Source: an optimization exercise on an open RTL-to-GDS flow (aim: small area). Production flows keep margins and buffers that such runs may drop.
Where RTL was checked, it was by simulation tests only, not by an equivalence proof against the original.
Not every run is shown, and edits may drop behaviour that the tests do not exercise.
Function not checked in runs 5 to 7: the RTL went through the layout flow alone.
Power is estimated from default activity; no workload was simulated.

==> design.v <==
module oneshot_universal(clk, rst, btn, btn_trig);
parameter WIDTH = 1;
input clk, rst;
input [WIDTH-1:0] btn;
reg [WIDTH-1:0] btn_reg;
output reg [WIDTH-1:0] btn_trig;
always @(negedge rst or posedge clk) begin
    if(!rst) begin
        btn_reg <= {WIDTH{1'b0}};
        btn_trig <= {WIDTH{1'b0}};
    end
    else begin
        btn_reg <= btn;
        btn_trig <= btn & ~btn_reg;
    end
end
endmodule
module clock(rst, clk, time_spd, add_hour_t, hour1, hour0, min1, min0, sec1, sec0, d_or_n);
input rst, clk;
input add_hour_t;
input [1:0] time_spd;
output reg [1:0] hour1;
output reg [3:0] hour0, min0, sec0;
output reg [2:0] min1, sec1;
output reg d_or_n;
reg [9:0] i;         
reg started;         
reg c_m0, mo2mt_t;   
reg c_m1, mt2ho_t;   
reg c_h9, ho2ht_t;   
reg c_h23, ht2d_t;   
reg wrap;
always @(*) begin
    case(time_spd)
        2'b00: wrap = (i >= 1000);
        2'b01: wrap = (i >= 100);
        2'b10: wrap = (i >= 10);
        default: wrap = (i >= 5);
    endcase
end
wire lowz = (i[9:3] == 0) & started;
wire k1 = lowz & (i[2:0] == 3'd1);
wire k3 = lowz & (i[2:0] == 3'd3);
wire k5 = lowz & (i[2:0] == 3'd5);
wire s0z = (sec0 == 0);
wire s1z = (sec1 == 0);
wire sec0_t = k1;                
wire sec1_t = k3 & s0z;          
wire min0_t = k5 & s0z & s1z;    
wire hour_t = mt2ho_t | add_hour_t;
wire sec0_9 = sec0[3] & sec0[0];
wire sec1_5 = sec1[2] & sec1[0];
wire min0_9 = min0[3] & min0[0];
wire min1_5 = min1[2] & min1[0];
wire hour0_9 = hour0[3] & hour0[0];
wire hour_23 = hour1[1] & (hour0 == 4'd3);
always @(negedge rst or posedge clk) begin
    if(!rst) begin
        i <= 0;
        started <= 0;
        c_m0 <= 0; mo2mt_t <= 0;
        c_m1 <= 0; mt2ho_t <= 0;
        c_h9 <= 0; ho2ht_t <= 0;
        c_h23 <= 0; ht2d_t <= 0;
        sec0 <= 0; sec1 <= 0; min0 <= 0; min1 <= 0; hour0 <= 0; hour1 <= 0;
        d_or_n <= 1;
    end
    else begin
        if(wrap) begin
            i <= 0;
            started <= 1;
        end
        else i <= i + 1'b1;
        if(sec0_t) sec0 <= sec0_9 ? 4'd0 : sec0 + 1'b1;
        if(sec1_t) sec1 <= sec1_5 ? 3'd0 : sec1 + 1'b1;
        if(min0_t) min0 <= min0_9 ? 4'd0 : min0 + 1'b1;
        c_m0 <= min0_t & min0_9;
        mo2mt_t <= c_m0;
        if(mo2mt_t) min1 <= min1_5 ? 3'd0 : min1 + 1'b1;
        c_m1 <= mo2mt_t & min1_5;
        mt2ho_t <= c_m1;
        if(hour_t) hour0 <= (hour0_9 | hour_23) ? 4'd0 : hour0 + 1'b1;
        c_h9 <= hour_t & hour0_9;
        c_h23 <= hour_t & hour_23;
        ho2ht_t <= c_h9;
        ht2d_t <= c_h23;
        if(ht2d_t) hour1 <= 0;
        else if(ho2ht_t) hour1 <= hour1 + 1'b1;
        d_or_n <= ~(hour1[0] | hour0[3] | (hour1[1] & ~(hour0[1] & hour0[0])));
    end
end
endmodule
module LCD(rst, clk, hour1, hour0, min1, min0, sec1, sec0, d_or_n, t_state, LCD_RS, LCD_RW, LCD_DATA);
input rst, clk, d_or_n;
input [2:0] t_state;
input [1:0] hour1;
input [3:0] hour0, min0, sec0;
input [2:0] min1, sec1;
output reg LCD_RS, LCD_RW;
output reg [7:0] LCD_DATA;
parameter DELAY = 3'b000,
          FUNCTION_SET = 3'b001,
          ENTRY_MODE = 3'b010,
          DISP_ONOFF = 3'b011,
          LINE1 = 3'b100,
          LINE2 = 3'b101,
          DELAY_T = 3'b110,
          CLEAR_DISP = 3'b111;
reg [2:0] state;
reg [7:0] cnt;
reg [3:0] snap;      
reg snap_d;          
reg [2:0] n_state;
reg [7:0] n_cnt;
always @(*) begin
    n_state = state;
    n_cnt = cnt + 1'b1;
    case(state)
        DELAY:        if(cnt >= 71)  begin n_state = FUNCTION_SET; n_cnt = 0; end
        FUNCTION_SET: if(cnt >= 30)  begin n_state = DISP_ONOFF;   n_cnt = 0; end
        DISP_ONOFF:   if(cnt >= 30)  begin n_state = ENTRY_MODE;   n_cnt = 0; end
        ENTRY_MODE:   if(cnt >= 30)  begin n_state = LINE1;        n_cnt = 0; end
        LINE1:        if(cnt >= 20)  begin n_state = LINE2;        n_cnt = 0; end
        LINE2:        if(cnt >= 20)  begin n_state = DELAY_T;      n_cnt = 0; end
        DELAY_T:      if(cnt >= 200) begin n_state = CLEAR_DISP;   n_cnt = 0; end
        default:      if(cnt >= 5)   begin n_state = LINE1;        n_cnt = 0; end
    endcase
end
reg [3:0] n_snap;
always @(*) begin
    case(cnt[3:0])
        4'd7:  n_snap = {2'b00, hour1};
        4'd8:  n_snap = state[0] ? {t_state == 3'd7, t_state + 3'd1} : hour0;
        4'd10: n_snap = {1'b0, min1};
        4'd11: n_snap = min0;
        4'd13: n_snap = {1'b0, sec1};
        default: n_snap = sec0;
    endcase
end
always @(posedge clk or negedge rst) begin
    if(!rst) begin
        state <= DELAY;
        cnt <= 0;
    end
    else begin
        state <= n_state;
        cnt <= n_cnt;
    end
end
always @(posedge clk) begin
    snap <= n_snap;
    snap_d <= d_or_n;
end
wire [7:0] digit = {4'b0011, snap};
always @(*) begin
    {LCD_RS, LCD_RW, LCD_DATA} = 10'b1_1_0010_0000;
    case(state)
        DELAY: if(cnt == 0) {LCD_RS, LCD_RW, LCD_DATA} = 10'b1_1_0000_0000;
        FUNCTION_SET: {LCD_RS, LCD_RW, LCD_DATA} = 10'b0_0_0011_1000;
        DISP_ONOFF:   {LCD_RS, LCD_RW, LCD_DATA} = 10'b0_0_0000_1100;
        ENTRY_MODE:   {LCD_RS, LCD_RW, LCD_DATA} = 10'b0_0_0000_0110;
        LINE1: begin
            {LCD_RS, LCD_RW} = 2'b10;
            case(cnt)
                0:  {LCD_RS, LCD_RW, LCD_DATA} = 10'b0_0_1000_0000;
                1:  LCD_DATA = 8'b0101_0100;  
                2:  LCD_DATA = 8'b0110_1001;  
                3:  LCD_DATA = 8'b0110_1101;  
                4:  LCD_DATA = 8'b0110_0101;  
                6:  LCD_DATA = 8'b0011_1010;  
                8, 9, 11, 12, 14, 15: LCD_DATA = digit;
                10, 13: LCD_DATA = 8'b0011_1010;  
                default: LCD_DATA = 8'b0010_0000;
            endcase
        end
        LINE2: begin
            {LCD_RS, LCD_RW} = 2'b10;
            case(cnt)
                0:  {LCD_RS, LCD_RW, LCD_DATA} = 10'b0_0_1100_0000;
                1:  LCD_DATA = 8'b0101_0011;  
                2:  LCD_DATA = 8'b0111_0100;  
                3:  LCD_DATA = 8'b0110_0001;  
                4:  LCD_DATA = 8'b0111_0100;  
                5:  LCD_DATA = 8'b0110_0101;  
                7:  LCD_DATA = 8'b0011_1010;  
                9:  LCD_DATA = {4'b0100, snap};
                10: LCD_DATA = 8'b0010_1000;  
                11: LCD_DATA = snap_d ? 8'b0100_1110 : 8'b0100_0100;  
                12: LCD_DATA = snap_d ? 8'b0110_1001 : 8'b0110_0001;  
                13: LCD_DATA = snap_d ? 8'b0110_0111 : 8'b0111_1001;  
                14: LCD_DATA = snap_d ? 8'b0110_1000 : 8'b0010_1001;  
                15: LCD_DATA = snap_d ? 8'b0111_0100 : 8'b0010_0000;  
                16: LCD_DATA = snap_d ? 8'b0010_1001 : 8'b0010_0000;  
                default: LCD_DATA = 8'b0010_0000;
            endcase
        end
        DELAY_T:    {LCD_RS, LCD_RW, LCD_DATA} = 10'b0_0_0000_0010;
        CLEAR_DISP: {LCD_RS, LCD_RW, LCD_DATA} = 10'b0_0_0000_0001;
    endcase
end
endmodule
module trafic_light(rst, clk, time_spd, add_hour, emgc_btn, LCD_RS, LCD_RW, LCD_DATA, N_C, W_C, S_C, E_C, Walk);
input rst, clk;
input add_hour, emgc_btn;
input [1:0] time_spd;
output LCD_RS, LCD_RW;
output wire [7:0] LCD_DATA;
output reg [3:0] N_C, W_C, S_C, E_C;  
output reg [7:0] Walk;  
parameter A = 3'd0, B = 3'd1, C = 3'd2, D = 3'd3,
          E = 3'd4, F = 3'd5, G = 3'd6, H = 3'd7;
wire d_or_n;
wire add_hour_t, emgc_btn_t;
wire [1:0] hour1;
wire [3:0] hour0, min0, sec0;
wire [2:0] min1, sec1;
reg ea;
reg [2:0] st;
reg pflag;           
reg night;           
reg emgc;
reg [4:0] hi;        
reg [8:0] lo;
reg [9:0] emgc_cnt;
reg lr;
reg [2:0] lp;
reg ly, lf;
oneshot_universal #(.WIDTH(2)) u1(clk, rst, {add_hour, emgc_btn}, {add_hour_t, emgc_btn_t});
clock c1(rst, clk, time_spd, add_hour_t, hour1, hour0, min1, min0, sec1, sec0, d_or_n);
LCD l1(rst, clk, hour1, hour0, min1, min0, sec1, sec0, d_or_n, ea ? A : st, LCD_RS, LCD_RW, LCD_DATA);
wire frozen = ~ea & (night ? (st == D || st == F || st == G) : (st == B || st == C || st == H));
wire lo_end = (lo == 9'd499);
wire ec_end = (emgc_cnt == 10'd1000);
wire t_end = ea ? (hi >= 30) : night ? (hi >= 20) : (hi >= 10);
reg [2:0] nxt;
always @(*) begin
    if(night) begin
        case(st)
            A: nxt = ~d_or_n ? A : pflag ? C : E;
            E: nxt = ~d_or_n ? A : H;
            H: nxt = ~d_or_n ? A : B;
            default: nxt = A;        
        endcase
    end
    else begin
        if(d_or_n) nxt = B;
        else case(st)
            A: nxt = D;
            D: nxt = F;
            E: nxt = pflag ? G : A;
            default: nxt = E;        
        endcase
    end
end
always @(posedge clk or negedge rst) begin
    if(!rst) begin
        ea <= 0;
        st <= B;
        pflag <= 0;
        night <= 1;
        emgc <= 0;
        hi <= 0;
        lo <= 0;
        emgc_cnt <= 0;
    end
    else if(emgc_btn_t) emgc <= ~emgc;
    else if(ea) begin
        if(t_end) begin
            ea <= 0;
            if(~d_or_n) st <= A;
            pflag <= (st == B || st == F);
            night <= d_or_n;
            emgc <= 0;
            hi <= 0; lo <= 0;
        end
        else begin
            lo <= lo_end ? 9'd0 : lo + 1'b1;
            hi <= hi + lo_end;
        end
    end
    else if(~frozen) begin
        if(t_end | (emgc & ec_end)) begin
            if(emgc) begin
                ea <= 1;
                emgc_cnt <= 0;
            end
            else st <= nxt;
            pflag <= (st == B || st == F);
            night <= d_or_n;
            hi <= 0; lo <= 0;
        end
        else begin
            lo <= lo_end ? 9'd0 : lo + 1'b1;
            hi <= hi + lo_end;
            if(emgc) emgc_cnt <= emgc_cnt + 1'b1;
        end
    end
end
reg n_y, n_f;
always @(*) begin
    n_y = 0; n_f = 0;
    if(ea) begin
        if(hi >= 29) begin n_y = 1; n_f = 1; end
        else if(hi == 28) n_y = 1;
        else if(hi >= 15) n_f = hi[0];
    end
    else if(emgc) n_y = 1;
    else if(night) begin
        if(st == H) n_y = (hi >= 17);
        else if(hi >= 19) n_y = 1;
        else if(hi == 18) begin n_y = 1; n_f = 1; end
        else if(hi >= 10) n_f = ~hi[0];
    end
    else begin
        if(st == D) n_y = (hi >= 7);
        else if(hi >= 9) begin n_y = 1; n_f = 1; end
        else if(hi == 8) n_y = 1;
        else if(hi >= 5) n_f = hi[0];
    end
end
always @(posedge clk or negedge rst) begin
    if(!rst) begin
        lr <= 1;
        lp <= A;
        ly <= 0;
        lf <= 0;
    end
    else if(~frozen) begin
        lr <= 0;
        lp <= ea ? A : st;
        ly <= n_y;
        lf <= n_f;
    end
end
reg [15:0] veh;
reg [7:0] walk;
always @(*) begin
    case(lp)
        A: begin veh = 16'b0100_0001_0100_0001; walk = 8'b10_01_10_01; end
        B: begin veh = 16'b1100_0001_0001_0001; walk = 8'b10_10_10_01; end
        C: begin veh = 16'b0001_0001_1100_0001; walk = 8'b10_01_10_10; end
        D: begin veh = 16'b1000_0001_1000_0001; walk = 8'b10_10_10_10; end
        E: begin veh = 16'b0001_0100_0001_0100; walk = 8'b01_10_01_10; end
        F: begin veh = 16'b0001_1100_0001_0001; walk = 8'b01_10_10_10; end
        G: begin veh = 16'b0001_0001_0001_1100; walk = 8'b10_10_01_10; end
        default: begin veh = 16'b0001_1000_0001_1000; walk = 8'b10_10_10_10; end
    endcase
    if(lr) {N_C, W_C, S_C, E_C, Walk} = 24'hffffff;
    else begin
        {N_C, W_C, S_C, E_C} = ly ? 16'b0010_0010_0010_0010 : veh;
        Walk = lf ? (walk & 8'b10_10_10_10) : walk;
    end
end
endmodule
==> run.sh <==
#!/bin/bash
# synth_recipe.tcl (not shown) runs the flow's synth.tcl, then flattens the netlist and writes it again
# the make line also repeats each setting of config.mk as NAME=value (left out here)
make -C /OpenROAD-flow-scripts/flow DESIGN_CONFIG=/design/flow/config.mk WORK_HOME=/design/flow/orfs CLKGATE_MAP_FILE= SYNTH_SCRIPT=/design/flow/synth_recipe.tcl finish
==> config.mk <==
export PLATFORM = sky130hd
export DESIGN_NAME = trafic_light
export DESIGN_NICKNAME = trafic_light
export VERILOG_FILES = /design/flow/design.v
export SDC_FILE = /design/flow/constraint.sdc
export NUM_CORES = 4
export LEC_CHECK = 0
export CAP_MARGIN = 20
export CORE_MARGIN = 2
export CORE_UTILIZATION = 40
export SLEW_MARGIN = 20
==> constraint.sdc <==
create_clock -name core_clock -period 10.0 [get_ports {clk}]
set_input_delay 2.0000 -clock core_clock [delete_from_list [all_inputs] [get_ports {clk}]]
set_output_delay 2.0000 -clock core_clock [all_outputs]
set_load 0.01 [all_outputs]
==> results list, run 1 <==
* Relative slew slack: between 30% and 40%
- The number of hold violations in the final report was 0.
- Timing-limited maximum frequency: approximately 190 MHz
- Hold buffer count at CTS: 0
- After global routing the overflow that remains totals 0.
- Among all stages on the critical path, the largest delay is contributed by sky130_fd_sc_hd__dfrtp_1.
- The die is around 130 µm wide.
* Post-route design area: around 6900 µm²
- Number of antenna violations at the first check in global routing: 0
- Capturing point of the worst reg2reg path: l1.state[2]
- Adder and majority gate portion of the synthesized area: 4.675%
- After layout, the worst path uses 53.68% of the clock period.
- Final Total Pwr: approximately 0.0012 W
* Primary flip-flop cell chosen by synthesis mapping: sky130_fd_sc_hd__dfrtp_1
- Worst setup margin: 4632 ps
* Clock latency reported for the late side of the worst-skew pair: approximately 350 ps
- In the final timing run, aggregate negative setup slack is 0 ps.
* Number of filler instances in the final layout: 1,430
* Required time of the critical path: around 8000 ps
* Leakage component of the power: around 3 nW
- STA classifies the critical path startpoint as a flip-flop.
- The first TritonRoute pass finished after 5 iterations.
- Share of the synthesized area in the top cell type: 35.77%
* Max FO, Critical Path: 32
- In the global route stage, overall resource usage came out at 18.11%.
- Startpoint of the worst-slack reg-to-reg timing path: l1.cnt[3]
- In this run the post-CTS setup repair buffer count came out at 0.
- Kind of critical path: flip-flop to primary output
* Number of endpoints failing setup at the final stage: 0
- Antenna diode count: 0
- Wire segments on met2 add up to around 6000 µm in the final route.
- Buffers placed on the I/O ports in this run total 39.
- Post-layout util: 45.64%
- The synthesized netlist devotes roughly a fifth of its cell area to compound gates.
* Synthesized netlist net count: ~730
- Once placement finished, the instance area stood at 6611 µm².
* Status: finished clean
* CP cell instances: inv_2, nand2_1, a2111oi_1, a211oi_1, a221oi_1, clkdlybuf4s50_1
- The first global-routing pass estimated about 24,000 µm of wire.
* Cell depth of the worst hold path: 0
- The highest metal layer carrying signal wires in the routed design is met4.
- The largest registers in the layout are c1.i (10), emgc_cnt (10), lo (9).
- Counting flops with a built-in enable in the synthesized netlist gives 0.
- Of the total synthesized cell area, the portion taken by AND, OR, NAND and NOR gates is a little under a quarter.
- For hold timing, the worst endpoint is c1.mt2ho_t.
- Ranked by total cell area, the synthesized netlist is headed by sky130_fd_sc_hd__dfrtp_1 36%, sky130_fd_sc_hd__ha_1 4.7%, sky130_fd_sc_hd__nor2_1 4.5%, sky130_fd_sc_hd__nand2_1 3.5%, sky130_fd_sc_hd__o21ai_0 3.3%.
* Portion of the post-synthesis area used by sequential elements: around two fifths
- Startpoint of the tightest hold check path: c1.c_m1
* Finished Layout Cells: 901
* Net count, final: approximately 740
* Largest stage delay, worst path: approximately 750 ps
- The die covers 16,400 µm².
- Aggregate routed wire length: ~14,000 µm
- STA classifies the critical path endpoint as a primary output.
-- run 1: cells in the mapped netlist, drive strengths merged (10+ instances only) --
cell / instances
inv: 33
dfrtp: 88
nor3: 25
a21o: 16
mux2: 10
nand2b: 10
buf: 14
xnor2: 13
nand3: 30
and3: 11
nor2: 74
nand2: 58
ha: 23
xor2: 17
or2: 10
o21ai: 42
nor2b: 19
a21oi: 30
nor4: 10
clkbuf: 29
-- run 1: layout make-up --
type | instances | area share [%]
Multi-Input combinational cell | 526 | 49.79
Tap cell | 188 | 3.403
Clock inverter | 4 | 0.7964
Timing Repair Buffer | 41 | 5.828
Clock buffer | 12 | 3.566
Sequential cell | 97 | 34.82
Inverter | 33 | 1.792
-- run 1: placed cells by master, fill, tap and decap left out, types with 7 or more instances in the layout --
cell type / instances
sky130_fd_sc_hd__nand2_1: 58
sky130_fd_sc_hd__a22o_1: 9
sky130_fd_sc_hd__clkdlybuf4s50_1: 38
sky130_fd_sc_hd__mux2_2: 9
sky130_fd_sc_hd__o21ai_0: 41
sky130_fd_sc_hd__nand3_1: 30
sky130_fd_sc_hd__nor3_1: 20
sky130_fd_sc_hd__ha_1: 23
sky130_fd_sc_hd__inv_1: 32
sky130_fd_sc_hd__a21oi_1: 28
sky130_fd_sc_hd__nor2_1: 74
sky130_fd_sc_hd__and3_1: 11
sky130_fd_sc_hd__clkbuf_16: 9
sky130_fd_sc_hd__nor4_1: 8
sky130_fd_sc_hd__nand2b_1: 10
sky130_fd_sc_hd__mux2i_1: 7
sky130_fd_sc_hd__xnor2_1: 13
sky130_fd_sc_hd__or3_1: 8
sky130_fd_sc_hd__a21o_1: 16
sky130_fd_sc_hd__or2_2: 10
sky130_fd_sc_hd__xor2_1: 17
sky130_fd_sc_hd__o211ai_1: 8
sky130_fd_sc_hd__nor2b_1: 19
sky130_fd_sc_hd__dfrtp_1: 88
-- run 1: where the power goes --
part           switching (W)  internal (W)  total (W)
Combinational       0.000130      0.000124   0.000254
Sequential         0.0000999      0.000465   0.000565
Clock               0.000156      0.000202   0.000358
-- run 1: kinds of logic (layout without fill, tap and decap cells) --
logic type	count (synthesis)	count (layout)
DFF	97	97
adders and majority gates	23	23
xor gates and xnor gates	31	31
muxes	17	17
buffers and inverters	76	90
AOI/OAI and AO/OA	172	172
and+or+nand+nor	283	283
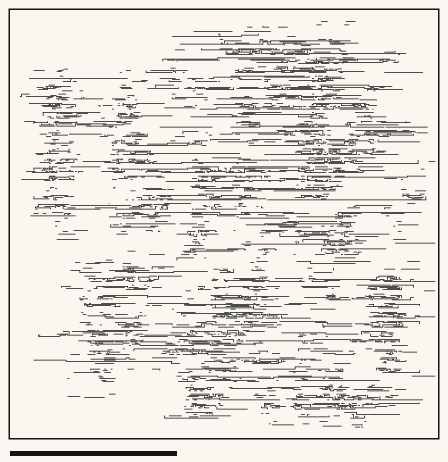
Fig. 1. Met1 routing (run 1).
Bar = 50 µm.
share of all routed wire: 50%
wire length on this layer: 7,200 µm

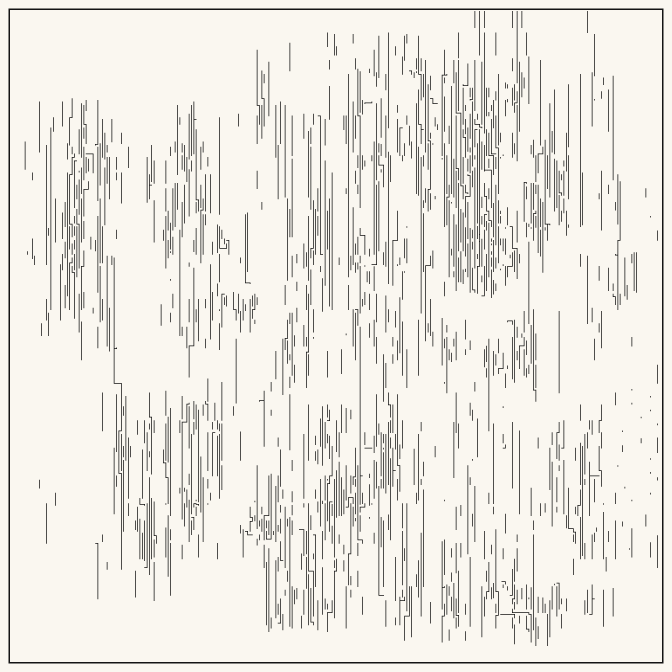
Fig. 2. The metal 2 layer (run 1).
longest straight run: 39.8 µm
wire length on this layer: 6,160 µm
main direction: vertical
nets with wire on the layer: 575
share of all routed wire: 43%

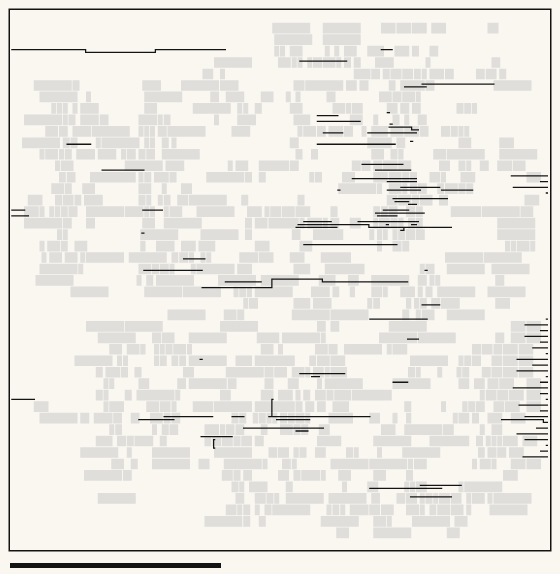
Fig. 3. The metal 3 layer (run 1).
Bar = 50 µm.
wire length on this layer: 730 µm
main direction: horizontal
longest straight run: 23.9 µm
nets with wire on the layer: 77
share of all routed wire: 5.1%

Fig. 4: run 1, the metal 4 layer
Bar = 50 µm.
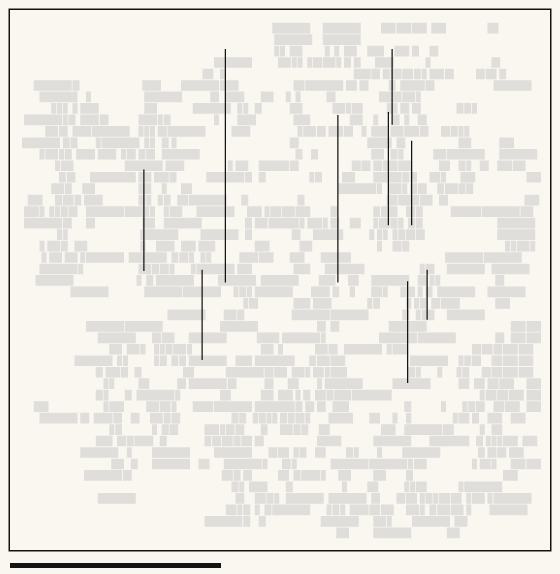

--- run 2 (diff from run 1) ---
--- a/config.mk
+++ b/config.mk
@@ -9,3 +9,4 @@
 export CORE_MARGIN = 2
 export CORE_UTILIZATION = 40
+export CTS_BUF_LIST = sky130_fd_sc_hd__clkbuf_8
 export SLEW_MARGIN = 20
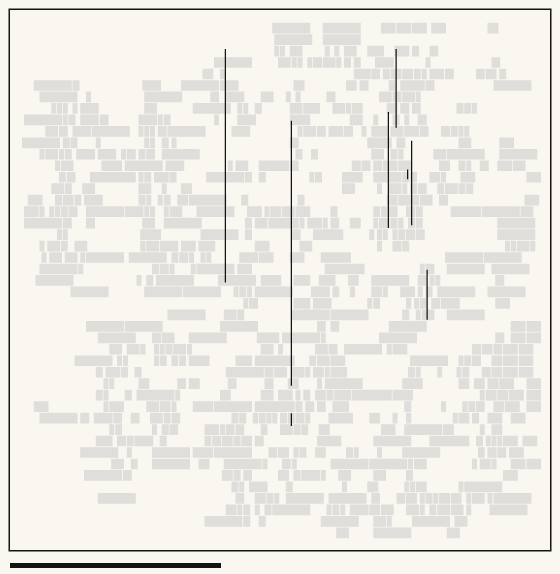
Fig. 5. The metal 4 layer (run 2).
Bar = 50 µm.
nets with wire on the layer: 8
wire length on this layer: 199 µm
longest straight run: 62.6 µm

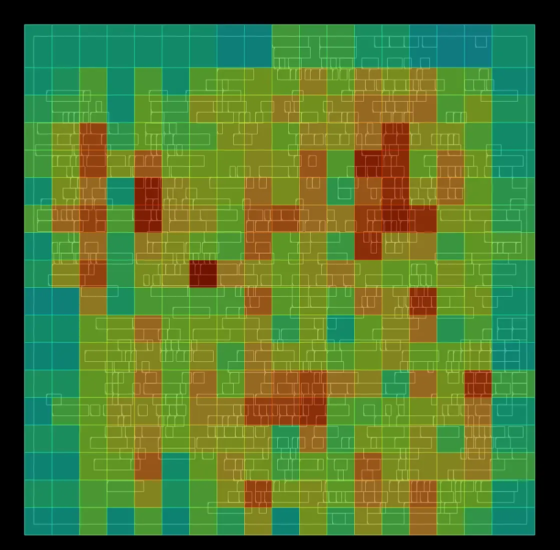
Fig. 6. Congestion heat map (run 2).
post-layout util: 44.97%
met2 Use GR: 26.64%
GRT met1 Usage: 26.84%
most utilized layer in the global route result: met1

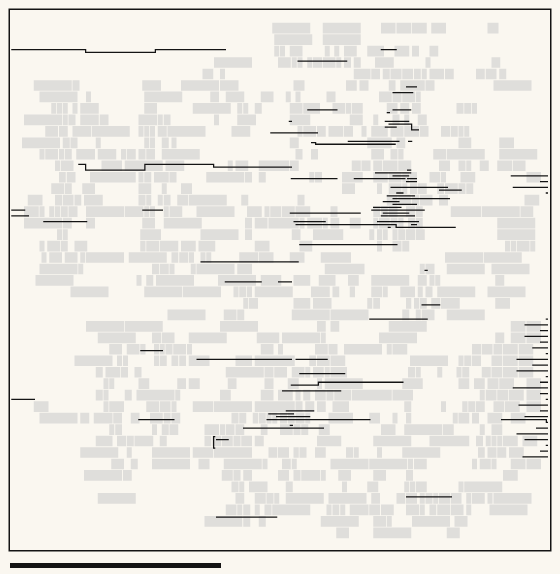
Fig. 7. The metal 3 layer (run 2).
Bar = 50 µm.
wire length on this layer: 798 µm
longest straight run: 24.4 µm

==> run 2 against run 1 <==
Against the previous run: critical endpoint unchanged; flip-flop and latch count did not move; worst hold slack improved by 7.7 ps; largest power group unchanged; via count is essentially flat; power down 7.8%; highest routed layer unchanged; register-to-register slack is essentially flat; largest cell class unchanged.
==> results list, run 2 <==
- Number of endpoints failing setup at the final stage: 0
- By startpoint and endpoint, the worst setup path is classified as flip-flop to primary output.
- The number of hold violations in the final report is 0.
- In the post-synthesis netlist, the cell with the most instances is sky130_fd_sc_hd__dfrtp_1.
- Relative slew slack: 36.25%
- Period Utilization, post-route: between 50% and 60%
- Primary flip-flop cell chosen by synthesis mapping: sky130_fd_sc_hd__dfrtp_1
- R2r setup slk: 7540 ps
* Aggregate routed wire length: approximately 14,000 µm
- The first global-routing pass estimated 24,430 µm of wire.
- Count of instances resized after the clock tree is built: 0
- Gate count after technology mapping: between 600 and 700
* Ranking of synthesized cells by area: sky130_fd_sc_hd__dfrtp_1 36%, sky130_fd_sc_hd__ha_1 4.7%, sky130_fd_sc_hd__nor2_1 4.5%, sky130_fd_sc_hd__nand2_1 3.5%, sky130_fd_sc_hd__o21ai_0 3.3%
- After clock tree synthesis, the flow added hold-fix buffers numbering 0.
* Number of buffers added by the clock tree synthesis step: 9
- The H-tree was split into 3 levels.
- CP cell instances: inv_1, ha_1, nand2_1, a2111oi_1, a211oi_1, a221oi_1, clkdlybuf4s50_1
- Ratio of cells with drive above 1 in the final layout: between 8 and 9%
- Required time of the critical path: 8000 ps
- Count of input and output buffers: 39
- In the final layout, flip-flops and latches occupy between 2000 and 2500 µm².
* Overall Global Routing Usage: 18.13%
* Data arrival time of the worst path: 3380 ps
- Leakage component of the power: 2.952 nW
- STA classifies the critical path endpoint as a primary output.
- Yosys cell types: between 70 and 80
* Number of enable-type register cells in the synthesized netlist: 0
- Net count, final: 737
- In the final layout, the registers with the most flip-flops are c1.i (10), emgc_cnt (10), lo (9).
- Buffers added to address setup during post-CTS repair amount to 0.
* HPWL after detailed placement: approximately 10000 µm
- Synthesized area per cell: a little under 9 µm²
- Startpoint kind of the worst setup timing path: flip-flop
- Top cells by instance count after synthesis: 88 x sky130_fd_sc_hd__dfrtp_1, 74 x sky130_fd_sc_hd__nor2_1, 58 x sky130_fd_sc_hd__nand2_1
- Synthesized netlist net count: 728
* Clock root cell: sky130_fd_sc_hd__clkbuf_8
- Entering global routing, the biggest net connects between 40 and 50 pins.
- The first detailed-routing pass took 6 iterations.
- In the layout the commonest cells are 88 x sky130_fd_sc_hd__dfrtp_1, 74 x sky130_fd_sc_hd__nor2_1, 58 x sky130_fd_sc_hd__nand2_1.
- The number of antenna violations at the first check in global routing is 0.
* Total Neg Setup Slack: 0 ps
- Global routing finished with a remaining overflow of 0.
* Die Outline Area: about 16,000 µm²
- Status: finished clean
* Slew at the pin with the worst max-slew slack: 956.3 ps
- For this run, the slowest stage of the critical path takes between 600 and 700 ps.
- Timing-limited maximum frequency: between 150 and 200 MHz
- First DRT Iteration DRCs: 400
- Cell Pwr Density: roughly 160 nW/µm²
- Max FO, Critical Path: 15
- Clock latency reported for the late side of the worst-skew pair: 370 ps
- Worst-case hold slack: about 350 ps
* Clock edge transition at the registers on the reported setup and hold paths: around 100 ps
- Number of filler instances in the final layout: 1,442
- Die outline width: 128.1 µm
- Of the synthesized area, sequential elements account for between 30 and 40%.
- Hold Path Class: flip-flop to flip-flop
- On the final layout, the worst clock skew is around 11 ps.
* Number of maximum-capacitance constraint violations: 0
- Antenna diode count: 0
- Worst-path cell with the longest stage delay: sky130_fd_sc_hd__a2111oi_1
- Share of the synthesized area in the top cell type: ~36%
- The worst-case IR drop observed on VDD is approximately 0.097 mV.
- The library cell used most frequently in the layout, excluding fill and tap cells, is sky130_fd_sc_hd__dfrtp_1.
-- run 2: cell counts after synthesis --
Identical to the previous run, type by type.
-- run 2: per-stage QoR --
| stage | instance area, µm² | instances | setup slack (ps) | total power [W] |
|---|---|---|---|---|
| finish | 6812 | 901 | 4620 | 0.001086 |
| global route | 6812 | 901 | 4399 | 0.001163 |
| CTS | 6812 | 901 | 4682 | 0.001097 |
| detailed placement | 6611 | 885 | 5110 | 0.0008249 |
| global placement | 6611 | 885 | 5185 | 0.0008150 |
| floorplan | 6156 | 699 | 6076 | 0.0007363 |
-- run 2: kinds of logic after synthesis --
logic type      share of synthesized area, %
simple gates                           23.92
compound gates                         19.68
flops                                  39.11
buf+inv                                4.980
xor+xnor                               4.675
fa+ha+maj                              4.675
mux                                    2.968
-- run 2: worst paths after layout --
kind | start | end | cells after the start
max in group asynchronous | rst | c1.started | 2
worst max register to register | l1.cnt[3] | l1.state[2] | 5
min in group asynchronous | rst | l1.state[1] | 1
worst min-delay path | c1.c_m1 | c1.mt2ho_t | 0
worst min register to register | c1.c_m1 | c1.mt2ho_t | 0
worst max-delay path | l1.cnt[1] | LCD_DATA[4] | 7
-- run 2: report_power, final --
group	switching, W	internal, W
registers	0.000100	0.000465
clock network	0.000145	0.000122
logic	0.000130	0.000124
total	0.000375	0.000711
-- run 2: layout make-up --
type | count | share of cell area, %
well taps | 188 | 3.453
clock inverters | 6 | 0.9184
inverters | 33 | 1.819
multi-input cells | 526 | 50.53
clock buffers | 10 | 2.021
flip-flops and latches | 97 | 35.34
repair buffers | 41 | 5.915
-- run 2: routing by layer --
layer,share of wire (%),wire [µm]
met1,50,7201
met2,43,6115
met3,5.6,797
met4,1.4,199
met5,0,0
-- run 2: critical path, delay by kind of cell, from the launching register on --
family                   cells  cell delay [ps]
AO/OA/AOI/OAI                3             1160
AND/OR/NAND/NOR              1              150
adder cells (fa/ha/maj)      1              550
buffers and inverters        2              700
flip-flops                   1              440
--- run 3 (diff from run 2) ---
--- a/config.mk
+++ b/config.mk
@@ -10,3 +10,5 @@
 export CORE_UTILIZATION = 40
 export CTS_BUF_LIST = sky130_fd_sc_hd__clkbuf_8
+export CTS_CLUSTER_DIAMETER = 200
+export CTS_CLUSTER_SIZE = 40
 export SLEW_MARGIN = 20
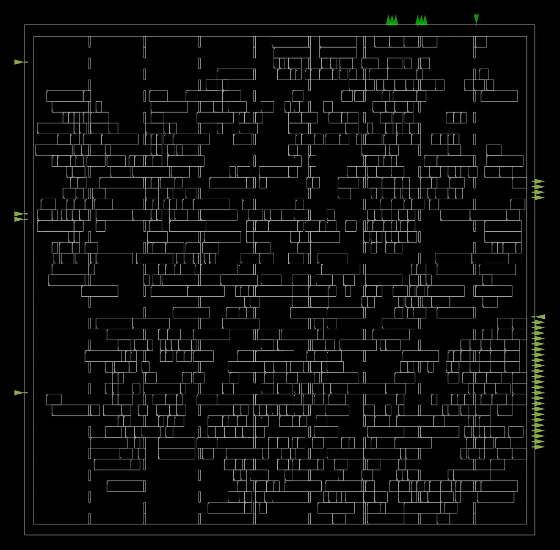
Fig. 8. Placement view (run 3).
FF+latch count: 97
Core Region: 15,150 µm²
fraction of area in registers: 35.34%

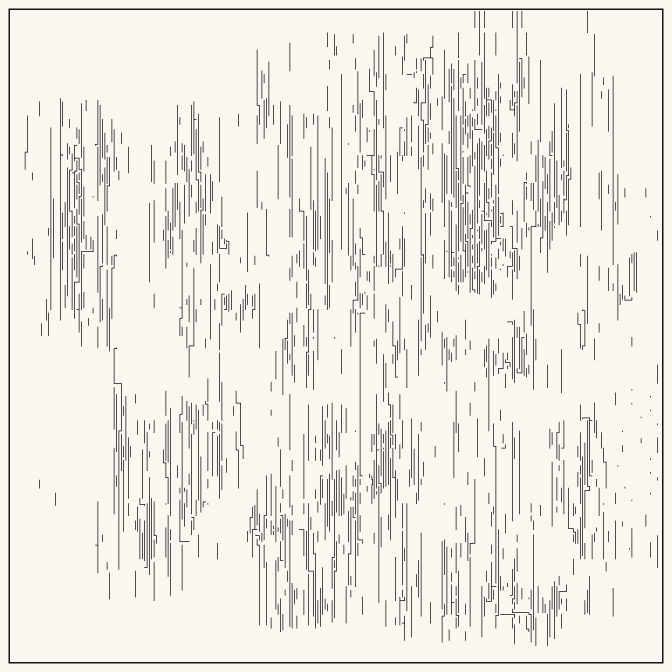
Fig. 9. The metal 2 layer (run 3).
nets with wire on the layer: 570
share of all routed wire: 43%
wire length on this layer: 6,120 µm
main direction: vertical

==> run 3 against run 2 <==
Against the previous run: still clean on timing, DRC and antenna; maximum frequency unchanged; flip-flop and latch count stayed put; critical path depth unchanged; clock skew did not move; highest routed layer unchanged.
==> results list, run 3 <==
* Status: finished clean
- Initial DRT Pass Iterations: 6
- For met2 alone, demand over resource in global routing was approximately a quarter.
* GRT overflow: 0
- Number of enable-type register cells in the synthesized netlist: 0
- Kind of critical path: flip-flop to primary output
* First DRT Iteration DRCs: 400
- Global routing consumed, on the met3 layer, under 10% of the routing resources.
- Overall power consumption after layout is estimated at around 0.0011 W.
- Data arrival time of the worst path: ~3400 ps
- Yosys warning total: 4
- The number of nets handed over by synthesis was about 730.
- Most utilized layer in the global route result: met1
- The top cell types in the final layout, fill and taps aside, are 88 x sky130_fd_sc_hd__dfrtp_1, 74 x sky130_fd_sc_hd__nor2_1, 58 x sky130_fd_sc_hd__nand2_1.
- Once detailed placement completed, the half-perimeter wirelength came to 9957 µm.
- Of all cell types, the one taking the most synthesized area is sky130_fd_sc_hd__dfrtp_1.
- Overall Global Routing Usage: 18.13%
* Most common library cell in the layout ignoring fill and taps: sky130_fd_sc_hd__dfrtp_1
* Critical path launch point: l1.cnt[1]
- Required time of the critical path: roughly 8000 ps
* Post-route design area: about 6800 µm²
- OpenSTA, run right after detailed placement, puts the worst setup slack at 5110 ps.
* Top cells by instance count after synthesis: 88 x sky130_fd_sc_hd__dfrtp_1, 74 x sky130_fd_sc_hd__nor2_1, 58 x sky130_fd_sc_hd__nand2_1
- Post-layout util: ~45%
- Post-Route Skew: ~11 ps
- Clock edge transition at the registers on the reported setup and hold paths: about 100 ps
- In this run the most critical hold path is launched from c1.c_m1.
- TritonCTS clock tree: built
- Count of input and output buffers: 39
- Largest net degree at the start of global routing: 49
* GRT met1 Usage: approximately 27%
- CP endpoint kind: primary output
* Hold Path Class: flip-flop to flip-flop
- The die is between 100 and 150 µm wide.
- Slew at the pin with the worst max-slew slack: around 960 ps
- In this run the number of H-tree levels came out at 3.
- Count of instances resized after the clock tree is built: 0
- 40 I/O pins were placed.
- Period Utilization, post-route: approximately 54%
- The routed design has approximately 14,000 µm of wire.
- Setup violations remaining at the end of the flow were counted as 0.
- Each instance of the synthesized netlist takes up on average ~8.8 µm².
- The final layout contains around 740 nets.
- From synthesis to final layout, the design area changed by 10.65%.
- Ranking of synthesized cells by area: sky130_fd_sc_hd__dfrtp_1 36%, sky130_fd_sc_hd__ha_1 4.7%, sky130_fd_sc_hd__nor2_1 4.5%, sky130_fd_sc_hd__nand2_1 3.5%, sky130_fd_sc_hd__o21ai_0 3.3%
- In the synthesized netlist the dominant register cell turns out to be sky130_fd_sc_hd__dfrtp_1.
- For this run, design rule violations remaining after detail routing come to 0.
- Maximum number of buffers from clock root to sink: 2
* Worst setup margin: ~4600 ps
- Gate count after technology mapping: 699
- The post-route netlist has around 8.3% of its cells at a drive strength greater than 1.
* Number of antenna violations at the first check in global routing: 0
- Max-cap violations in this run came to 0.
- The number of global-route vias before repair was slightly below 5,000.
* Die Outline Area: ~16,000 µm²
* Routed wire per std cell: about 16 µm
* Largest registers: c1.i (10), emgc_cnt (10), lo (9)
* Vias per cell: between 5 and 6
- STA classifies the critical path startpoint as a flip-flop.
* Slew Viols, Final: 0
- Clock tree synthesis selected as its root buffer the cell sky130_fd_sc_hd__clkbuf_8.
* Clock latency reported for the late side of the worst-skew pair: approximately 370 ps
- Timing would allow up to about 190 MHz.
* Number of nets still failing antenna checks after routing: 0
- Post CTS Setup Buffer Count: 0
- In this run, CTS created clock tree buffers numbering 9.
- 0 antenna diodes ended up in the layout.
- Leakage component of the power: roughly 3.0 nW
- After routing, the total negative slack on setup checks comes to 0 ps.
- Yosys mapped the design onto 75 distinct sky130hd cell types.
* Dominant cell by count in the synthesized netlist: sky130_fd_sc_hd__dfrtp_1
- Cell Pwr Density: 159.4 nW/µm²
* Peak supply drop: 0.09688 mV
- After detailed placement, the total cell area comes to about 6600 µm².
* Synth Register Bits: between 90 and 100
- Counting every sink on the clock net gives 97.
* Share of the synthesized area in the top cell type: between 30% and 40%
- Total number of vias: around 5,100
* Portion of the post-synthesis area used by sequential elements: 39.11%
- Relative slew slack: between 30% and 40%
- Along the worst path, the maximum fanout reaches 15.
* Hold buffer count at CTS: 0
- First-pass GRT wire length: about 24,000 µm
- Cell area after synthesis: slightly above 6000 µm²
* Startpoint of the worst-slack reg-to-reg timing path: l1.cnt[3]
- The number of hold violations in the final report came to 0.
- Routability-driven placement finished with a final weighted congestion of 0.8727.
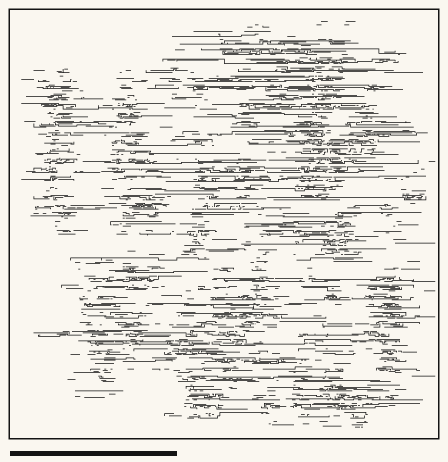
Fig. 10. Met1 routing (run 3).
Bar = 50 µm.
main direction: horizontal
longest straight run: 40.9 µm
wire length on this layer: 7,200 µm
nets with wire on the layer: 668
share of all routed wire: 50%

-- run 3: cell counts after synthesis --
Identical to the previous run, type by type.
-- run 3: report_power, final --
| part | leakage, nW | internal (W) | switching (W) |
|---|---|---|---|
| combinational | 1.62 | 0.000124 | 0.000130 |
| clock | 0.105 | 0.000122 | 0.000145 |
| sequential | 1.23 | 0.000465 | 0.000100 |
-- run 3: through the flow --
| stage | hold slack, ps | cells |
|---|---|---|
| after floorplan | 331.2 | 699 |
| after global placement | 333.4 | 885 |
| after detailed placement | 334.7 | 885 |
| after CTS | 352.0 | 901 |
| after global routing | 372.3 | 901 |
| final | 353.1 | 901 |
-- run 3: cell families (layout without fill, tap and decap cells) --
| logic type | after synthesis | in the layout | share of synthesized area (%) |
|---|---|---|---|
| muxes | 17 | 17 | 2.968 |
| adders and majority gates | 23 | 23 | 4.675 |
| AOI/OAI and AO/OA | 172 | 172 | 19.68 |
| DFF | 97 | 97 | 39.11 |
| xor gates and xnor gates | 31 | 31 | 4.675 |
| buffers and inverters | 76 | 90 | 4.980 |
| and+or+nand+nor | 283 | 283 | 23.92 |
-- run 3: per-layer routing --
metal,share of wire (%),routed length [µm]
met1,50,7201
met2,43,6115
met3,5.6,797
met4,1.4,199
met5,0,0
-- run 3: path summary, 6_finish.rpt --
path,end,slack (ps),cells past startpoint
max,LCD_DATA[4],4620,7
min,c1.mt2ho_t,350,0
max reg2reg,l1.state[2],7540,5
min reg2reg,c1.mt2ho_t,350,0
max in group asynchronous,c1.started,7330,2
min in group asynchronous,l1.state[1],1630,1
-- run 3: critical path, cell delays in order, from the launching register on --
cell,delay [ps]
sky130_fd_sc_hd__dfrtp_1,440
sky130_fd_sc_hd__inv_1,100
sky130_fd_sc_hd__ha_1,550
sky130_fd_sc_hd__nand2_1,150
sky130_fd_sc_hd__a2111oi_1,680
sky130_fd_sc_hd__a211oi_1,110
sky130_fd_sc_hd__a221oi_1,370
sky130_fd_sc_hd__clkdlybuf4s50_1,600
-- run 3: final cells by class --
cell class	count	area, µm²
clock buffer	10	137.6
clock inverter	6	62.56
inverter	33	123.9
fill	1442	8334
tap	188	235.2
timing repair buffer	41	402.9
sequential	97	2407
multi-input combinational	526	3442
--- run 4 (diff from run 3) ---
==> flow/run.sh (new file) <==
#!/bin/bash
# Layout flow: the standard synthesis, its combinational logic re-mapped for
# area by ABC (flip-flops untouched, result proven equal to the standard
# netlist, else the standard netlist is kept), then the standard layout with
# the smallest buffer on the ports.
set -uo pipefail
LIB=$FLOW_HOME/platforms/$FLOW_PLATFORM/lib/sky130_fd_sc_hd__tt_025C_1v80.lib
R=orfs/results/$FLOW_PLATFORM/trafic_light/base
bash standard.sh synth > 1_standard_synth.log 2>&1 || exit 1
cp $R/1_2_yosys.v std.v
sed "s#@LIB@#$LIB#g; s#@TOP@#$FLOW_TOP#g" flow/resynth.ys > resynth_run.ys
sed "s#@LIB@#$LIB#g; s#@TOP@#$FLOW_TOP#g" flow/equiv.ys > equiv_run.ys
if yosys -s resynth_run.ys > 2_resynth.log 2>&1 && yosys -s equiv_run.ys > 3_equiv.log 2>&1; then
  cp resynth.v $R/1_2_yosys.v
  touch $R/1_2_yosys.v
  echo "resynthesized netlist used" > resynth_status.log
else
  echo "standard netlist kept" > resynth_status.log
fi
bash standard.sh BUFFER_PORTS_ARGS="-buffer_cell sky130_fd_sc_hd__buf_1" finish > 4_standard_finish.log 2>&1
==> flow/abc_area.script (new file) <==
strash
&get -n
&deepsyn -T 30
&put
dch -f
amap
==> flow/equiv.ys (new file) <==
# Prove the re-mapped netlist equal to the standard one (same flip-flops).
read_liberty -ignore_miss_func @LIB@
read_verilog std.v
rename @TOP@ gold
read_verilog resynth.v
rename @TOP@ gate
flatten gold gate
hierarchy -check
async2sync
opt_clean
equiv_make gold gate equiv
hierarchy -top equiv
equiv_simple -seq 1
equiv_induct
equiv_status -assert
==> flow/resynth.ys (new file) <==
# Re-map the combinational logic of the standard synthesis netlist for area.
# The flip-flops are kept as they are (same instances, names and cells).
read_liberty -ignore_miss_func @LIB@
blackbox sky130_fd_sc_hd__df*
read_verilog std.v
hierarchy -top @TOP@
flatten
opt_clean -purge
abc -script flow/abc_area.script -liberty @LIB@ -dont_use sky130_fd_sc_hd__lpflow_bleeder_1 -dont_use sky130_fd_sc_hd__lpflow_clkbufkapwr_1 -dont_use sky130_fd_sc_hd__lpflow_clkbufkapwr_16 -dont_use sky130_fd_sc_hd__lpflow_clkbufkapwr_2 -dont_use sky130_fd_sc_hd__lpflow_clkbufkapwr_4 -dont_use sky130_fd_sc_hd__lpflow_clkbufkapwr_8 -dont_use sky130_fd_sc_hd__lpflow_clkinvkapwr_1 -dont_use sky130_fd_sc_hd__lpflow_clkinvkapwr_16 -dont_use sky130_fd_sc_hd__lpflow_clkinvkapwr_2 -dont_use sky130_fd_sc_hd__lpflow_clkinvkapwr_4 -dont_use sky130_fd_sc_hd__lpflow_clkinvkapwr_8 -dont_use sky130_fd_sc_hd__lpflow_decapkapwr_12 -dont_use sky130_fd_sc_hd__lpflow_decapkapwr_3 -dont_use sky130_fd_sc_hd__lpflow_decapkapwr_4 -dont_use sky130_fd_sc_hd__lpflow_decapkapwr_6 -dont_use sky130_fd_sc_hd__lpflow_decapkapwr_8 -dont_use sky130_fd_sc_hd__lpflow_inputiso0n_1 -dont_use sky130_fd_sc_hd__lpflow_inputiso0p_1 -dont_use sky130_fd_sc_hd__lpflow_inputiso1n_1 -dont_use sky130_fd_sc_hd__lpflow_inputiso1p_1 -dont_use sky130_fd_sc_hd__lpflow_inputisolatch_1 -dont_use sky130_fd_sc_hd__lpflow_isobufsrc_1 -dont_use sky130_fd_sc_hd__lpflow_isobufsrc_16 -dont_use sky130_fd_sc_hd__lpflow_isobufsrc_2 -dont_use sky130_fd_sc_hd__lpflow_isobufsrc_4 -dont_use sky130_fd_sc_hd__lpflow_isobufsrc_8 -dont_use sky130_fd_sc_hd__lpflow_isobufsrckapwr_16 -dont_use sky130_fd_sc_hd__lpflow_lsbuf_lh_hl_isowell_tap_1 -dont_use sky130_fd_sc_hd__lpflow_lsbuf_lh_hl_isowell_tap_2 -dont_use sky130_fd_sc_hd__lpflow_lsbuf_lh_hl_isowell_tap_4 -dont_use sky130_fd_sc_hd__lpflow_lsbuf_lh_isowell_4 -dont_use sky130_fd_sc_hd__lpflow_lsbuf_lh_isowell_tap_1 -dont_use sky130_fd_sc_hd__lpflow_lsbuf_lh_isowell_tap_2 -dont_use sky130_fd_sc_hd__lpflow_lsbuf_lh_isowell_tap_4 -dont_use sky130_fd_sc_hd__probe -dont_use sky130_fd_sc_hd__probe_p_8 -dont_use sky130_fd_sc_hd__probec_p_8 
opt_clean -purge
insbuf -buf sky130_fd_sc_hd__buf_1 A X
hilomap -singleton -hicell sky130_fd_sc_hd__conb_1 HI -locell sky130_fd_sc_hd__conb_1 LO
splitnets
opt_clean -purge
hierarchy -top @TOP@
read_liberty -lib -ignore_redef @LIB@
check -assert
tee -o resynth_stat.log stat -liberty @LIB@
write_verilog -noattr -nohex -nodec resynth.v
==> standard.sh (new file) <==
#!/bin/bash
# synth_recipe.tcl (not shown) runs the flow's synth.tcl, then flattens the netlist and writes it again
# the make line also repeats each setting of config.mk as NAME=value (left out here)
make -C /OpenROAD-flow-scripts/flow DESIGN_CONFIG=/design/flow/config.mk WORK_HOME=/design/flow/orfs CLKGATE_MAP_FILE= SYNTH_SCRIPT=/design/flow/synth_recipe.tcl "${@:-finish}"
--- a/config.mk
+++ b/config.mk
@@ -10,5 +10,3 @@
 export CORE_UTILIZATION = 40
 export CTS_BUF_LIST = sky130_fd_sc_hd__clkbuf_8
-export CTS_CLUSTER_DIAMETER = 200
-export CTS_CLUSTER_SIZE = 40
 export SLEW_MARGIN = 20
removed: run.sh
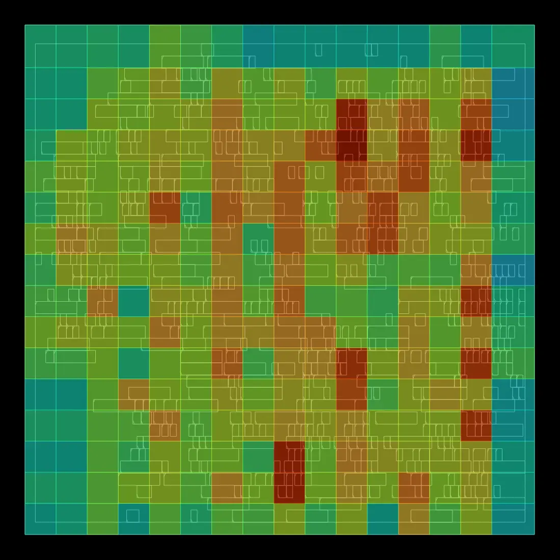
Fig. 11. Congestion heat map (run 4).
met2 Use GR: 29.76%
global routing usage on met3: 3.535%

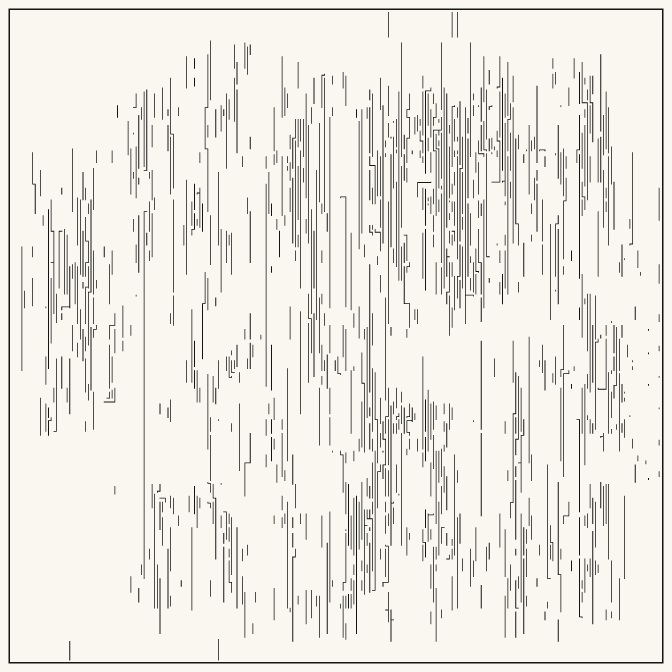
Fig. 12. The metal 2 layer (run 4).
wire length on this layer: 5,100 µm
main direction: vertical
share of all routed wire: 44%

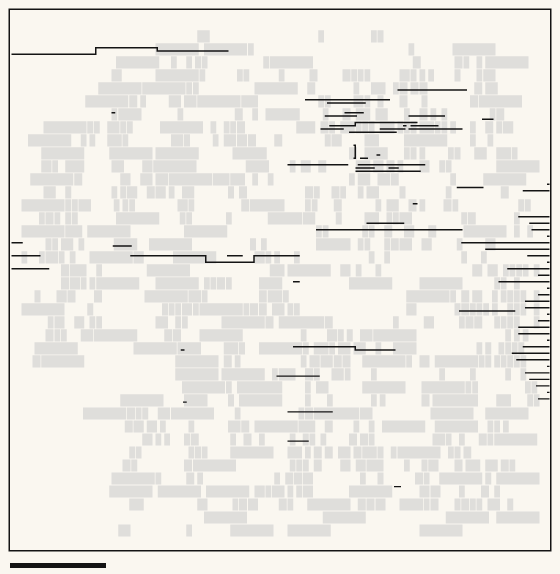
Fig. 13. The metal 3 layer (run 4).
Bar = 20 µm.
longest straight run: 30.4 µm
wire length on this layer: 510 µm
share of all routed wire: 4.4%

==> run 4 against run 3 <==
Against the previous run: core utilization increased by 0.51 points; via count decreased by 18%; register-to-register slack worse by 1800 ps; worst hold slack better by 2.3 ps; largest power group unchanged.
==> results list, run 4 <==
- Ratio of cells with drive above 1 in the final layout: under 10%
* Number of levels in the clock H-tree: 3
- Buffers inserted during clock tree synthesis total 9.
- Overall Global Routing Usage: between 10% and 20%
* HPWL after detailed placement: ~8500 µm
* Post-route design area: approximately 5200 µm²
- Number of antenna violations at the first check in global routing: 0
- Measured against its own limit, the worst slew margin works out to 39.69%.
- Count of input and output buffers: 39
- Total number of vias: approximately 4,200
- Measured on the finished design, the core utilization comes to about 45%.
* Finished Layout Cells: 773
* Status: finished clean
* Vias per cell: 5.467
- Largest delay share family, worst path: compound AO/OA/AOI/OAI gates
* Area delta synth->final: 10.27%
- The filler cells instantiated in the layout total 1,161.
- The total overflow left after global routing is 0.
* Number of endpoints failing setup at the final stage: 0
- The number of global-route vias before repair is around 4,000.
* Worst-path cell with the longest stage delay: sky130_fd_sc_hd__dfrtp_1
- Number of sinks on the clock net: 97
- Once placement completed, the tool counted placed cells totaling around 760.
- STA classifies the critical path startpoint as a flip-flop.
* Cell Pwr Density: approximately 180 nW/µm²
- Leakage component of the power: between 2 and 2.5 nW
- CP cell instances: clkinv_1, nor2_1, o21ai_0, o21ai_0, clkinv_1, o21ai_0, nor2_1, o41ai_1, buf_1
- Count of buffering cells on the critical path with inverters included: 3
* Maximum number of buffers from clock root to sink: 2
* Synthesized netlist net count: about 600
* Hold buffer count at CTS: 0
* Post CTS Setup Buffer Count: 0
* Largest registers: c1.i (10), emgc_cnt (10), lo (9)
* TritonCTS clock tree: built
- The floorplan step defined a core boundary enclosing between 10,000 and 15,000 µm².
- CP endpoint kind: primary output
- Die Outline Area: about 13,000 µm²
- Number of nets still failing antenna checks after routing: 0
* Clock latency reported for the late side of the worst-skew pair: about 370 ps
- First DRT Iteration DRCs: between 300 and 400
- Number of cell instances on the worst register-to-register path: 13
- Aggregate routed wire length: about 11,000 µm
- Across all hold checks on the routed design, the worst slack comes to around 360 ps.
* Total Neg Setup Slack: 0 ps
* Routed wire per std cell: 14.85 µm
- R2r setup slk: 5720 ps
- STA puts the critical path data arrival time at 3570 ps.
* Post-route DRC: 0
- After detailed placement, the total cell area comes to ~5100 µm².
-- run 4: cell count changes in the layout (fill, tap and decap cells not counted), sizes merged, moves of 31 or more --
cell / previous run / this run
clkinv: 2 / 77
nor2: 74 / 147
clkdlybuf4s50: 38 / 0
buf: 3 / 39
inv: 35 / 4
-- run 4: per-layer routing --
metal,up-vias,routed length [µm],global-route usage (%)
met5,-,0,0
met4,0,212,7.886
met3,21,509,3.535
met2,100,5096,29.76
met1,1991,5657,25.81
li1,2114,-,-
-- run 4: worst min path at each step --
stage / from / end / depth (start not counted)
after detailed placement: c1.c_m0 / c1.mo2mt_t / 0
after CTS: c1.c_h23 / c1.ht2d_t / 0
after floorplan: c1.c_h9 / c1.ho2ht_t / 0
after global routing: c1.c_m0 / c1.mo2mt_t / 0
final: c1.c_m0 / c1.mo2mt_t / 0
after global placement: c1.c_h9 / c1.ho2ht_t / 0
-- run 4: worst reg2reg max path, stage by stage, from the launching register on --
cell	delay [ps]
sky130_fd_sc_hd__dfrtp_1	690
sky130_fd_sc_hd__clkinv_1	480
sky130_fd_sc_hd__nor2_1	400
sky130_fd_sc_hd__o21ai_0	170
sky130_fd_sc_hd__o21ai_0	310
sky130_fd_sc_hd__clkinv_1	280
sky130_fd_sc_hd__o21ai_0	260
sky130_fd_sc_hd__nor2_1	90
sky130_fd_sc_hd__nor2_1	170
sky130_fd_sc_hd__nor4_1	80
sky130_fd_sc_hd__a21oi_1	300
sky130_fd_sc_hd__clkinv_1	150
sky130_fd_sc_hd__nor2_1	590
sky130_fd_sc_hd__nor3_1	160
-- run 4: layout make-up --
| type | instances | area [µm²] | area share [%] |
|---|---|---|---|
| flip-flops and latches | 97 | 2407 | 45.96 |
| multi-input cells | 403 | 2058 | 39.30 |
| inverters | 74 | 277.8 | 5.303 |
| well taps | 143 | 178.9 | 3.416 |
| repair buffers | 40 | 157.7 | 3.010 |
| clock buffers | 9 | 123.9 | 2.365 |
| clock inverters | 7 | 33.78 | 0.6450 |
-- run 4: where the power goes --
group | internal (W) | switching, W | leakage (nW)
Sequential | 0.000475 | 0.0000662 | 1.22
Clock | 0.0000867 | 0.000135 | 0.0980
Combinational | 0.0000793 | 0.000112 | 0.807
Fig. 14: run 4, the metal 4 layer
Bar = 20 µm.
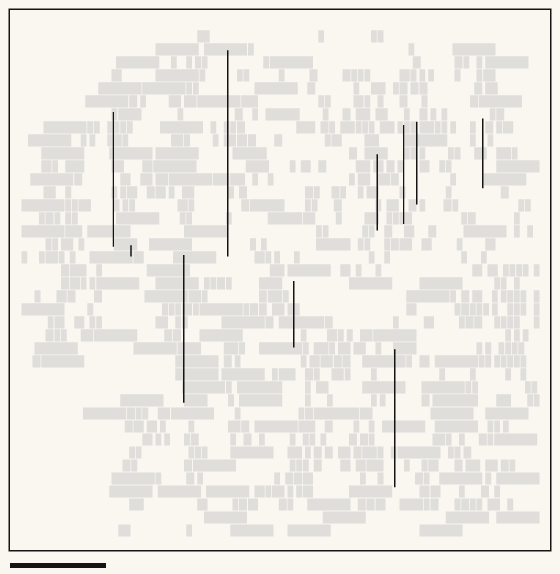

## Run 5: files that changed since run 4, shown whole
==> design.v <==
module oneshot_universal(clk, rst, btn, btn_trig);
parameter WIDTH = 1;
input clk, rst;
input [WIDTH-1:0] btn;
reg [WIDTH-1:0] btn_reg, btn_reg2;
output reg [WIDTH-1:0] btn_trig;
always @(negedge rst or posedge clk) begin
    if(!rst) begin
        btn_reg <= {WIDTH{1'b0}};
        btn_reg2 <= {WIDTH{1'b0}};
        btn_trig <= {WIDTH{1'b0}};
    end
    else begin
        btn_reg <= btn;
        btn_reg2 <= btn_reg;
        btn_trig <= btn_reg & ~btn_reg2;
    end
end
endmodule
module clock(rst, clk, time_spd, add_hour_t, hour1, hour0, min1, min0, sec1, sec0, d_or_n, d_or_n_d);
input rst, clk;
input add_hour_t;        
input [1:0] time_spd;
output reg [1:0] hour1;
output reg [3:0] hour0, min0, sec0;
output reg [2:0] min1, sec1;
output d_or_n;           
output reg d_or_n_d;     
reg [9:0] i;         
reg started;         
reg st2mo_t;         
reg c_m0, mo2mt_t;   
reg c_m1, mt2ho_t;   
reg c_h9, ho2ht_t;   
reg c_h23, ht2d_t;   
reg wrap;
always @(*) begin
    case(time_spd)
        2'b00: wrap = (i >= 1000);
        2'b01: wrap = (i >= 100);
        2'b10: wrap = (i >= 10);
        default: wrap = (i >= 5);
    endcase
end
wire lowz = (i[9:3] == 0) & started;
wire k2 = lowz & (i[2:0] == 3'd2);
wire k4 = lowz & (i[2:0] == 3'd4);
wire k5 = lowz & (i[2:0] == 3'd5);
wire s0z = (sec0 == 0);
wire s1z = (sec1 == 0);
wire sec0_t = k2;                
wire sec1_t = k4 & s0z;          
wire hour_t = mt2ho_t | add_hour_t;
wire sec0_9 = sec0[3] & sec0[0];
wire sec1_5 = sec1[2] & sec1[0];
wire min0_9 = min0[3] & min0[0];
wire min1_5 = min1[2] & min1[0];
wire hour0_9 = hour0[3] & hour0[0];
wire hour_23 = hour1[1] & (hour0 == 4'd3);
assign d_or_n = ~(hour1[0] | hour0[3] | (hour1[1] & ~(hour0[1] & hour0[0])));
always @(negedge rst or posedge clk) begin
    if(!rst) begin
        i <= 0;
        started <= 0;
        st2mo_t <= 0;
        c_m0 <= 0; mo2mt_t <= 0;
        c_m1 <= 0; mt2ho_t <= 0;
        c_h9 <= 0; ho2ht_t <= 0;
        c_h23 <= 0; ht2d_t <= 0;
        sec0 <= 0; sec1 <= 0; min0 <= 0; min1 <= 0; hour0 <= 0; hour1 <= 0;
        d_or_n_d <= 1;
    end
    else begin
        if(wrap) begin
            i <= 0;
            started <= 1;
        end
        else i <= i + 1'b1;
        if(sec0_t) sec0 <= sec0_9 ? 4'd0 : sec0 + 1'b1;
        if(sec1_t) sec1 <= sec1_5 ? 3'd0 : sec1 + 1'b1;
        st2mo_t <= k5 & s0z & s1z;
        if(st2mo_t) min0 <= min0_9 ? 4'd0 : min0 + 1'b1;
        c_m0 <= st2mo_t & min0_9;
        mo2mt_t <= c_m0;
        if(mo2mt_t) min1 <= min1_5 ? 3'd0 : min1 + 1'b1;
        c_m1 <= mo2mt_t & min1_5;
        mt2ho_t <= c_m1;
        if(hour_t) hour0 <= (hour0_9 | hour_23) ? 4'd0 : hour0 + 1'b1;
        c_h9 <= hour_t & hour0_9;
        c_h23 <= hour_t & hour_23;
        ho2ht_t <= c_h9;
        ht2d_t <= c_h23;
        if(ht2d_t) hour1 <= 0;
        else if(ho2ht_t) hour1 <= hour1 + 1'b1;
        d_or_n_d <= d_or_n;
    end
end
endmodule
module LCD(rst, clk, hour1, hour0, min1, min0, sec1, sec0, d_or_n, t_state, LCD_RS, LCD_RW, LCD_DATA);
input rst, clk, d_or_n;
input [2:0] t_state;
input [1:0] hour1;
input [3:0] hour0, min0, sec0;
input [2:0] min1, sec1;
output reg LCD_RS, LCD_RW;
output reg [7:0] LCD_DATA;
parameter DELAY = 3'b000,
          FUNCTION_SET = 3'b001,
          ENTRY_MODE = 3'b010,
          DISP_ONOFF = 3'b011,
          LINE1 = 3'b100,
          LINE2 = 3'b101,
          DELAY_T = 3'b110,
          CLEAR_DISP = 3'b111;
reg [2:0] state;
reg [7:0] cnt;
reg [2:0] n_state;
reg [7:0] n_start;
always @(*) begin
    case(state)
        DELAY:        n_state = FUNCTION_SET;
        FUNCTION_SET: n_state = DISP_ONOFF;
        DISP_ONOFF:   n_state = ENTRY_MODE;
        ENTRY_MODE:   n_state = LINE1;
        LINE1:        n_state = LINE2;
        LINE2:        n_state = DELAY_T;
        DELAY_T:      n_state = CLEAR_DISP;
        default:      n_state = LINE1;
    endcase
    case(n_state)
        FUNCTION_SET, DISP_ONOFF, ENTRY_MODE: n_start = 8'd225;  
        LINE1, LINE2: n_start = 8'd235;                           
        DELAY_T:      n_start = 8'd55;                            
        default:      n_start = 8'd250;                           
    endcase
end
wire last = &cnt;
wire [4:0] k = cnt[4:0] - 5'd11;    
always @(posedge clk or negedge rst) begin
    if(!rst) begin
        state <= DELAY;
        cnt <= 8'd184;
    end
    else if(last) begin
        state <= n_state;
        cnt <= n_start;
    end
    else cnt <= cnt + 1'b1;
end
always @(*) begin
    {LCD_RS, LCD_RW, LCD_DATA} = 10'b1_1_0010_0000;
    case(state)
        DELAY: if(~cnt[6] && cnt[2:0] == 0) {LCD_RS, LCD_RW, LCD_DATA} = 10'b1_1_0000_0000;
        FUNCTION_SET: {LCD_RS, LCD_RW, LCD_DATA} = 10'b0_0_0011_1000;
        DISP_ONOFF:   {LCD_RS, LCD_RW, LCD_DATA} = 10'b0_0_0000_1100;
        ENTRY_MODE:   {LCD_RS, LCD_RW, LCD_DATA} = 10'b0_0_0000_0110;
        LINE1: begin
            {LCD_RS, LCD_RW} = 2'b10;
            case(k)
                0:  {LCD_RS, LCD_RW, LCD_DATA} = 10'b0_0_1000_0000;
                1:  LCD_DATA = 8'b0101_0100;  
                2:  LCD_DATA = 8'b0110_1001;  
                3:  LCD_DATA = 8'b0110_1101;  
                4:  LCD_DATA = 8'b0110_0101;  
                6:  LCD_DATA = 8'b0011_1010;  
                8:  LCD_DATA = {6'b0011_00, hour1};
                9:  LCD_DATA = {4'b0011, hour0};
                10: LCD_DATA = 8'b0011_1010;  
                11: LCD_DATA = {5'b0011_0, min1};
                12: LCD_DATA = {4'b0011, min0};
                13: LCD_DATA = 8'b0011_1010;  
                14: LCD_DATA = {5'b0011_0, sec1};
                15: LCD_DATA = {4'b0011, sec0};
                default: LCD_DATA = 8'b0010_0000;
            endcase
        end
        LINE2: begin
            {LCD_RS, LCD_RW} = 2'b10;
            case(k)
                0:  {LCD_RS, LCD_RW, LCD_DATA} = 10'b0_0_1100_0000;
                1:  LCD_DATA = 8'b0101_0011;  
                2:  LCD_DATA = 8'b0111_0100;  
                3:  LCD_DATA = 8'b0110_0001;  
                4:  LCD_DATA = 8'b0111_0100;  
                5:  LCD_DATA = 8'b0110_0101;  
                7:  LCD_DATA = 8'b0011_1010;  
                9:  LCD_DATA = {4'b0100, t_state == 3'd7, t_state + 3'd1};  
                10: LCD_DATA = 8'b0010_1000;  
                11: LCD_DATA = d_or_n ? 8'b0100_1110 : 8'b0100_0100;  
                12: LCD_DATA = d_or_n ? 8'b0110_1001 : 8'b0110_0001;  
                13: LCD_DATA = d_or_n ? 8'b0110_0111 : 8'b0111_1001;  
                14: LCD_DATA = d_or_n ? 8'b0110_1000 : 8'b0010_1001;  
                15: LCD_DATA = d_or_n ? 8'b0111_0100 : 8'b0010_0000;  
                16: LCD_DATA = d_or_n ? 8'b0010_1001 : 8'b0010_0000;  
                default: LCD_DATA = 8'b0010_0000;
            endcase
        end
        DELAY_T:    {LCD_RS, LCD_RW, LCD_DATA} = 10'b0_0_0000_0010;
        CLEAR_DISP: {LCD_RS, LCD_RW, LCD_DATA} = 10'b0_0_0000_0001;
    endcase
end
endmodule
module trafic_light(rst, clk, time_spd, add_hour, emgc_btn, LCD_RS, LCD_RW, LCD_DATA, N_C, W_C, S_C, E_C, Walk);
input rst, clk;
input add_hour, emgc_btn;
input [1:0] time_spd;
output LCD_RS, LCD_RW;
output wire [7:0] LCD_DATA;
output reg [3:0] N_C, W_C, S_C, E_C;  
output reg [7:0] Walk;  
parameter A = 3'd0, B = 3'd1, C = 3'd2, D = 3'd3,
          E = 3'd4, F = 3'd5, G = 3'd6, H = 3'd7;
wire d_or_n_now, d_or_n;
wire add_hour_t, emgc_btn_t;
wire [1:0] hour1;
wire [3:0] hour0, min0, sec0;
wire [2:0] min1, sec1;
reg ea;
reg [2:0] st;
reg pflag;           
reg night;           
reg emgc;
reg [4:0] hi;        
reg [8:0] lo;
reg [9:0] emgc_cnt;
oneshot_universal #(.WIDTH(2)) u1(clk, rst, {add_hour, emgc_btn}, {add_hour_t, emgc_btn_t});
clock c1(rst, clk, time_spd, add_hour_t, hour1, hour0, min1, min0, sec1, sec0, d_or_n_now, d_or_n);
LCD l1(rst, clk, hour1, hour0, min1, min0, sec1, sec0, d_or_n, ea ? A : st, LCD_RS, LCD_RW, LCD_DATA);
wire frozen = ~ea & (night ? (st == D || st == F || st == G) : (st == B || st == C || st == H));
wire lo_end = (lo == 9'd499);
wire ec_end = (emgc_cnt == 10'd1000);
wire t_end = ea ? (hi == 5'd30) : night ? (hi == 5'd20) : (hi == 5'd10);
reg [2:0] nxt;
always @(*) begin
    if(night) begin
        case(st)
            A: nxt = ~d_or_n ? A : pflag ? C : E;
            E: nxt = ~d_or_n ? A : H;
            H: nxt = ~d_or_n ? A : B;
            default: nxt = A;        
        endcase
    end
    else begin
        if(d_or_n) nxt = B;
        else case(st)
            A: nxt = D;
            D: nxt = F;
            E: nxt = pflag ? G : A;
            default: nxt = E;        
        endcase
    end
end
always @(posedge clk or negedge rst) begin
    if(!rst) begin
        ea <= 0;
        st <= B;
        pflag <= 0;
        night <= 1;
        emgc <= 0;
        hi <= 5'd31;
        lo <= 9'd499;
        emgc_cnt <= 0;
    end
    else if(emgc_btn_t) emgc <= ~emgc;
    else if(ea) begin
        if(t_end) begin
            ea <= 0;
            if(~d_or_n) st <= A;
            pflag <= (st == B || st == F);
            night <= d_or_n;
            emgc <= 0;
            hi <= 0; lo <= 0;
        end
        else begin
            lo <= lo_end ? 9'd0 : lo + 1'b1;
            hi <= hi + lo_end;
        end
    end
    else if(~frozen) begin
        if(t_end | (emgc & ec_end)) begin
            if(emgc) begin
                ea <= 1;
                emgc_cnt <= 0;
            end
            else st <= nxt;
            pflag <= (st == B || st == F);
            night <= d_or_n;
            hi <= 0; lo <= 0;
        end
        else begin
            lo <= lo_end ? 9'd0 : lo + 1'b1;
            hi <= hi + lo_end;
            if(emgc) emgc_cnt <= emgc_cnt + 1'b1;
        end
    end
end
reg ly, lf;
always @(*) begin
    ly = 0; lf = 0;
    if(ea | frozen) begin
        if(frozen | hi >= 29) begin ly = 1; lf = 1; end
        else if(hi == 28) ly = 1;
        else if(hi >= 15) lf = hi[0];
    end
    else if(emgc) ly = 1;
    else if(night) begin
        if(st == H) ly = (hi >= 17);
        else if(hi >= 19) ly = 1;
        else if(hi == 18) begin ly = 1; lf = 1; end
        else if(hi >= 10) lf = ~hi[0];
    end
    else begin
        if(st == D) ly = (hi >= 7);
        else if(hi >= 9) begin ly = 1; lf = 1; end
        else if(hi == 8) ly = 1;
        else if(hi >= 5) lf = hi[0];
    end
end
wire [2:0] lp = (ea | frozen) ? A : st;
reg [15:0] veh;
reg [7:0] walk;
always @(*) begin
    case(lp)
        A: begin veh = 16'b0100_0001_0100_0001; walk = 8'b10_01_10_01; end
        B: begin veh = 16'b1100_0001_0001_0001; walk = 8'b10_10_10_01; end
        C: begin veh = 16'b0001_0001_1100_0001; walk = 8'b10_01_10_10; end
        D: begin veh = 16'b1000_0001_1000_0001; walk = 8'b10_10_10_10; end
        E: begin veh = 16'b0001_0100_0001_0100; walk = 8'b01_10_01_10; end
        F: begin veh = 16'b0001_1100_0001_0001; walk = 8'b01_10_10_10; end
        G: begin veh = 16'b0001_0001_0001_1100; walk = 8'b10_10_01_10; end
        default: begin veh = 16'b0001_1000_0001_1000; walk = 8'b10_10_10_10; end
    endcase
    if(&hi) {N_C, W_C, S_C, E_C, Walk} = 24'hffffff;    
    else begin
        {N_C, W_C, S_C, E_C} = ly ? 16'b0010_0010_0010_0010 : veh;
        Walk = lf ? (walk & 8'b10_10_10_10) : walk;
    end
end
endmodule
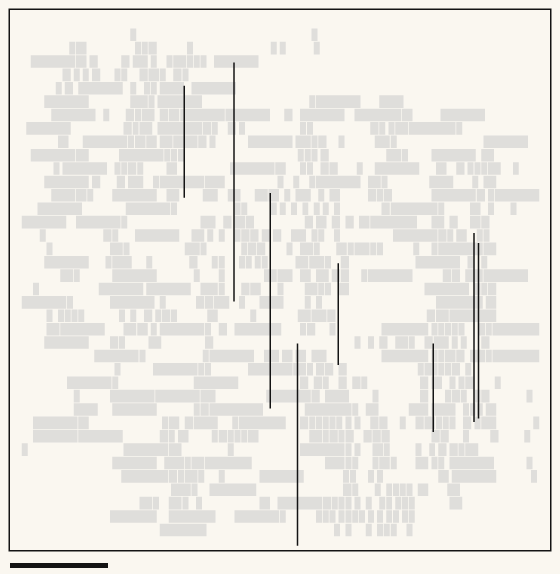
Fig. 15. The metal 4 layer (run 5).
Bar = 20 µm.
share of all routed wire: 2.5%
main direction: vertical
nets with wire on the layer: 7
longest straight run: 48.3 µm

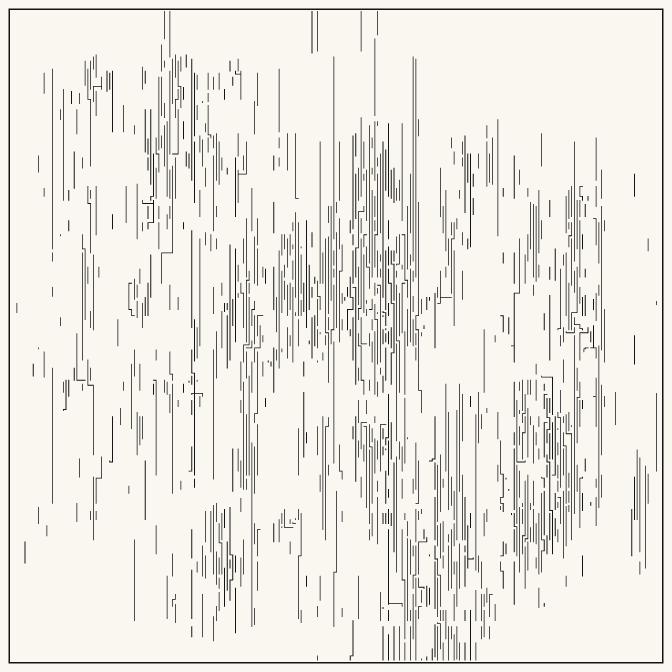
Fig. 16. The metal 2 layer (run 5).
longest straight run: 36.7 µm
nets with wire on the layer: 523
share of all routed wire: 45%

==> run 5 against run 4 <==
Against the previous run: critical path depth is 3 higher; final area is 4.4% lower; power is 2.6% lower; first-iteration DRC count is 9.3% higher; sequential power is 8.7% lower; die area is 5.6% lower; critical endpoint is now E_C[0]; combinational power is 8% lower; wire length is 5.6% lower; count of clock-buffer cells in the layout stayed put; final cell count is 4.7% lower; still clean on timing, DRC and antenna; core utilization is 0.50 points higher.
==> results list, run 5 <==
* Yosys warning total: 4
- For this run, design rule violations remaining after detail routing come to 0.
- When the netlist entered floorplanning its net count stood at roughly 550.
- CTS saw approximately 90 sinks.
- Maximum number of buffers from clock root to sink: 2
- The library cell used most frequently in the layout, excluding fill and tap cells, is sky130_fd_sc_hd__nor2_1.
* Largest stage delay, worst path: a little under 600 ps
- The analysis attributes to net switching a power of about 0.0003 W.
* CP endpoint kind: primary output
- The internal power of the cells totals roughly 0.00063 W.
* Number of levels in the clock H-tree: 3
- Via count of the first global-routing pass: ~3,800
* Cell depth of the worst hold path: 0
- In this run the power density over the cells is 185.6 nW/µm².
- For the worst setup path, the data required time is about 8000 ps.
- Hold buffer count at CTS: 0
* Max FO, Critical Path: 6
* Number of hold-slack violations in the final timing report: 0
- The tree is rooted in a sky130_fd_sc_hd__clkbuf_8.
* Area delta synth->final: 11.92%
- First DRT Iteration DRCs: roughly 380
- Relative contribution of the clock network to total power: roughly 28%
* Worst-case hold slack: roughly 350 ps
- The core region is roughly 11,000 µm².
- Slew Viols, Final: 0
- Based on the critical path, the design can be clocked at up to between 150 and 200 MHz.
- The filler cells instantiated in the layout total 1,078.
* Antenna diode count: 0
* Largest registers: c1.i (10), emgc_cnt (10), lo (9)
- The number of placed instances, taps included, is roughly 720.
- Gate count after technology mapping: approximately 540
* Peak supply drop: around 0.12 mV
* Routed wire per std cell: approximately 15 µm
- Setup violations remaining at the end of the flow were counted as 0.
- After clock tree synthesis, the repair step resized 0 gates.
- Number of maximum-capacitance constraint violations: 0
- The number of clock buffers added by TritonCTS is 9.
- Measured in cells, the most critical reg-to-reg path has a length of 18.
- The worst path uses ~55% of the clock period.
* Count of input and output buffers: 39
* Proportion of total power due to net switching: roughly 32%
* Number of top-level design ports: 40
- The path class of the tightest hold or removal check is flip-flop to flip-flop.
- Prior to clock tree synthesis, the placed netlist has a worst setup slack of approximately 4900 ps.
- In the post-route analysis, the smallest setup slack over all paths is around 4500 ps.
- At the end of routability-driven placement, the weighted congestion stood at about 0.96.
- Status: finished clean
* Total Neg Setup Slack: 0 ps
* Overall Global Routing Usage: between 15 and 20%
- Using the TritonRoute via totals, the vias-per-cell ratio works out to between 5 and 6.
- Largest net degree at the start of global routing: 57
- Clock latency reported for the late side of the worst-skew pair: ~380 ps
* Initial DRT Pass Iterations: 5
- Cell area after synthesis: ~4500 µm²
* Die Outline Area: roughly 12,000 µm²
- The routed layout has 4,049 vias.
* Relative slew slack: approximately 53%
- Net count, final: between 500 and 600
- Aggregate routed wire length: ~11,000 µm
* CP cell instances: clkinv_1, nor2_1, clkinv_1, o211ai_1, a21oi_1, o21ai_0, clkinv_1, nor3_1, a22oi_1, nor2b_1, nor2_1, buf_1
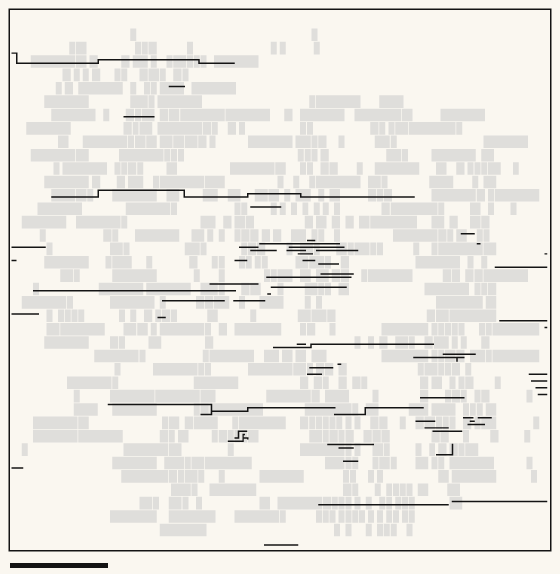
Fig. 17. The metal 3 layer (run 5).
Bar = 20 µm.
main direction: horizontal
longest straight run: 40.9 µm
share of all routed wire: 5.6%
wire length on this layer: 601 µm

run 5: power by group through the flow:
stage          Clock, W  Combinational, W  Sequential, W
2_1_floorplan         0          0.000139       0.000485
3_3_place_gp          0          0.000172       0.000500
3_5_place_dp          0          0.000179       0.000502
4_1_cts        0.000268          0.000179       0.000495
5_1_grt        0.000285          0.000206       0.000506
6_report       0.000258          0.000176       0.000495
run 5: final cells by class:
cell class | count | area, µm² | share of cell area, %
flip-flops and latches | 89 | 2251 | 44.96
multi-input cells | 380 | 1944 | 38.84
inverters | 71 | 266.5 | 5.324
well taps | 140 | 175.2 | 3.499
clock buffers | 9 | 123.9 | 2.474
repair buffers | 41 | 165.2 | 3.299
clock inverters | 7 | 80.08 | 1.600
run 5: path summary, 6_finish.rpt:
| path | start | endpoint | slack [ps] |
|---|---|---|---|
| min reg2reg | c1.c_h23 | c1.ht2d_t | 350 |
| max in group asynchronous | rst | c1.i[5] | 7350 |
| min in group asynchronous | rst | u1.btn_reg[0] | 1580 |
| max | st[0] | E_C[0] | 4460 |
| min | c1.c_h23 | c1.ht2d_t | 350 |
| max reg2reg | st[0] | emgc_cnt[9] | 5700 |
run 5: routing by layer:
layer / vias up / global-route usage, % / part of all wire, %
met3: 17 / 5.453 / 5.5
met4: 0 / 8.770 / 2.5
li1: 1987 / - / -
met1: 1937 / 28.06 / 47
met5: - / 0 / 0
met2: 108 / 28.17 / 45
run 5: worst max-delay path: cells and delay by family, from the launching register on:
kind            cells  cell delay, ps
compound gates      4             840
simple gates        4            1120
flops               1             580
buf+inv             4             610
run 5: metrics by stage:
step / utilization, % / power [W] / instance area (µm²)
after detailed placement: 44.10 / 0.0006812 / 4802
after CTS: 45.98 / 0.0009432 / 5006
after floorplan: - / 0.0006241 / 4473
final: 45.98 / 0.0009292 / 5006
after global placement: 44.10 / 0.0006712 / 4802
after global routing: 45.98 / 0.0009972 / 5006
Fig. 18: run 5, met1 routing
Bar = 20 µm.
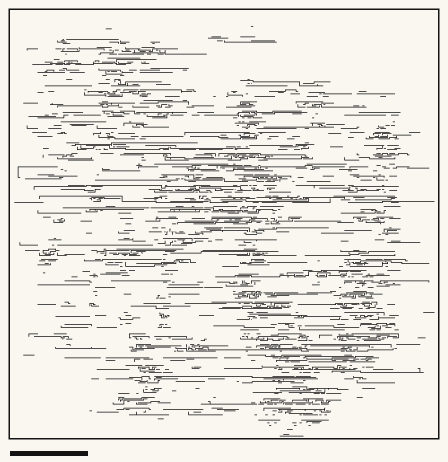

--- run 6 (diff from run 5) ---
--- a/flow/run.sh
+++ b/flow/run.sh
@@ -18,3 +18,3 @@
   echo "standard netlist kept" > resynth_status.log
 fi
-bash standard.sh BUFFER_PORTS_ARGS="-buffer_cell sky130_fd_sc_hd__buf_1" finish > 4_standard_finish.log 2>&1
+bash standard.sh BUFFER_PORTS_ARGS="-buffer_cell sky130_fd_sc_hd__buf_1" CTS_ARGS="-sink_clustering_enable -repair_clock_nets -dont_use_dummy_load -buf_list sky130_fd_sc_hd__clkbuf_8" finish > 4_standard_finish.log 2>&1
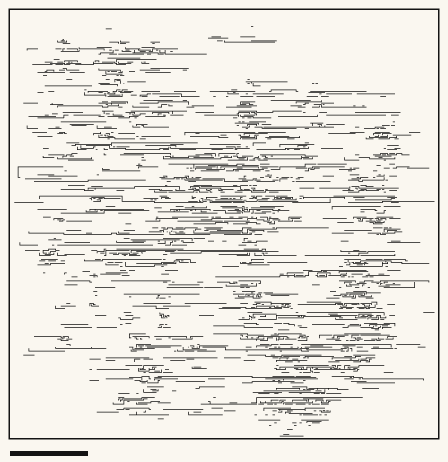
Fig. 19. Met1 routing (run 6).
Bar = 20 µm.
share of all routed wire: 47%
nets with wire on the layer: 558
longest straight run: 27.1 µm

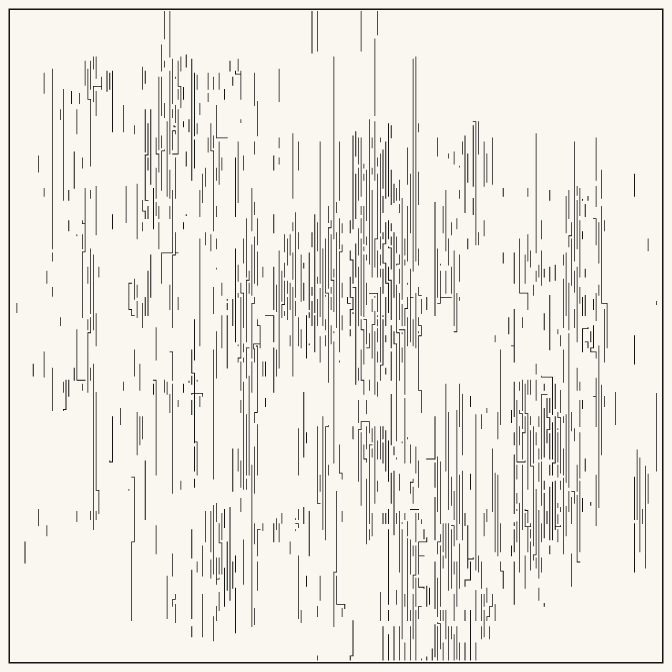
Fig. 20. The metal 2 layer (run 6).
wire length on this layer: 4,800 µm
share of all routed wire: 45%

==> run 6 against run 5 <==
Against the previous run: worst setup slack improved by 62 ps; combinational power barely moved; via count fell by 0.12%; final area fell by 1.6%; final cell count fell by 0.95%; count of clock-buffer cells in the layout did not move; core utilization fell by 0.74 points; highest routed layer unchanged; sequential share of layout area rose by 0.73 points; power fell by 6.9%; critical path depth did not move.
==> results list, run 6 <==
- From synthesis to final layout, the design area changed by 10.13%.
- Overall Global Routing Usage: slightly below 20%
* Number of hold-slack violations in the final timing report: 0
- The repair_antennas step left the layout with diodes totalling 0.
* Period Utilization, post-route: ~55%
* Most utilized layer in the global route result: met2
- Max FO, Critical Path: 6
- The total overflow left after global routing is 0.
- Ratio of cells with drive above 1 in the final layout: 5.254%
- Count of input and output buffers: 39
- Post-placement worst setup slack: ~5000 ps
* Yosys warning total: 4
* Relative slew slack: between 50% and 60%
- The clock passes through at most 2 buffers.
- The finished layout holds 730 standard cells, fillers aside.
* Gate count after technology mapping: roughly 540
- For this block, the initial DRC count from the detailed router was around 350.
- Total number of vias: 4,044
- In the final layout, the multi-input gates occupy about 1900 µm².
- Startpoint of the worst-slack reg-to-reg timing path: st[0]
- CP endpoint kind: primary output
- Setup violations remaining at the end of the flow were counted as 0.
* Largest net degree at the start of global routing: 57
- In this run the count of I/O pins placed on the die edge is 40.
- Largest registers: c1.i (10), emgc_cnt (10), lo (9)
- Global routing usage on met3: roughly 5.5%
- Hold Path Class: flip-flop to flip-flop
* Kind of critical path: flip-flop to primary output
* Number of antenna violations at the first check in global routing: 0
- Clock tree synthesis selected as its root buffer the cell sky130_fd_sc_hd__clkbuf_8.
* Hold buffer count at CTS: 0
- Vias per cell: ~5.5
- After clock tree synthesis, the clock-pin slew on the worst setup and hold paths is about 90 ps.
- At the end of routability-driven placement, the weighted congestion stood at 0.9551.
* Post-layout util: between 40% and 50%
- Synthesized area per cell: 8.238 µm²
* Startpoint kind of the worst setup timing path: flip-flop
- Once detailed placement completed, the half-perimeter wirelength came to 8154 µm.
- Number of cell instances on the worst register-to-register path: 18
- Net count, final: between 500 and 600
* Met2 Use GR: 28.26%
- Once the clock tree was built, the setup fixing pass inserted 0 buffers.
- After detailed routing, the average wire length per cell comes to approximately 15 µm.
- Inst Count DP: between 700 and 800
* Most used cells in the layout excluding fill and tap cells: 131 x sky130_fd_sc_hd__nor2_1, 71 x sky130_fd_sc_hd__clkinv_1, 70 x sky130_fd_sc_hd__dfrtp_1
- Worst-case hold slack: 359.8 ps
* Startpoint of the tightest hold check path: c1.c_h23
* Synthesized netlist net count: 549
* Post-route DRC: 0
* Worst setup margin: 4526 ps
- The endpoint identified for the worst register-to-register timing path is emgc_cnt[9].
- Number of levels in the clock H-tree: 3
* Sequential cell area in the final layout: about 2300 µm²
- Count of instances resized after the clock tree is built: 0
- At the later pin of the worst-skew pair, clock insertion delay measures approximately 370 ps.
- Initial DRT Pass Iterations: 5
- Aggregate routed wire length: 10,730 µm
* TritonCTS clock tree: built
- STA puts the critical path data required time at approximately 8000 ps.
- The run finished with no timing, DRC or antenna violations.
- Terminating pin of the worst hold path: c1.ht2d_t
- First-pass GRT wire length: around 18,000 µm
* Cell area after synthesis: 4473 µm²
- Via count of the first global-routing pass: about 3,700
* Number of nets still failing antenna checks after routing: 0
* Core Region: about 11,000 µm²
- Based on the critical path, the design can be clocked at up to approximately 180 MHz.
- Along the worst hold path, the cell count comes to 0.
- Most common library cell in the layout ignoring fill and taps: sky130_fd_sc_hd__nor2_1
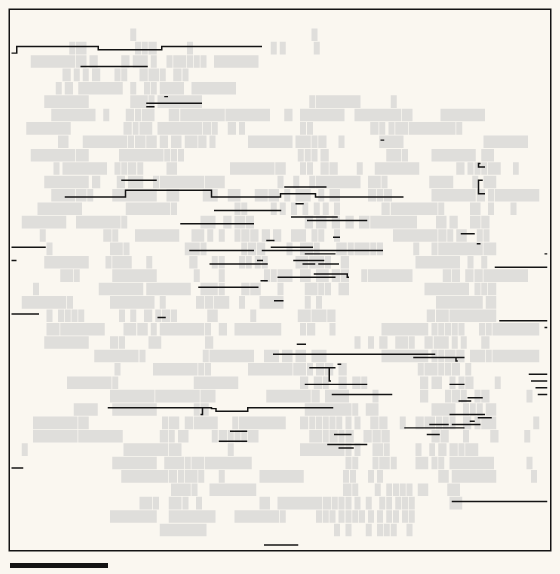
Fig. 21. The metal 3 layer (run 6).
Bar = 20 µm.
share of all routed wire: 5.6%
nets with wire on the layer: 56
main direction: horizontal

[run 6: changes by cell type in the layout (fill, tap and decap cells not counted)]
cell	before	now
sky130_fd_sc_hd__clkinvlp_4	2	0
sky130_fd_sc_hd__inv_8	2	0
sky130_fd_sc_hd__bufinv_16	1	0
sky130_fd_sc_hd__clkinv_4	1	0
sky130_fd_sc_hd__inv_1	1	0
[run 6: cell type report]
| cell class | instances | share of cell area (%) |
|---|---|---|
| well taps | 140 | 3.556 |
| inverters | 71 | 5.410 |
| repair buffers | 41 | 3.353 |
| flip-flops and latches | 89 | 45.69 |
| clock buffers | 9 | 2.515 |
| multi-input cells | 380 | 39.47 |
[run 6: worst max-delay path by stage]
stage,slack (ps),startpoint,cells after the start,to
global route,4040,st[0],12,S_C[2]
detailed placement,4890,st[0],12,E_C[0]
finish,4530,st[0],12,E_C[0]
global placement,5130,st[0],12,E_C[2]
CTS,4480,st[0],12,E_C[0]
floorplan,5360,st[0],11,E_C[0]
[run 6: stage by stage]
stage	area [µm²]	total power, W
2_1_floorplan	4473	0.0006241
3_3_place_gp	4802	0.0006712
3_5_place_dp	4802	0.0006812
4_1_cts	4926	0.0008787
5_1_grt	4926	0.0009315
6_report	4926	0.0008654
[run 6: worst max-delay path, cell delays in order, from the launching register on]
cell and delay (ps):
sky130_fd_sc_hd__dfstp_2 570, sky130_fd_sc_hd__clkinv_1 140, sky130_fd_sc_hd__nor2_1 240, sky130_fd_sc_hd__clkinv_1 120, sky130_fd_sc_hd__o211ai_1 240, sky130_fd_sc_hd__a21oi_1 100
sky130_fd_sc_hd__o21ai_0 210, sky130_fd_sc_hd__clkinv_1 170, sky130_fd_sc_hd__nor3_1 470, sky130_fd_sc_hd__a22oi_1 270, sky130_fd_sc_hd__nor2b_1 260, sky130_fd_sc_hd__nor2_1 150
sky130_fd_sc_hd__buf_1 160
[run 6: metal layers]
| metal | vias to the layer above | routed length [µm] |
|---|---|---|
| met2 | 122 | 4798 |
| met1 | 1917 | 5069 |
| met5 | - | 0 |
| met4 | 0 | 263 |
| met3 | 19 | 602 |
| li1 | 1986 | - |
[run 6: report_power, final]
group	total, W	switching (W)	internal [W]
Clock	0.000195	0.000114	0.0000806
Sequential	0.000495	0.0000564	0.000438
Combinational	0.000176	0.000103	0.0000732
--- run 7 (diff from run 6) ---
--- a/flow/run.sh
+++ b/flow/run.sh
@@ -18,3 +18,3 @@
   echo "standard netlist kept" > resynth_status.log
 fi
-bash standard.sh BUFFER_PORTS_ARGS="-buffer_cell sky130_fd_sc_hd__buf_1" CTS_ARGS="-sink_clustering_enable -repair_clock_nets -dont_use_dummy_load -buf_list sky130_fd_sc_hd__clkbuf_8" finish > 4_standard_finish.log 2>&1
+bash standard.sh BUFFER_PORTS_ARGS="-buffer_cell sky130_fd_sc_hd__buf_1" CTS_ARGS="-sink_clustering_enable -repair_clock_nets -dont_use_dummy_load -buf_list sky130_fd_sc_hd__clkbuf_8 -sink_clustering_size 30 -sink_clustering_max_diameter 150" finish > 4_standard_finish.log 2>&1
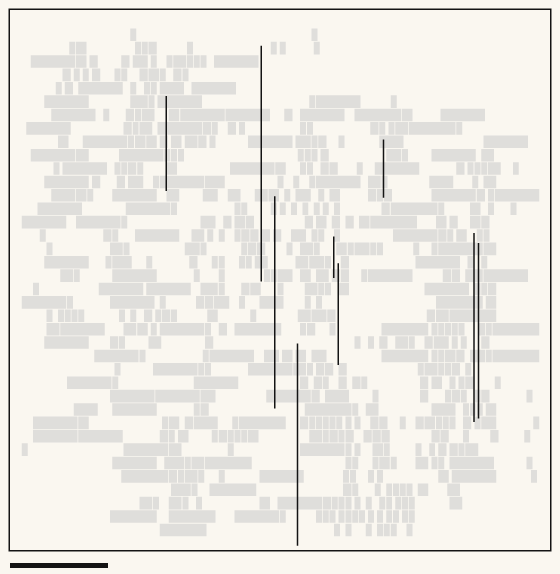
Fig. 22. The metal 4 layer (run 7).
Bar = 20 µm.
wire length on this layer: 264 µm
nets with wire on the layer: 7
share of all routed wire: 2.5%
longest straight run: 47.6 µm
main direction: vertical

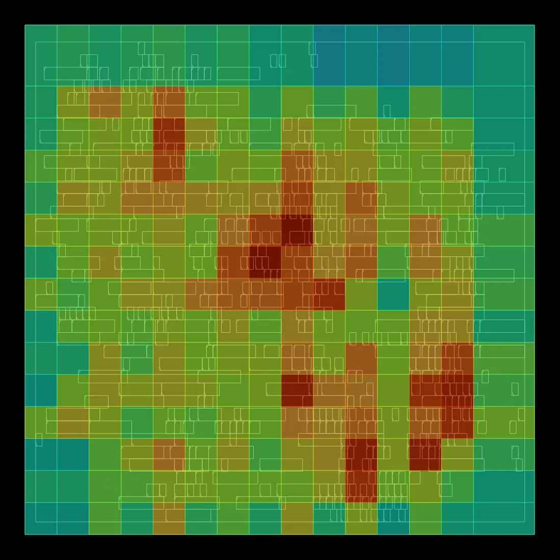
Fig. 23. Congestion heat map (run 7).
met2 Use GR: 28.26%
post-layout util: 45.24%
GRT met1 Usage: 27.91%
most utilized layer in the global route result: met2
global routing usage on met3: 5.453%

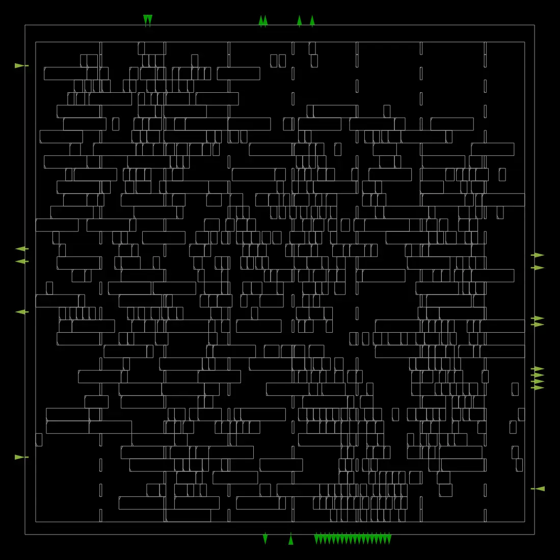
Fig. 24. Placement view (run 7).
well tap count: 140
Finished Layout Cells: 730
Std-Cell Rows: 38
Core Region: 10,890 µm²

==> run 7 against run 6 <==
Against the previous run: sequential power about the same; worst setup slack unchanged; clock skew unchanged; final cell count unchanged; global-route usage unchanged; worst hold slack unchanged; core utilization unchanged; clock power about the same; final area unchanged; first-iteration DRC count unchanged; non-clock buffer count unchanged; highest routed layer unchanged; sequential share of layout area unchanged.
==> results list, run 7 <==
- Worst-path cell with the longest stage delay: sky130_fd_sc_hd__dfstp_2
- Final Critical Period: about 5500 ps
* Yosys warning total: 4
- Number of maximum-capacitance constraint violations: 0
- Number of levels in the clock H-tree: 3
- Slew at the pin with the worst max-slew slack: ~710 ps
- The max-slew violation total from the final report was 0.
- Overall Global Routing Usage: between 10% and 20%
- Peak supply drop: between 0.1 and 0.15 mV
* Capturing point of the worst reg2reg path: emgc_cnt[9]
- Number of sinks on the clock net: 89
- The post-route netlist has around 5.3% of its cells at a drive strength greater than 1.
* Final weighted congestion in routability-driven placement: roughly 0.96
- Clock root cell: sky130_fd_sc_hd__clkbuf_8
* Cell area after synthesis: 4473 µm²
- Total number of vias: 4,044
- Count of input and output buffers: 39
* Effective utilization at floorplan: approximately 41%
- 0 antenna diodes ended up in the layout.
- The floorplan step defined a die boundary enclosing ~12,000 µm².
- For this run, the top clock speed supported by timing is 182.7 MHz.
* Number of cell instances on the worst register-to-register path: 18
* Count of buffering cells on the critical path with inverters included: 4
- The library cell used most frequently in the layout, excluding fill and tap cells, is sky130_fd_sc_hd__nor2_1.
- Number of filler instances in the final layout: between 1,000 and 1,500
- Largest registers: c1.i (10), emgc_cnt (10), lo (9)
- The HPWL after detailed placement is about 8000 µm.
* First DRT Iteration DRCs: roughly 350
- Setup violations remaining at the end of the flow were counted as 0.
- Summed over all cells, the static leakage comes to 1.954 nW.
- The net count of the finished layout is roughly 600.
- Largest delay share family, worst path: simple AND/OR/NAND/NOR gates
- Total Neg Setup Slack: 0 ps
- In this run the horizontal extent of the chip is between 100 and 150 µm.
- Number of antenna violations at the first check in global routing: 0
- R2r setup slk: 5770 ps
- Measured against its own limit, the worst slew margin works out to approximately 52%.
- The worst register-to-register path begins at st[0].
* Gate count after technology mapping: around 540
- Data on the critical path arrives at its endpoint at 3470 ps.
* Vias per cell: between 5 and 6
* Number of buffers added by the clock tree synthesis step: 9
- Period Utilization, post-route: between 50% and 60%
* Setup repair after global routing missed its margin: no
- Hold buffer count at CTS: 0
- Required time of the critical path: 8000 ps
- Most used cell, CP: sky130_fd_sc_hd__clkinv_1
- Dividing the detail-routed wire length by the instance count gives 14.70 µm.
* CP endpoint kind: primary output
- The first detailed-routing pass ran for 5 iterations.
* Largest stage delay, worst path: about 570 ps
* Count of instances resized after the clock tree is built: 0
* Clock edge transition at the registers on the reported setup and hold paths: about 90 ps
* Post-Route Skew: around 23 ps
- Number of hold-slack violations in the final timing report: 0
* Startpoint kind of the worst setup timing path: flip-flop
- Most used cells in the layout excluding fill and tap cells: 131 x sky130_fd_sc_hd__nor2_1, 71 x sky130_fd_sc_hd__clkinv_1, 70 x sky130_fd_sc_hd__dfrtp_1
* Aggregate routed wire length: approximately 11,000 µm
* Status: finished clean
- First-pass GRT wire length: 18,220 µm
- TritonCTS clock tree: built
* Maximum number of buffers from clock root to sink: 2
* Synthesized netlist net count: roughly 550
* Max FO, Critical Path: 6
- In the routed design, unresolved DRC markers number 0.
- CP cell instances: clkinv_1, nor2_1, clkinv_1, o211ai_1, a21oi_1, o21ai_0, clkinv_1, nor3_1, a22oi_1, nor2b_1, nor2_1, buf_1
- In this run the remaining antenna-violating nets after routing total 0.
* Y dimension of the die: 109.7 µm
- Entering global routing, the biggest net connects 57 pins.
- The number of global-route vias before repair is approximately 3,700.
* Number of top-level design ports: 40
- Kind of critical path: flip-flop to primary output
* GRT overflow: 0
- Hold Path Class: flip-flop to flip-flop
- Power spread over the standard cell area amounts to about 180 nW/µm².
* Synthesized area per cell: 8.238 µm²
* Clock latency reported for the late side of the worst-skew pair: between 300 and 400 ps
* Startpoint of the tightest hold check path: c1.c_h23
- Compared with the post-synthesis result, the final layout area differs by 10.13%.
* Cell depth of the worst hold path: 0
* Post CTS Setup Buffer Count: 0
- For hold timing, the worst endpoint is c1.ht2d_t.
## run 7: cell counts in the layout (fill, tap and decap cells not counted)
Identical to the previous run, type by type.
## run 7: power by group
part           internal, W  leakage, nW  total, W  switching, W
sequential        0.000438         1.10  0.000495     0.0000564
clock            0.0000806       0.0647  0.000195      0.000114
combinational    0.0000732        0.789  0.000176      0.000103
## run 7: through the flow
stage,power [W],hold slack [ps],setup WS (ps),cell area (µm²),std cells
finish,0.0008654,359.8,4526,4926,730
detailed placement,0.0006812,337.9,4886,4802,721
CTS,0.0008787,365.9,4479,4926,730
floorplan,0.0006241,331.2,5361,4473,543
global placement,0.0006712,331.3,5125,4802,721
global route,0.0009315,371.9,4036,4926,730
## run 7: metal layers
metal | up-vias | part of all wire, %
met5 | - | 0
met4 | 0 | 2.5
met3 | 19 | 5.6
met2 | 122 | 45
met1 | 1917 | 47
li1 | 1986 | -
## run 7: final cells by class
cell class / count / area (µm²) / area share, %
Clock buffer: 9 / 123.9 / 2.515
Inverter: 71 / 266.5 / 5.410
Multi-Input combinational cell: 380 / 1944 / 39.47
Sequential cell: 89 / 2251 / 45.69
Tap cell: 140 / 175.2 / 3.556
Timing Repair Buffer: 41 / 165.2 / 3.353
## run 7: worst max path at each step
stage | from | endpoint | slack (ps) | depth (start not counted)
2_1_floorplan | st[0] | E_C[0] | 5360 | 11
3_3_place_gp | st[0] | E_C[2] | 5130 | 12
3_5_place_dp | st[0] | E_C[0] | 4890 | 12
4_1_cts | st[0] | E_C[0] | 4480 | 12
5_1_grt | st[0] | S_C[2] | 4040 | 12
6_report | st[0] | E_C[0] | 4530 | 12
## run 7: worst register-to-register path: cells and delay by family (launching register included)
family,cells,cell delay [ps]
flops,1,570
buf+inv,4,570
simple gates,10,2220
compound gates,4,790
--- run 8 (diff from run 7) ---
--- a/design.v
+++ b/design.v
@@ -105,55 +105,42 @@
 output reg LCD_RS, LCD_RW;
 output reg [7:0] LCD_DATA;
-parameter DELAY = 3'b000,
-          FUNCTION_SET = 3'b001,
-          ENTRY_MODE = 3'b010,
-          DISP_ONOFF = 3'b011,
-          LINE1 = 3'b100,
-          LINE2 = 3'b101,
-          DELAY_T = 3'b110,
-          CLEAR_DISP = 3'b111;
-reg [2:0] state;
-reg [7:0] cnt;
-reg [2:0] n_state;
-reg [7:0] n_start;
+parameter P_FS = 4'd3, P_DO = 4'd4, P_EM = 4'd5, P_L1 = 4'd6, P_L2 = 4'd7,
+          P_DT = 4'd14, P_CD = 4'd15;
+reg [3:0] ph;
+reg [4:0] c;
+wire last = &c;
+wire [3:0] n_ph = (ph == P_CD) ? P_L1 : ph + 1'b1;
+reg [4:0] n_start;
 always @(*) begin
-    case(state)
-        DELAY:        n_state = FUNCTION_SET;
-        FUNCTION_SET: n_state = DISP_ONOFF;
-        DISP_ONOFF:   n_state = ENTRY_MODE;
-        ENTRY_MODE:   n_state = LINE1;
-        LINE1:        n_state = LINE2;
-        LINE2:        n_state = DELAY_T;
-        DELAY_T:      n_state = CLEAR_DISP;
-        default:      n_state = LINE1;
-    endcase
-    case(n_state)
-        FUNCTION_SET, DISP_ONOFF, ENTRY_MODE: n_start = 8'd225;  
-        LINE1, LINE2: n_start = 8'd235;                           
-        DELAY_T:      n_start = 8'd55;                            
-        default:      n_start = 8'd250;                           
+    case(n_ph)
+        4'd1, 4'd8, 4'd9, 4'd10, 4'd11, 4'd12, 4'd13: n_start = 5'd0;
+        4'd2: n_start = 5'd16;
+        P_FS, P_DO, P_EM: n_start = 5'd1;
+        P_L1, P_L2: n_start = 5'd11;
+        P_DT: n_start = 5'd23;
+        default: n_start = 5'd26;   
     endcase
 end
-wire last = &cnt;
-wire [4:0] k = cnt[4:0] - 5'd11;    
 always @(posedge clk or negedge rst) begin
     if(!rst) begin
-        state <= DELAY;
-        cnt <= 8'd184;
+        ph <= 4'd0;
+        c <= 5'd8;
     end
     else if(last) begin
-        state <= n_state;
-        cnt <= n_start;
+        ph <= n_ph;
+        c <= n_start;
     end
-    else cnt <= cnt + 1'b1;
+    else c <= c + 1'b1;
 end
+wire [4:0] k = c - 5'd11;    
 always @(*) begin
     {LCD_RS, LCD_RW, LCD_DATA} = 10'b1_1_0010_0000;
-    case(state)
-        DELAY: if(~cnt[6] && cnt[2:0] == 0) {LCD_RS, LCD_RW, LCD_DATA} = 10'b1_1_0000_0000;
-        FUNCTION_SET: {LCD_RS, LCD_RW, LCD_DATA} = 10'b0_0_0011_1000;
-        DISP_ONOFF:   {LCD_RS, LCD_RW, LCD_DATA} = 10'b0_0_0000_1100;
-        ENTRY_MODE:   {LCD_RS, LCD_RW, LCD_DATA} = 10'b0_0_0000_0110;
-        LINE1: begin
+    case(ph)
+        4'd0: if(c == 5'd8) {LCD_RS, LCD_RW, LCD_DATA} = 10'b1_1_0000_0000;
+        4'd1, 4'd2: ;
+        P_FS: {LCD_RS, LCD_RW, LCD_DATA} = 10'b0_0_0011_1000;
+        P_DO: {LCD_RS, LCD_RW, LCD_DATA} = 10'b0_0_0000_1100;
+        P_EM: {LCD_RS, LCD_RW, LCD_DATA} = 10'b0_0_0000_0110;
+        P_L1: begin
             {LCD_RS, LCD_RW} = 2'b10;
             case(k)
@@ -175,5 +162,5 @@
             endcase
         end
-        LINE2: begin
+        P_L2: begin
             {LCD_RS, LCD_RW} = 2'b10;
             case(k)
@@ -196,6 +183,6 @@
             endcase
         end
-        DELAY_T:    {LCD_RS, LCD_RW, LCD_DATA} = 10'b0_0_0000_0010;
-        CLEAR_DISP: {LCD_RS, LCD_RW, LCD_DATA} = 10'b0_0_0000_0001;
+        P_CD:    {LCD_RS, LCD_RW, LCD_DATA} = 10'b0_0_0000_0001;
+        default: {LCD_RS, LCD_RW, LCD_DATA} = 10'b0_0_0000_0010;   
     endcase
 end
--- a/flow/run.sh
+++ b/flow/run.sh
@@ -18,3 +18,3 @@
   echo "standard netlist kept" > resynth_status.log
 fi
-bash standard.sh BUFFER_PORTS_ARGS="-buffer_cell sky130_fd_sc_hd__buf_1" CTS_ARGS="-sink_clustering_enable -repair_clock_nets -dont_use_dummy_load -buf_list sky130_fd_sc_hd__clkbuf_8 -sink_clustering_size 30 -sink_clustering_max_diameter 150" finish > 4_standard_finish.log 2>&1
+bash standard.sh BUFFER_PORTS_ARGS="-buffer_cell sky130_fd_sc_hd__buf_1" CTS_ARGS="-sink_clustering_enable -repair_clock_nets -dont_use_dummy_load -buf_list sky130_fd_sc_hd__clkbuf_8" finish > 4_standard_finish.log 2>&1
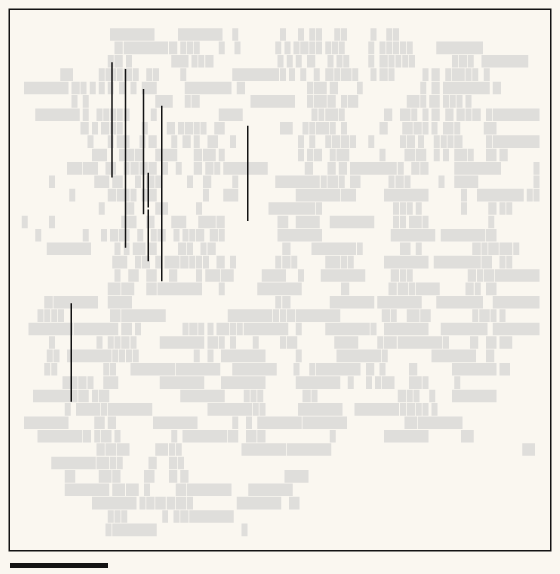
Fig. 25. The metal 4 layer (run 8).
Bar = 20 µm.
main direction: vertical
wire length on this layer: 175 µm
share of all routed wire: 1.7%
nets with wire on the layer: 7

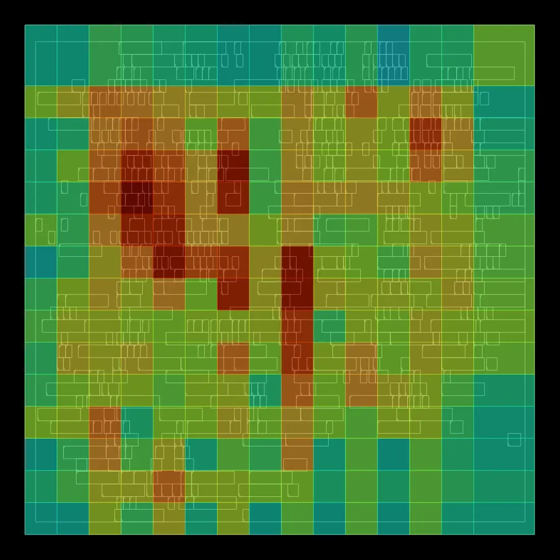
Fig. 26. Congestion heat map (run 8).
met2 Use GR: 30.47%
GRT met1 Usage: 25.85%
global routing usage on met3: 4.920%

==> run 8 against run 7 <==
Against the previous run: count of clock-buffer cells in the layout did not move; via count is 1.9% higher; sequential power decreased by 0.8%; maximum frequency shrank 3.5%; wire length down 0.93%; final cell count increased by 3.0%; final area shrank 0.10%; core utilization hardly changed.
==> results list, run 8 <==
- CTS built an H-tree with a depth of 3.
- The floorplan step set the die width to between 100 and 150 µm.
- Number of sinks on the clock net: 87
* Antenna diode count: 0
- Number of buffers added by the clock tree synthesis step: 9
- Largest stage delay, worst path: roughly 520 ps
- In the routed design, unresolved DRC markers number 0.
- Leakage component of the power: roughly 2.0 nW
- Setup repair after global routing left no endpoint under its margin.
- 40 I/O pins were placed.
- The number of antenna violations at the first check in global routing is 0.
- Peak supply drop: ~0.13 mV
- Relative slew slack: around two fifths
- Entering global routing, the biggest net connects 75 pins.
* Synthesized netlist net count: approximately 570
- During synthesis, Yosys emitted a total of 4 warnings.
- Cell area after synthesis: 4468 µm²
- Number of cell instances on the worst register-to-register path: 15
- Startpoint of the tightest hold check path: c1.c_m0
- Largest delay share family, worst path: compound AO/OA/AOI/OAI gates
- The setup path with the least slack is of type flip-flop to primary output.
- Setup violations remaining at the end of the flow were counted as 0.
- Clock root cell: sky130_fd_sc_hd__clkbuf_8
- Global routing finished with a remaining overflow of 0.
* First DRT Iteration DRCs: roughly 340
- In this run the core area contains 38 standard-cell rows.
* Final Critical Period: approximately 5700 ps
* Slew Viols, Final: 0
- Once layout is complete, the utilization of the core stands at a little under half.
- Timing-limited maximum frequency: about 180 MHz
- Gate count after technology mapping: 565
- The die is roughly 110 µm tall.
- The worst path meets setup with 4326 ps of slack.
* Aggregate routed wire length: ~11,000 µm
- In the routed layout, each cell is associated on average with a via count of between 5 and 6.
* Total stage count of the critical path: 12
- Post CTS Setup Buffer Count: 0
- Tracing the worst setup path back leads to its startpoint at l1.c[0].
* Routed wire per std cell: 14.14 µm
- Effective utilization at floorplan: roughly two fifths
- HPWL after detailed placement: slightly below 8000 µm
- Startpoint of the worst-slack reg-to-reg timing path: night
* Number of filler instances in the final layout: between 1,000 and 1,500
- Die Outline Area: 12,030 µm²
- Post-placement worst setup slack: ~4800 ps
- At the worst endpoint, the required time is ~8000 ps.
- In this run, post-CTS hold repair placed 0 buffers.
- Count of buffering cells on the critical path with inverters included: 4
- The flow ran to the end and the layout has no timing, DRC or antenna violations.
- Count of input and output buffers: 39
- Number of nets still failing antenna checks after routing: 0
- The most numerous cell type found on the critical path is sky130_fd_sc_hd__clkinv_1.
* Count of instances resized after the clock tree is built: 0
- For the worst setup path, the data arrival time is approximately 3700 ps.
* Via count of the first global-routing pass: roughly 3,900
* Area delta synth->final: 10.14%
* First-pass GRT wire length: ~18,000 µm
* Slew at the pin with the worst max-slew slack: between 900 and 1000 ps
- Clock-pin slew was measured on the worst setup and hold paths at approximately 90 ps.
- Maximum number of buffers from clock root to sink: 2
* Number of hold-slack violations in the final timing report: 0
- Most used cells in the layout excluding fill and tap cells: 152 x sky130_fd_sc_hd__nor2_1, 71 x sky130_fd_sc_hd__dfrtp_1, 66 x sky130_fd_sc_hd__clkinv_1
* Core Region: 10,890 µm²
* Ratio of cells with drive above 1 in the final layout: under 10%
* Initial DRT Pass Iterations: 5
- Post-Route Skew: 21.28 ps
- Largest registers: c1.i (10), emgc_cnt (10), lo (9)
- The min-delay analysis places its worst path in the category flip-flop to flip-flop.
* Total Neg Setup Slack: 0 ps
- STA classifies the critical path endpoint as a primary output.
- Most common library cell in the layout ignoring fill and taps: sky130_fd_sc_hd__nor2_1
* Total number of vias: ~4,000
- Cell Pwr Density: roughly 180 nW/µm²
- Clock latency reported for the late side of the worst-skew pair: between 300 and 400 ps
- Worst-path cell with the longest stage delay: sky130_fd_sc_hd__dfrtp_1
* Cell depth of the worst hold path: 0
- For this run, the total global-route usage over all layers was measured as between 10% and 20%.
- Number of maximum-capacitance constraint violations: 0
- STA classifies the critical path startpoint as a flip-flop.
* Final weighted congestion in routability-driven placement: between 0.9 and 1
* Period Utilization, post-route: 56.74%
- CP cell instances: clkinv_1, nor2_1, clkinv_1, o32ai_1, nor3_1, o311ai_0, clkinv_1, a21oi_1, o21ai_0, a211o_1, a31o_1, buf_1
- Dividing the synthesized area by the synthesized cell count gives 7.908 µm².
- The net count of the finished layout is 620.
- Max FO, Critical Path: 10
* TritonCTS clock tree: built
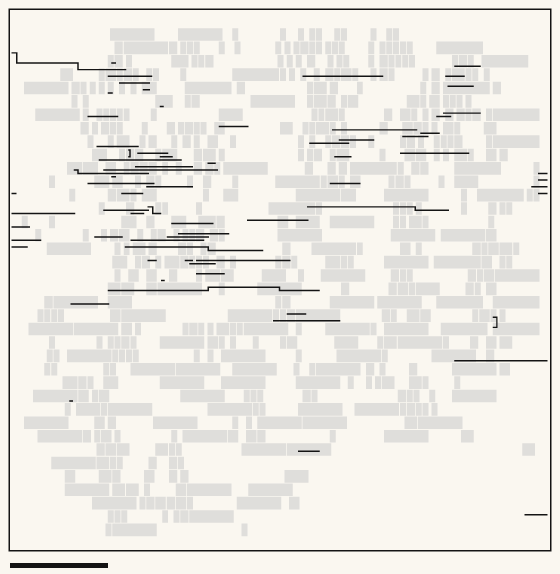
Fig. 27. The metal 3 layer (run 8).
Bar = 20 µm.
nets with wire on the layer: 53
longest straight run: 23.0 µm

==> run 8: final cells by class <==
class                           instances  area (µm²)  share of cell area [%]
Inverter                               66       247.7                   5.034
Timing Repair Buffer                   41       165.2                   3.356
Sequential cell                        87        2197                   44.65
Multi-Input combinational cell        409        2012                   40.88
Tap cell                              140       175.2                   3.560
Clock buffer                            9       123.9                   2.517
==> run 8: path summary, 6_finish.rpt <==
path	to	slack (ps)
setup / recovery	LCD_DATA[4]	4330
hold / removal	c1.mo2mt_t	330
setup reg to reg	hi[4]	6480
hold reg to reg	c1.mo2mt_t	330
max in group asynchronous	l1.ph[3]	7320
min in group asynchronous	lo[2]	1500
==> run 8: where the power goes <==
group	internal, W	leakage (nW)	switching [W]
combinational	0.0000734	0.838	0.000110
clock	0.0000806	0.0647	0.000110
sequential	0.000430	1.07	0.0000607
total	0.000584	1.98	0.000281
==> run 8: stage by stage <==
step	hold slack, ps	std cells	area (µm²)	power, W
floorplan	331.2	565	4468	0.0006210
global placement	331.8	742	4790	0.0006702
detailed placement	334.7	743	4797	0.0006812
CTS	338.8	752	4921	0.0008791
global route	339.7	752	4921	0.0009385
finish	330.1	752	4921	0.0008651
==> run 8: metal layers <==
metal	routed length (µm)	track usage [%]
met3	570	4.920
met2	5030	30.47
met5	0	0
met1	4858	25.85
met4	175	7.685
Fig. 28: run 8, placement view
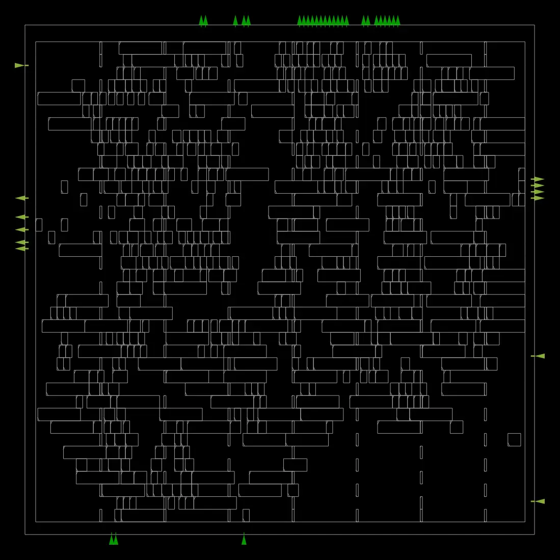

--- run 9 (diff from run 8) ---
==> flow/run.sh (replaced) <==
#!/bin/bash
# Layout flow: the standard synthesis, its combinational logic re-mapped for
# area by ABC (flip-flops untouched; a few ABC scripts are tried, each result
# is proven equal to the standard netlist, and the smallest proven one is
# used, else the standard netlist is kept), then the standard layout with the
# smallest buffer on the ports and a clock tree without dummy loads.
set -uo pipefail
LIB=$FLOW_HOME/platforms/$FLOW_PLATFORM/lib/sky130_fd_sc_hd__tt_025C_1v80.lib
R=orfs/results/$FLOW_PLATFORM/trafic_light/base
bash standard.sh synth > 1_standard_synth.log 2>&1 || exit 1
cp $R/1_2_yosys.v std.v
for n in 1 2 3; do
  (
    mkdir -p rs$n
    sed "s#@LIB@#$LIB#g; s#@TOP@#$FLOW_TOP#g; s#@SCRIPT@#flow/abc_$n.script#g; s#@DIR@#rs$n#g" flow/resynth.ys > rs$n/resynth.ys
    sed "s#@LIB@#$LIB#g; s#@TOP@#$FLOW_TOP#g; s#@DIR@#rs$n#g" flow/equiv.ys > rs$n/equiv.ys
    timeout 900 yosys -s rs$n/resynth.ys > 2_resynth_$n.log 2>&1 &&
      timeout 900 yosys -s rs$n/equiv.ys > 3_equiv_$n.log 2>&1 &&
      grep "Chip area" rs$n/resynth_stat.log | awk '{print $NF}' > rs$n/ok
  ) &
done
wait
best=""; bestarea=""
for n in 1 2 3; do
  if [[ -s rs$n/ok ]]; then
    a=$(cat rs$n/ok)
    if [[ -z "$best" ]] || awk "BEGIN{exit !($a < $bestarea)}"; then best=$n; bestarea=$a; fi
  fi
done
if [[ -n "$best" ]]; then
  cp rs$best/resynth.v $R/1_2_yosys.v
  touch $R/1_2_yosys.v
  echo "resynthesized netlist $best used, area $bestarea" > resynth_status.log
else
  echo "standard netlist kept" > resynth_status.log
fi
bash standard.sh BUFFER_PORTS_ARGS="-buffer_cell sky130_fd_sc_hd__buf_1" \
  CTS_ARGS="-sink_clustering_enable -repair_clock_nets -dont_use_dummy_load -buf_list sky130_fd_sc_hd__clkbuf_8" \
  finish > 4_standard_finish.log 2>&1
==> flow/abc_1.script (new file) <==
strash
&get -n
&deepsyn -T 30
&put
dch -f
amap
==> flow/abc_2.script (new file) <==
strash
&get -n
&deepsyn -T 30 -S 7
&put
strash
dch -f
map -a
strash
dch -f
amap
==> flow/abc_3.script (new file) <==
strash
&get -n
&dc2
&dch -f
&if -a -K 6
&mfs
&put
strash
dch -f
amap
--- a/flow/equiv.ys
+++ b/flow/equiv.ys
@@ -3,5 +3,5 @@
 read_verilog std.v
 rename @TOP@ gold
-read_verilog resynth.v
+read_verilog @DIR@/resynth.v
 rename @TOP@ gate
 flatten gold gate
==> flow/resynth.ys (replaced) <==
# Re-map the combinational logic of the standard synthesis netlist for area.
# The flip-flops are kept as they are (same instances, names and cells).
read_liberty -ignore_miss_func @LIB@
blackbox sky130_fd_sc_hd__df*
read_verilog std.v
hierarchy -top @TOP@
flatten
opt_clean -purge
abc -script @SCRIPT@ -liberty @LIB@ -dont_use sky130_fd_sc_hd__lpflow_bleeder_1 -dont_use sky130_fd_sc_hd__lpflow_clkbufkapwr_1 -dont_use sky130_fd_sc_hd__lpflow_clkbufkapwr_16 -dont_use sky130_fd_sc_hd__lpflow_clkbufkapwr_2 -dont_use sky130_fd_sc_hd__lpflow_clkbufkapwr_4 -dont_use sky130_fd_sc_hd__lpflow_clkbufkapwr_8 -dont_use sky130_fd_sc_hd__lpflow_clkinvkapwr_1 -dont_use sky130_fd_sc_hd__lpflow_clkinvkapwr_16 -dont_use sky130_fd_sc_hd__lpflow_clkinvkapwr_2 -dont_use sky130_fd_sc_hd__lpflow_clkinvkapwr_4 -dont_use sky130_fd_sc_hd__lpflow_clkinvkapwr_8 -dont_use sky130_fd_sc_hd__lpflow_decapkapwr_12 -dont_use sky130_fd_sc_hd__lpflow_decapkapwr_3 -dont_use sky130_fd_sc_hd__lpflow_decapkapwr_4 -dont_use sky130_fd_sc_hd__lpflow_decapkapwr_6 -dont_use sky130_fd_sc_hd__lpflow_decapkapwr_8 -dont_use sky130_fd_sc_hd__lpflow_inputiso0n_1 -dont_use sky130_fd_sc_hd__lpflow_inputiso0p_1 -dont_use sky130_fd_sc_hd__lpflow_inputiso1n_1 -dont_use sky130_fd_sc_hd__lpflow_inputiso1p_1 -dont_use sky130_fd_sc_hd__lpflow_inputisolatch_1 -dont_use sky130_fd_sc_hd__lpflow_isobufsrc_1 -dont_use sky130_fd_sc_hd__lpflow_isobufsrc_16 -dont_use sky130_fd_sc_hd__lpflow_isobufsrc_2 -dont_use sky130_fd_sc_hd__lpflow_isobufsrc_4 -dont_use sky130_fd_sc_hd__lpflow_isobufsrc_8 -dont_use sky130_fd_sc_hd__lpflow_isobufsrckapwr_16 -dont_use sky130_fd_sc_hd__lpflow_lsbuf_lh_hl_isowell_tap_1 -dont_use sky130_fd_sc_hd__lpflow_lsbuf_lh_hl_isowell_tap_2 -dont_use sky130_fd_sc_hd__lpflow_lsbuf_lh_hl_isowell_tap_4 -dont_use sky130_fd_sc_hd__lpflow_lsbuf_lh_isowell_4 -dont_use sky130_fd_sc_hd__lpflow_lsbuf_lh_isowell_tap_1 -dont_use sky130_fd_sc_hd__lpflow_lsbuf_lh_isowell_tap_2 -dont_use sky130_fd_sc_hd__lpflow_lsbuf_lh_isowell_tap_4 -dont_use sky130_fd_sc_hd__probe -dont_use sky130_fd_sc_hd__probe_p_8 -dont_use sky130_fd_sc_hd__probec_p_8 
opt_clean -purge
insbuf -buf sky130_fd_sc_hd__buf_1 A X
hilomap -singleton -hicell sky130_fd_sc_hd__conb_1 HI -locell sky130_fd_sc_hd__conb_1 LO
splitnets
opt_clean -purge
hierarchy -top @TOP@
read_liberty -lib -ignore_redef @LIB@
check -assert
tee -o @DIR@/resynth_stat.log stat -liberty @LIB@
write_verilog -noattr -nohex -nodec @DIR@/resynth.v
--- a/config.mk
+++ b/config.mk
@@ -8,5 +8,6 @@
 export CAP_MARGIN = 20
 export CORE_MARGIN = 2
-export CORE_UTILIZATION = 40
+export CORE_UTILIZATION = 70
 export CTS_BUF_LIST = sky130_fd_sc_hd__clkbuf_8
+export PLACE_DENSITY = 0.8
 export SLEW_MARGIN = 20
removed: flow/abc_area.script
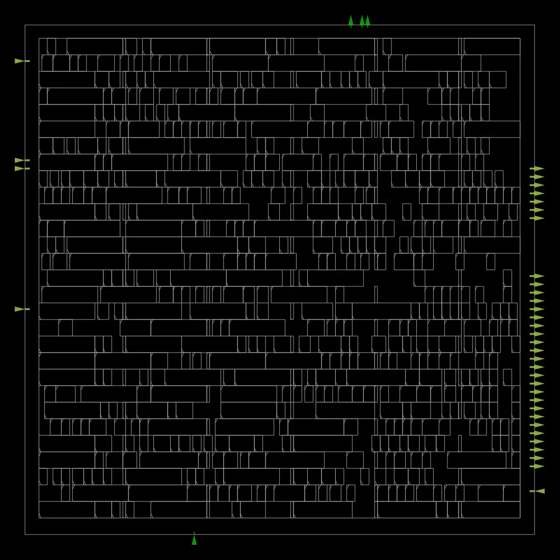
Fig. 29. Placement view (run 9).
FF+latch count: 87
Core Region: 6241 µm²

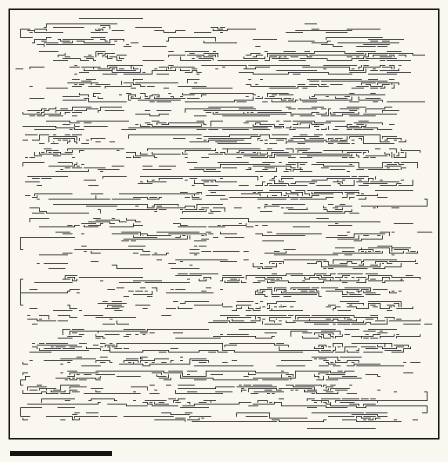
Fig. 30. Met1 routing (run 9).
Bar = 20 µm.
longest straight run: 27.1 µm
share of all routed wire: 44%
wire length on this layer: 4,740 µm
nets with wire on the layer: 557

==> run 9 against run 8 <==
Against the previous run: clock skew shrank 2.8 ps; worst hold slack gained 19 ps; largest cell class unchanged; power grew 0.69%; maximum frequency grew 11%; die area shrank 42%; wire length grew 1.7%; critical path type unchanged.
==> results list, run 9 <==
* Status: finished clean
- In the layout the commonest cells are 137 x sky130_fd_sc_hd__nor2_1, 77 x sky130_fd_sc_hd__clkinv_1, 71 x sky130_fd_sc_hd__dfrtp_1.
* Number of top-level design ports: 40
* Antenna diode count: 0
- The pre-antenna-repair detailed-routing pass consisted of 7 iterations.
* Worst-path cell with the longest stage delay: sky130_fd_sc_hd__dfstp_2
* Number of sinks on the clock net: 87
- Number of maximum-capacitance constraint violations: 0
- Via count of the first global-routing pass: approximately 4,100
- Post-route DRC: 0
- Largest registers: c1.i (10), emgc_cnt (10), lo (9)
- The first global-routing pass estimated between 15,000 and 20,000 µm of wire.
* Hold buffer count at CTS: 0
* Cell area after synthesis: 4457 µm²
- Proportion of total power due to net switching: 32.60%
* Worst setup endpoint: E_C[0]
- Number of endpoints failing setup at the final stage: 0
* R2r setup slk: 6330 ps
- Number of hold-slack violations in the final timing report: 0
- Synthesis produced a netlist with a net count of 560.
* Timing-limited maximum frequency: 195.6 MHz
- The die covers approximately 7000 µm².
* Most used cell, CP: sky130_fd_sc_hd__nor2_1
- Ratio of cells with drive above 1 in the final layout: roughly 4.5%
- The largest single stage delay on the critical path is 580 ps.
- The cell count after synthesis came out at around 550.
- Clock-pin slew was measured on the worst setup and hold paths at 70 ps.
- Post-CTS repair changed the size of 0 cells.
- Final Critical Period: 5112 ps
* Hold Path Class: flip-flop to flip-flop
- Std-Cell Rows: 29
- TritonCTS built the clock tree.
* Number of levels in the clock H-tree: 3
- Entering global routing, the biggest net connects 84 pins.
- For the worst setup path, the data required time is ~8000 ps.
* Startpoint of the worst-slack reg-to-reg timing path: night
* Peak supply drop: ~0.17 mV
- Leaving out fill and tap cells, the most frequent cell in the layout is sky130_fd_sc_hd__nor2_1.
- Synthesized area per cell: between 8 and 9 µm²
- Yosys printed 4 warnings.
* GRT overflow: 0
* Data arrival time of the worst path: 3110 ps
- The clock arrives with roughly 18 ps of skew.
* Relative contribution of the clock network to total power: between 20% and 30%
- Critical path launch point: night
- Period Utilization, post-route: slightly above 50%
- At the pin with the least slew margin, the transition time is 865.6 ps.
* Setup repair after global routing missed its margin: no
- The number of clock buffers added by TritonCTS is 9.
- The worst setup path is captured at a primary output.
- Fill cells in the final layout number between 400 and 500.
- Maximum number of buffers from clock root to sink: 2
- Total Neg Setup Slack: 0 ps
- From bottom edge to top edge, the die measures roughly 84 µm.
- Clock latency reported for the late side of the worst-skew pair: roughly 350 ps
- From synthesis to final layout, the design area changed by 8.310%.
- The number of antenna violations at the first check in global routing was 0.
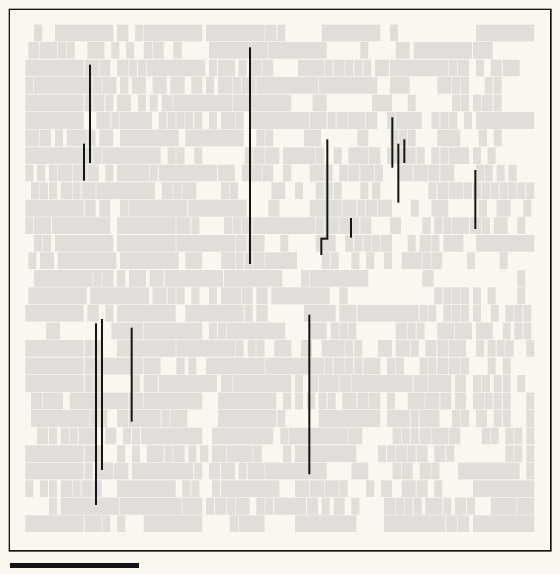
Fig. 31. The metal 4 layer (run 9).
Bar = 20 µm.
aggregate routed wire length: 10,820 µm
total number of vias: 4,222

## run 9: changes by cell type in the layout (fill, tap and decap cells not counted), moves of 4 or more
cell / before / now
sky130_fd_sc_hd__nand4_1: 1 / 7
sky130_fd_sc_hd__nand2_1: 52 / 48
sky130_fd_sc_hd__clkinv_1: 66 / 77
sky130_fd_sc_hd__o31ai_1: 1 / 6
sky130_fd_sc_hd__nor3_1: 41 / 29
sky130_fd_sc_hd__nor4_1: 7 / 3
sky130_fd_sc_hd__nor2_1: 152 / 137
sky130_fd_sc_hd__o22ai_1: 6 / 13
## run 9: area by class of cell
cell class | instances | area, µm² | area share, %
inverters | 77 | 289.0 | 5.988
flip-flops and latches | 87 | 2197 | 45.52
multi-input cells | 387 | 1959 | 40.59
clock buffers | 9 | 123.9 | 2.566
repair buffers | 40 | 161.4 | 3.344
well taps | 77 | 96.34 | 1.996
## run 9: worst max-delay path: cells and delay by family, from the launching register on
kind                   cells  cell delay (ps)
buffers and inverters      3              510
and+or+nand+nor            3              640
AOI/OAI and AO/OA          5             1050
DFF                        1              580
## run 9: how the worst min path moves through the flow
| stage | end | slack (ps) |
|---|---|---|
| finish | c1.mo2mt_t | 350 |
| global route | c1.mo2mt_t | 360 |
| CTS | c1.mo2mt_t | 350 |
| detailed placement | c1.mo2mt_t | 340 |
| global placement | c1.ht2d_t | 330 |
| floorplan | c1.ho2ht_t | 330 |
## run 9: metrics by stage
step / util, % / power, W / worst slack, ps / instances / hold WS [ps]
after floorplan: - / 0.0006256 / 5765 / 554 / 331.2
after global placement: 75.30 / 0.0006684 / 5530 / 668 / 332.2
after detailed placement: 75.30 / 0.0006839 / 5352 / 668 / 335.5
after CTS: 77.29 / 0.0008711 / 4990 / 677 / 350.6
after global routing: 77.35 / 0.0009200 / 4653 / 677 / 358.4
final: 77.35 / 0.0008710 / 4888 / 677 / 349.4
## run 9: power groups by stage
stage               Sequential (W)  Clock (W)  Combinational (W)
global placement          0.000489          0           0.000179
CTS                       0.000489   0.000190           0.000192
detailed placement        0.000495          0           0.000189
finish                    0.000490   0.000188           0.000193
floorplan                 0.000479          0           0.000147
global route              0.000499   0.000200           0.000221
## run 9: routing by layer
layer / share of wire (%) / wire length [µm] / GRT usage, %
met1: 44 / 4741 / 46.60
met2: 48 / 5195 / 52.73
met3: 6.4 / 690 / 5.440
met4: 1.8 / 193 / 11.44
met5: 0 / 0 / 0

port drivers added, routing unchanged:
The flow's constraints put no driver on any port. The routed layouts listed below were extracted and timed again, unchanged, in two steps. Step 1 assumes that a clkbuf_16 drives the clock port and a buf_2 every other input. Step 2 adds t to the input delays and takes it off the output delays; t is the mean of the earliest and latest rising clock arrival at the registers after step 1. Input paths then give back, and output paths get back, about the clock's delay inside the block. Three values: ideal ports, drivers, drivers and shift; two values: the first two.
run	shift t [ns]	slack for setup (ns)	slew at the worst register clock pin (ns)	cell pins on the clock port's net
run 1	0.382	4.632 / 4.593 / 4.975	0.07 / 0.07	1
run 2	0.402	4.620 / 4.586 / 4.988	0.10 / 0.10	1
run 3	0.402	4.620 / 4.586 / 4.988	0.10 / 0.10	1
run 4	0.401	4.429 / 4.395 / 4.796	0.09 / 0.09	1
run 5	0.416	4.464 / 4.427 / 4.844	0.09 / 0.09	1
run 6	0.398	4.526 / 4.492 / 4.890	0.09 / 0.09	1
run 7	0.398	4.526 / 4.492 / 4.890	0.09 / 0.09	1
run 8	0.389	4.326 / 4.291 / 4.679	0.09 / 0.09	1
run 9	0.373	4.888 / 4.856 / 5.229	0.09 / 0.09	1
After both steps every run listed still meets setup and hold.
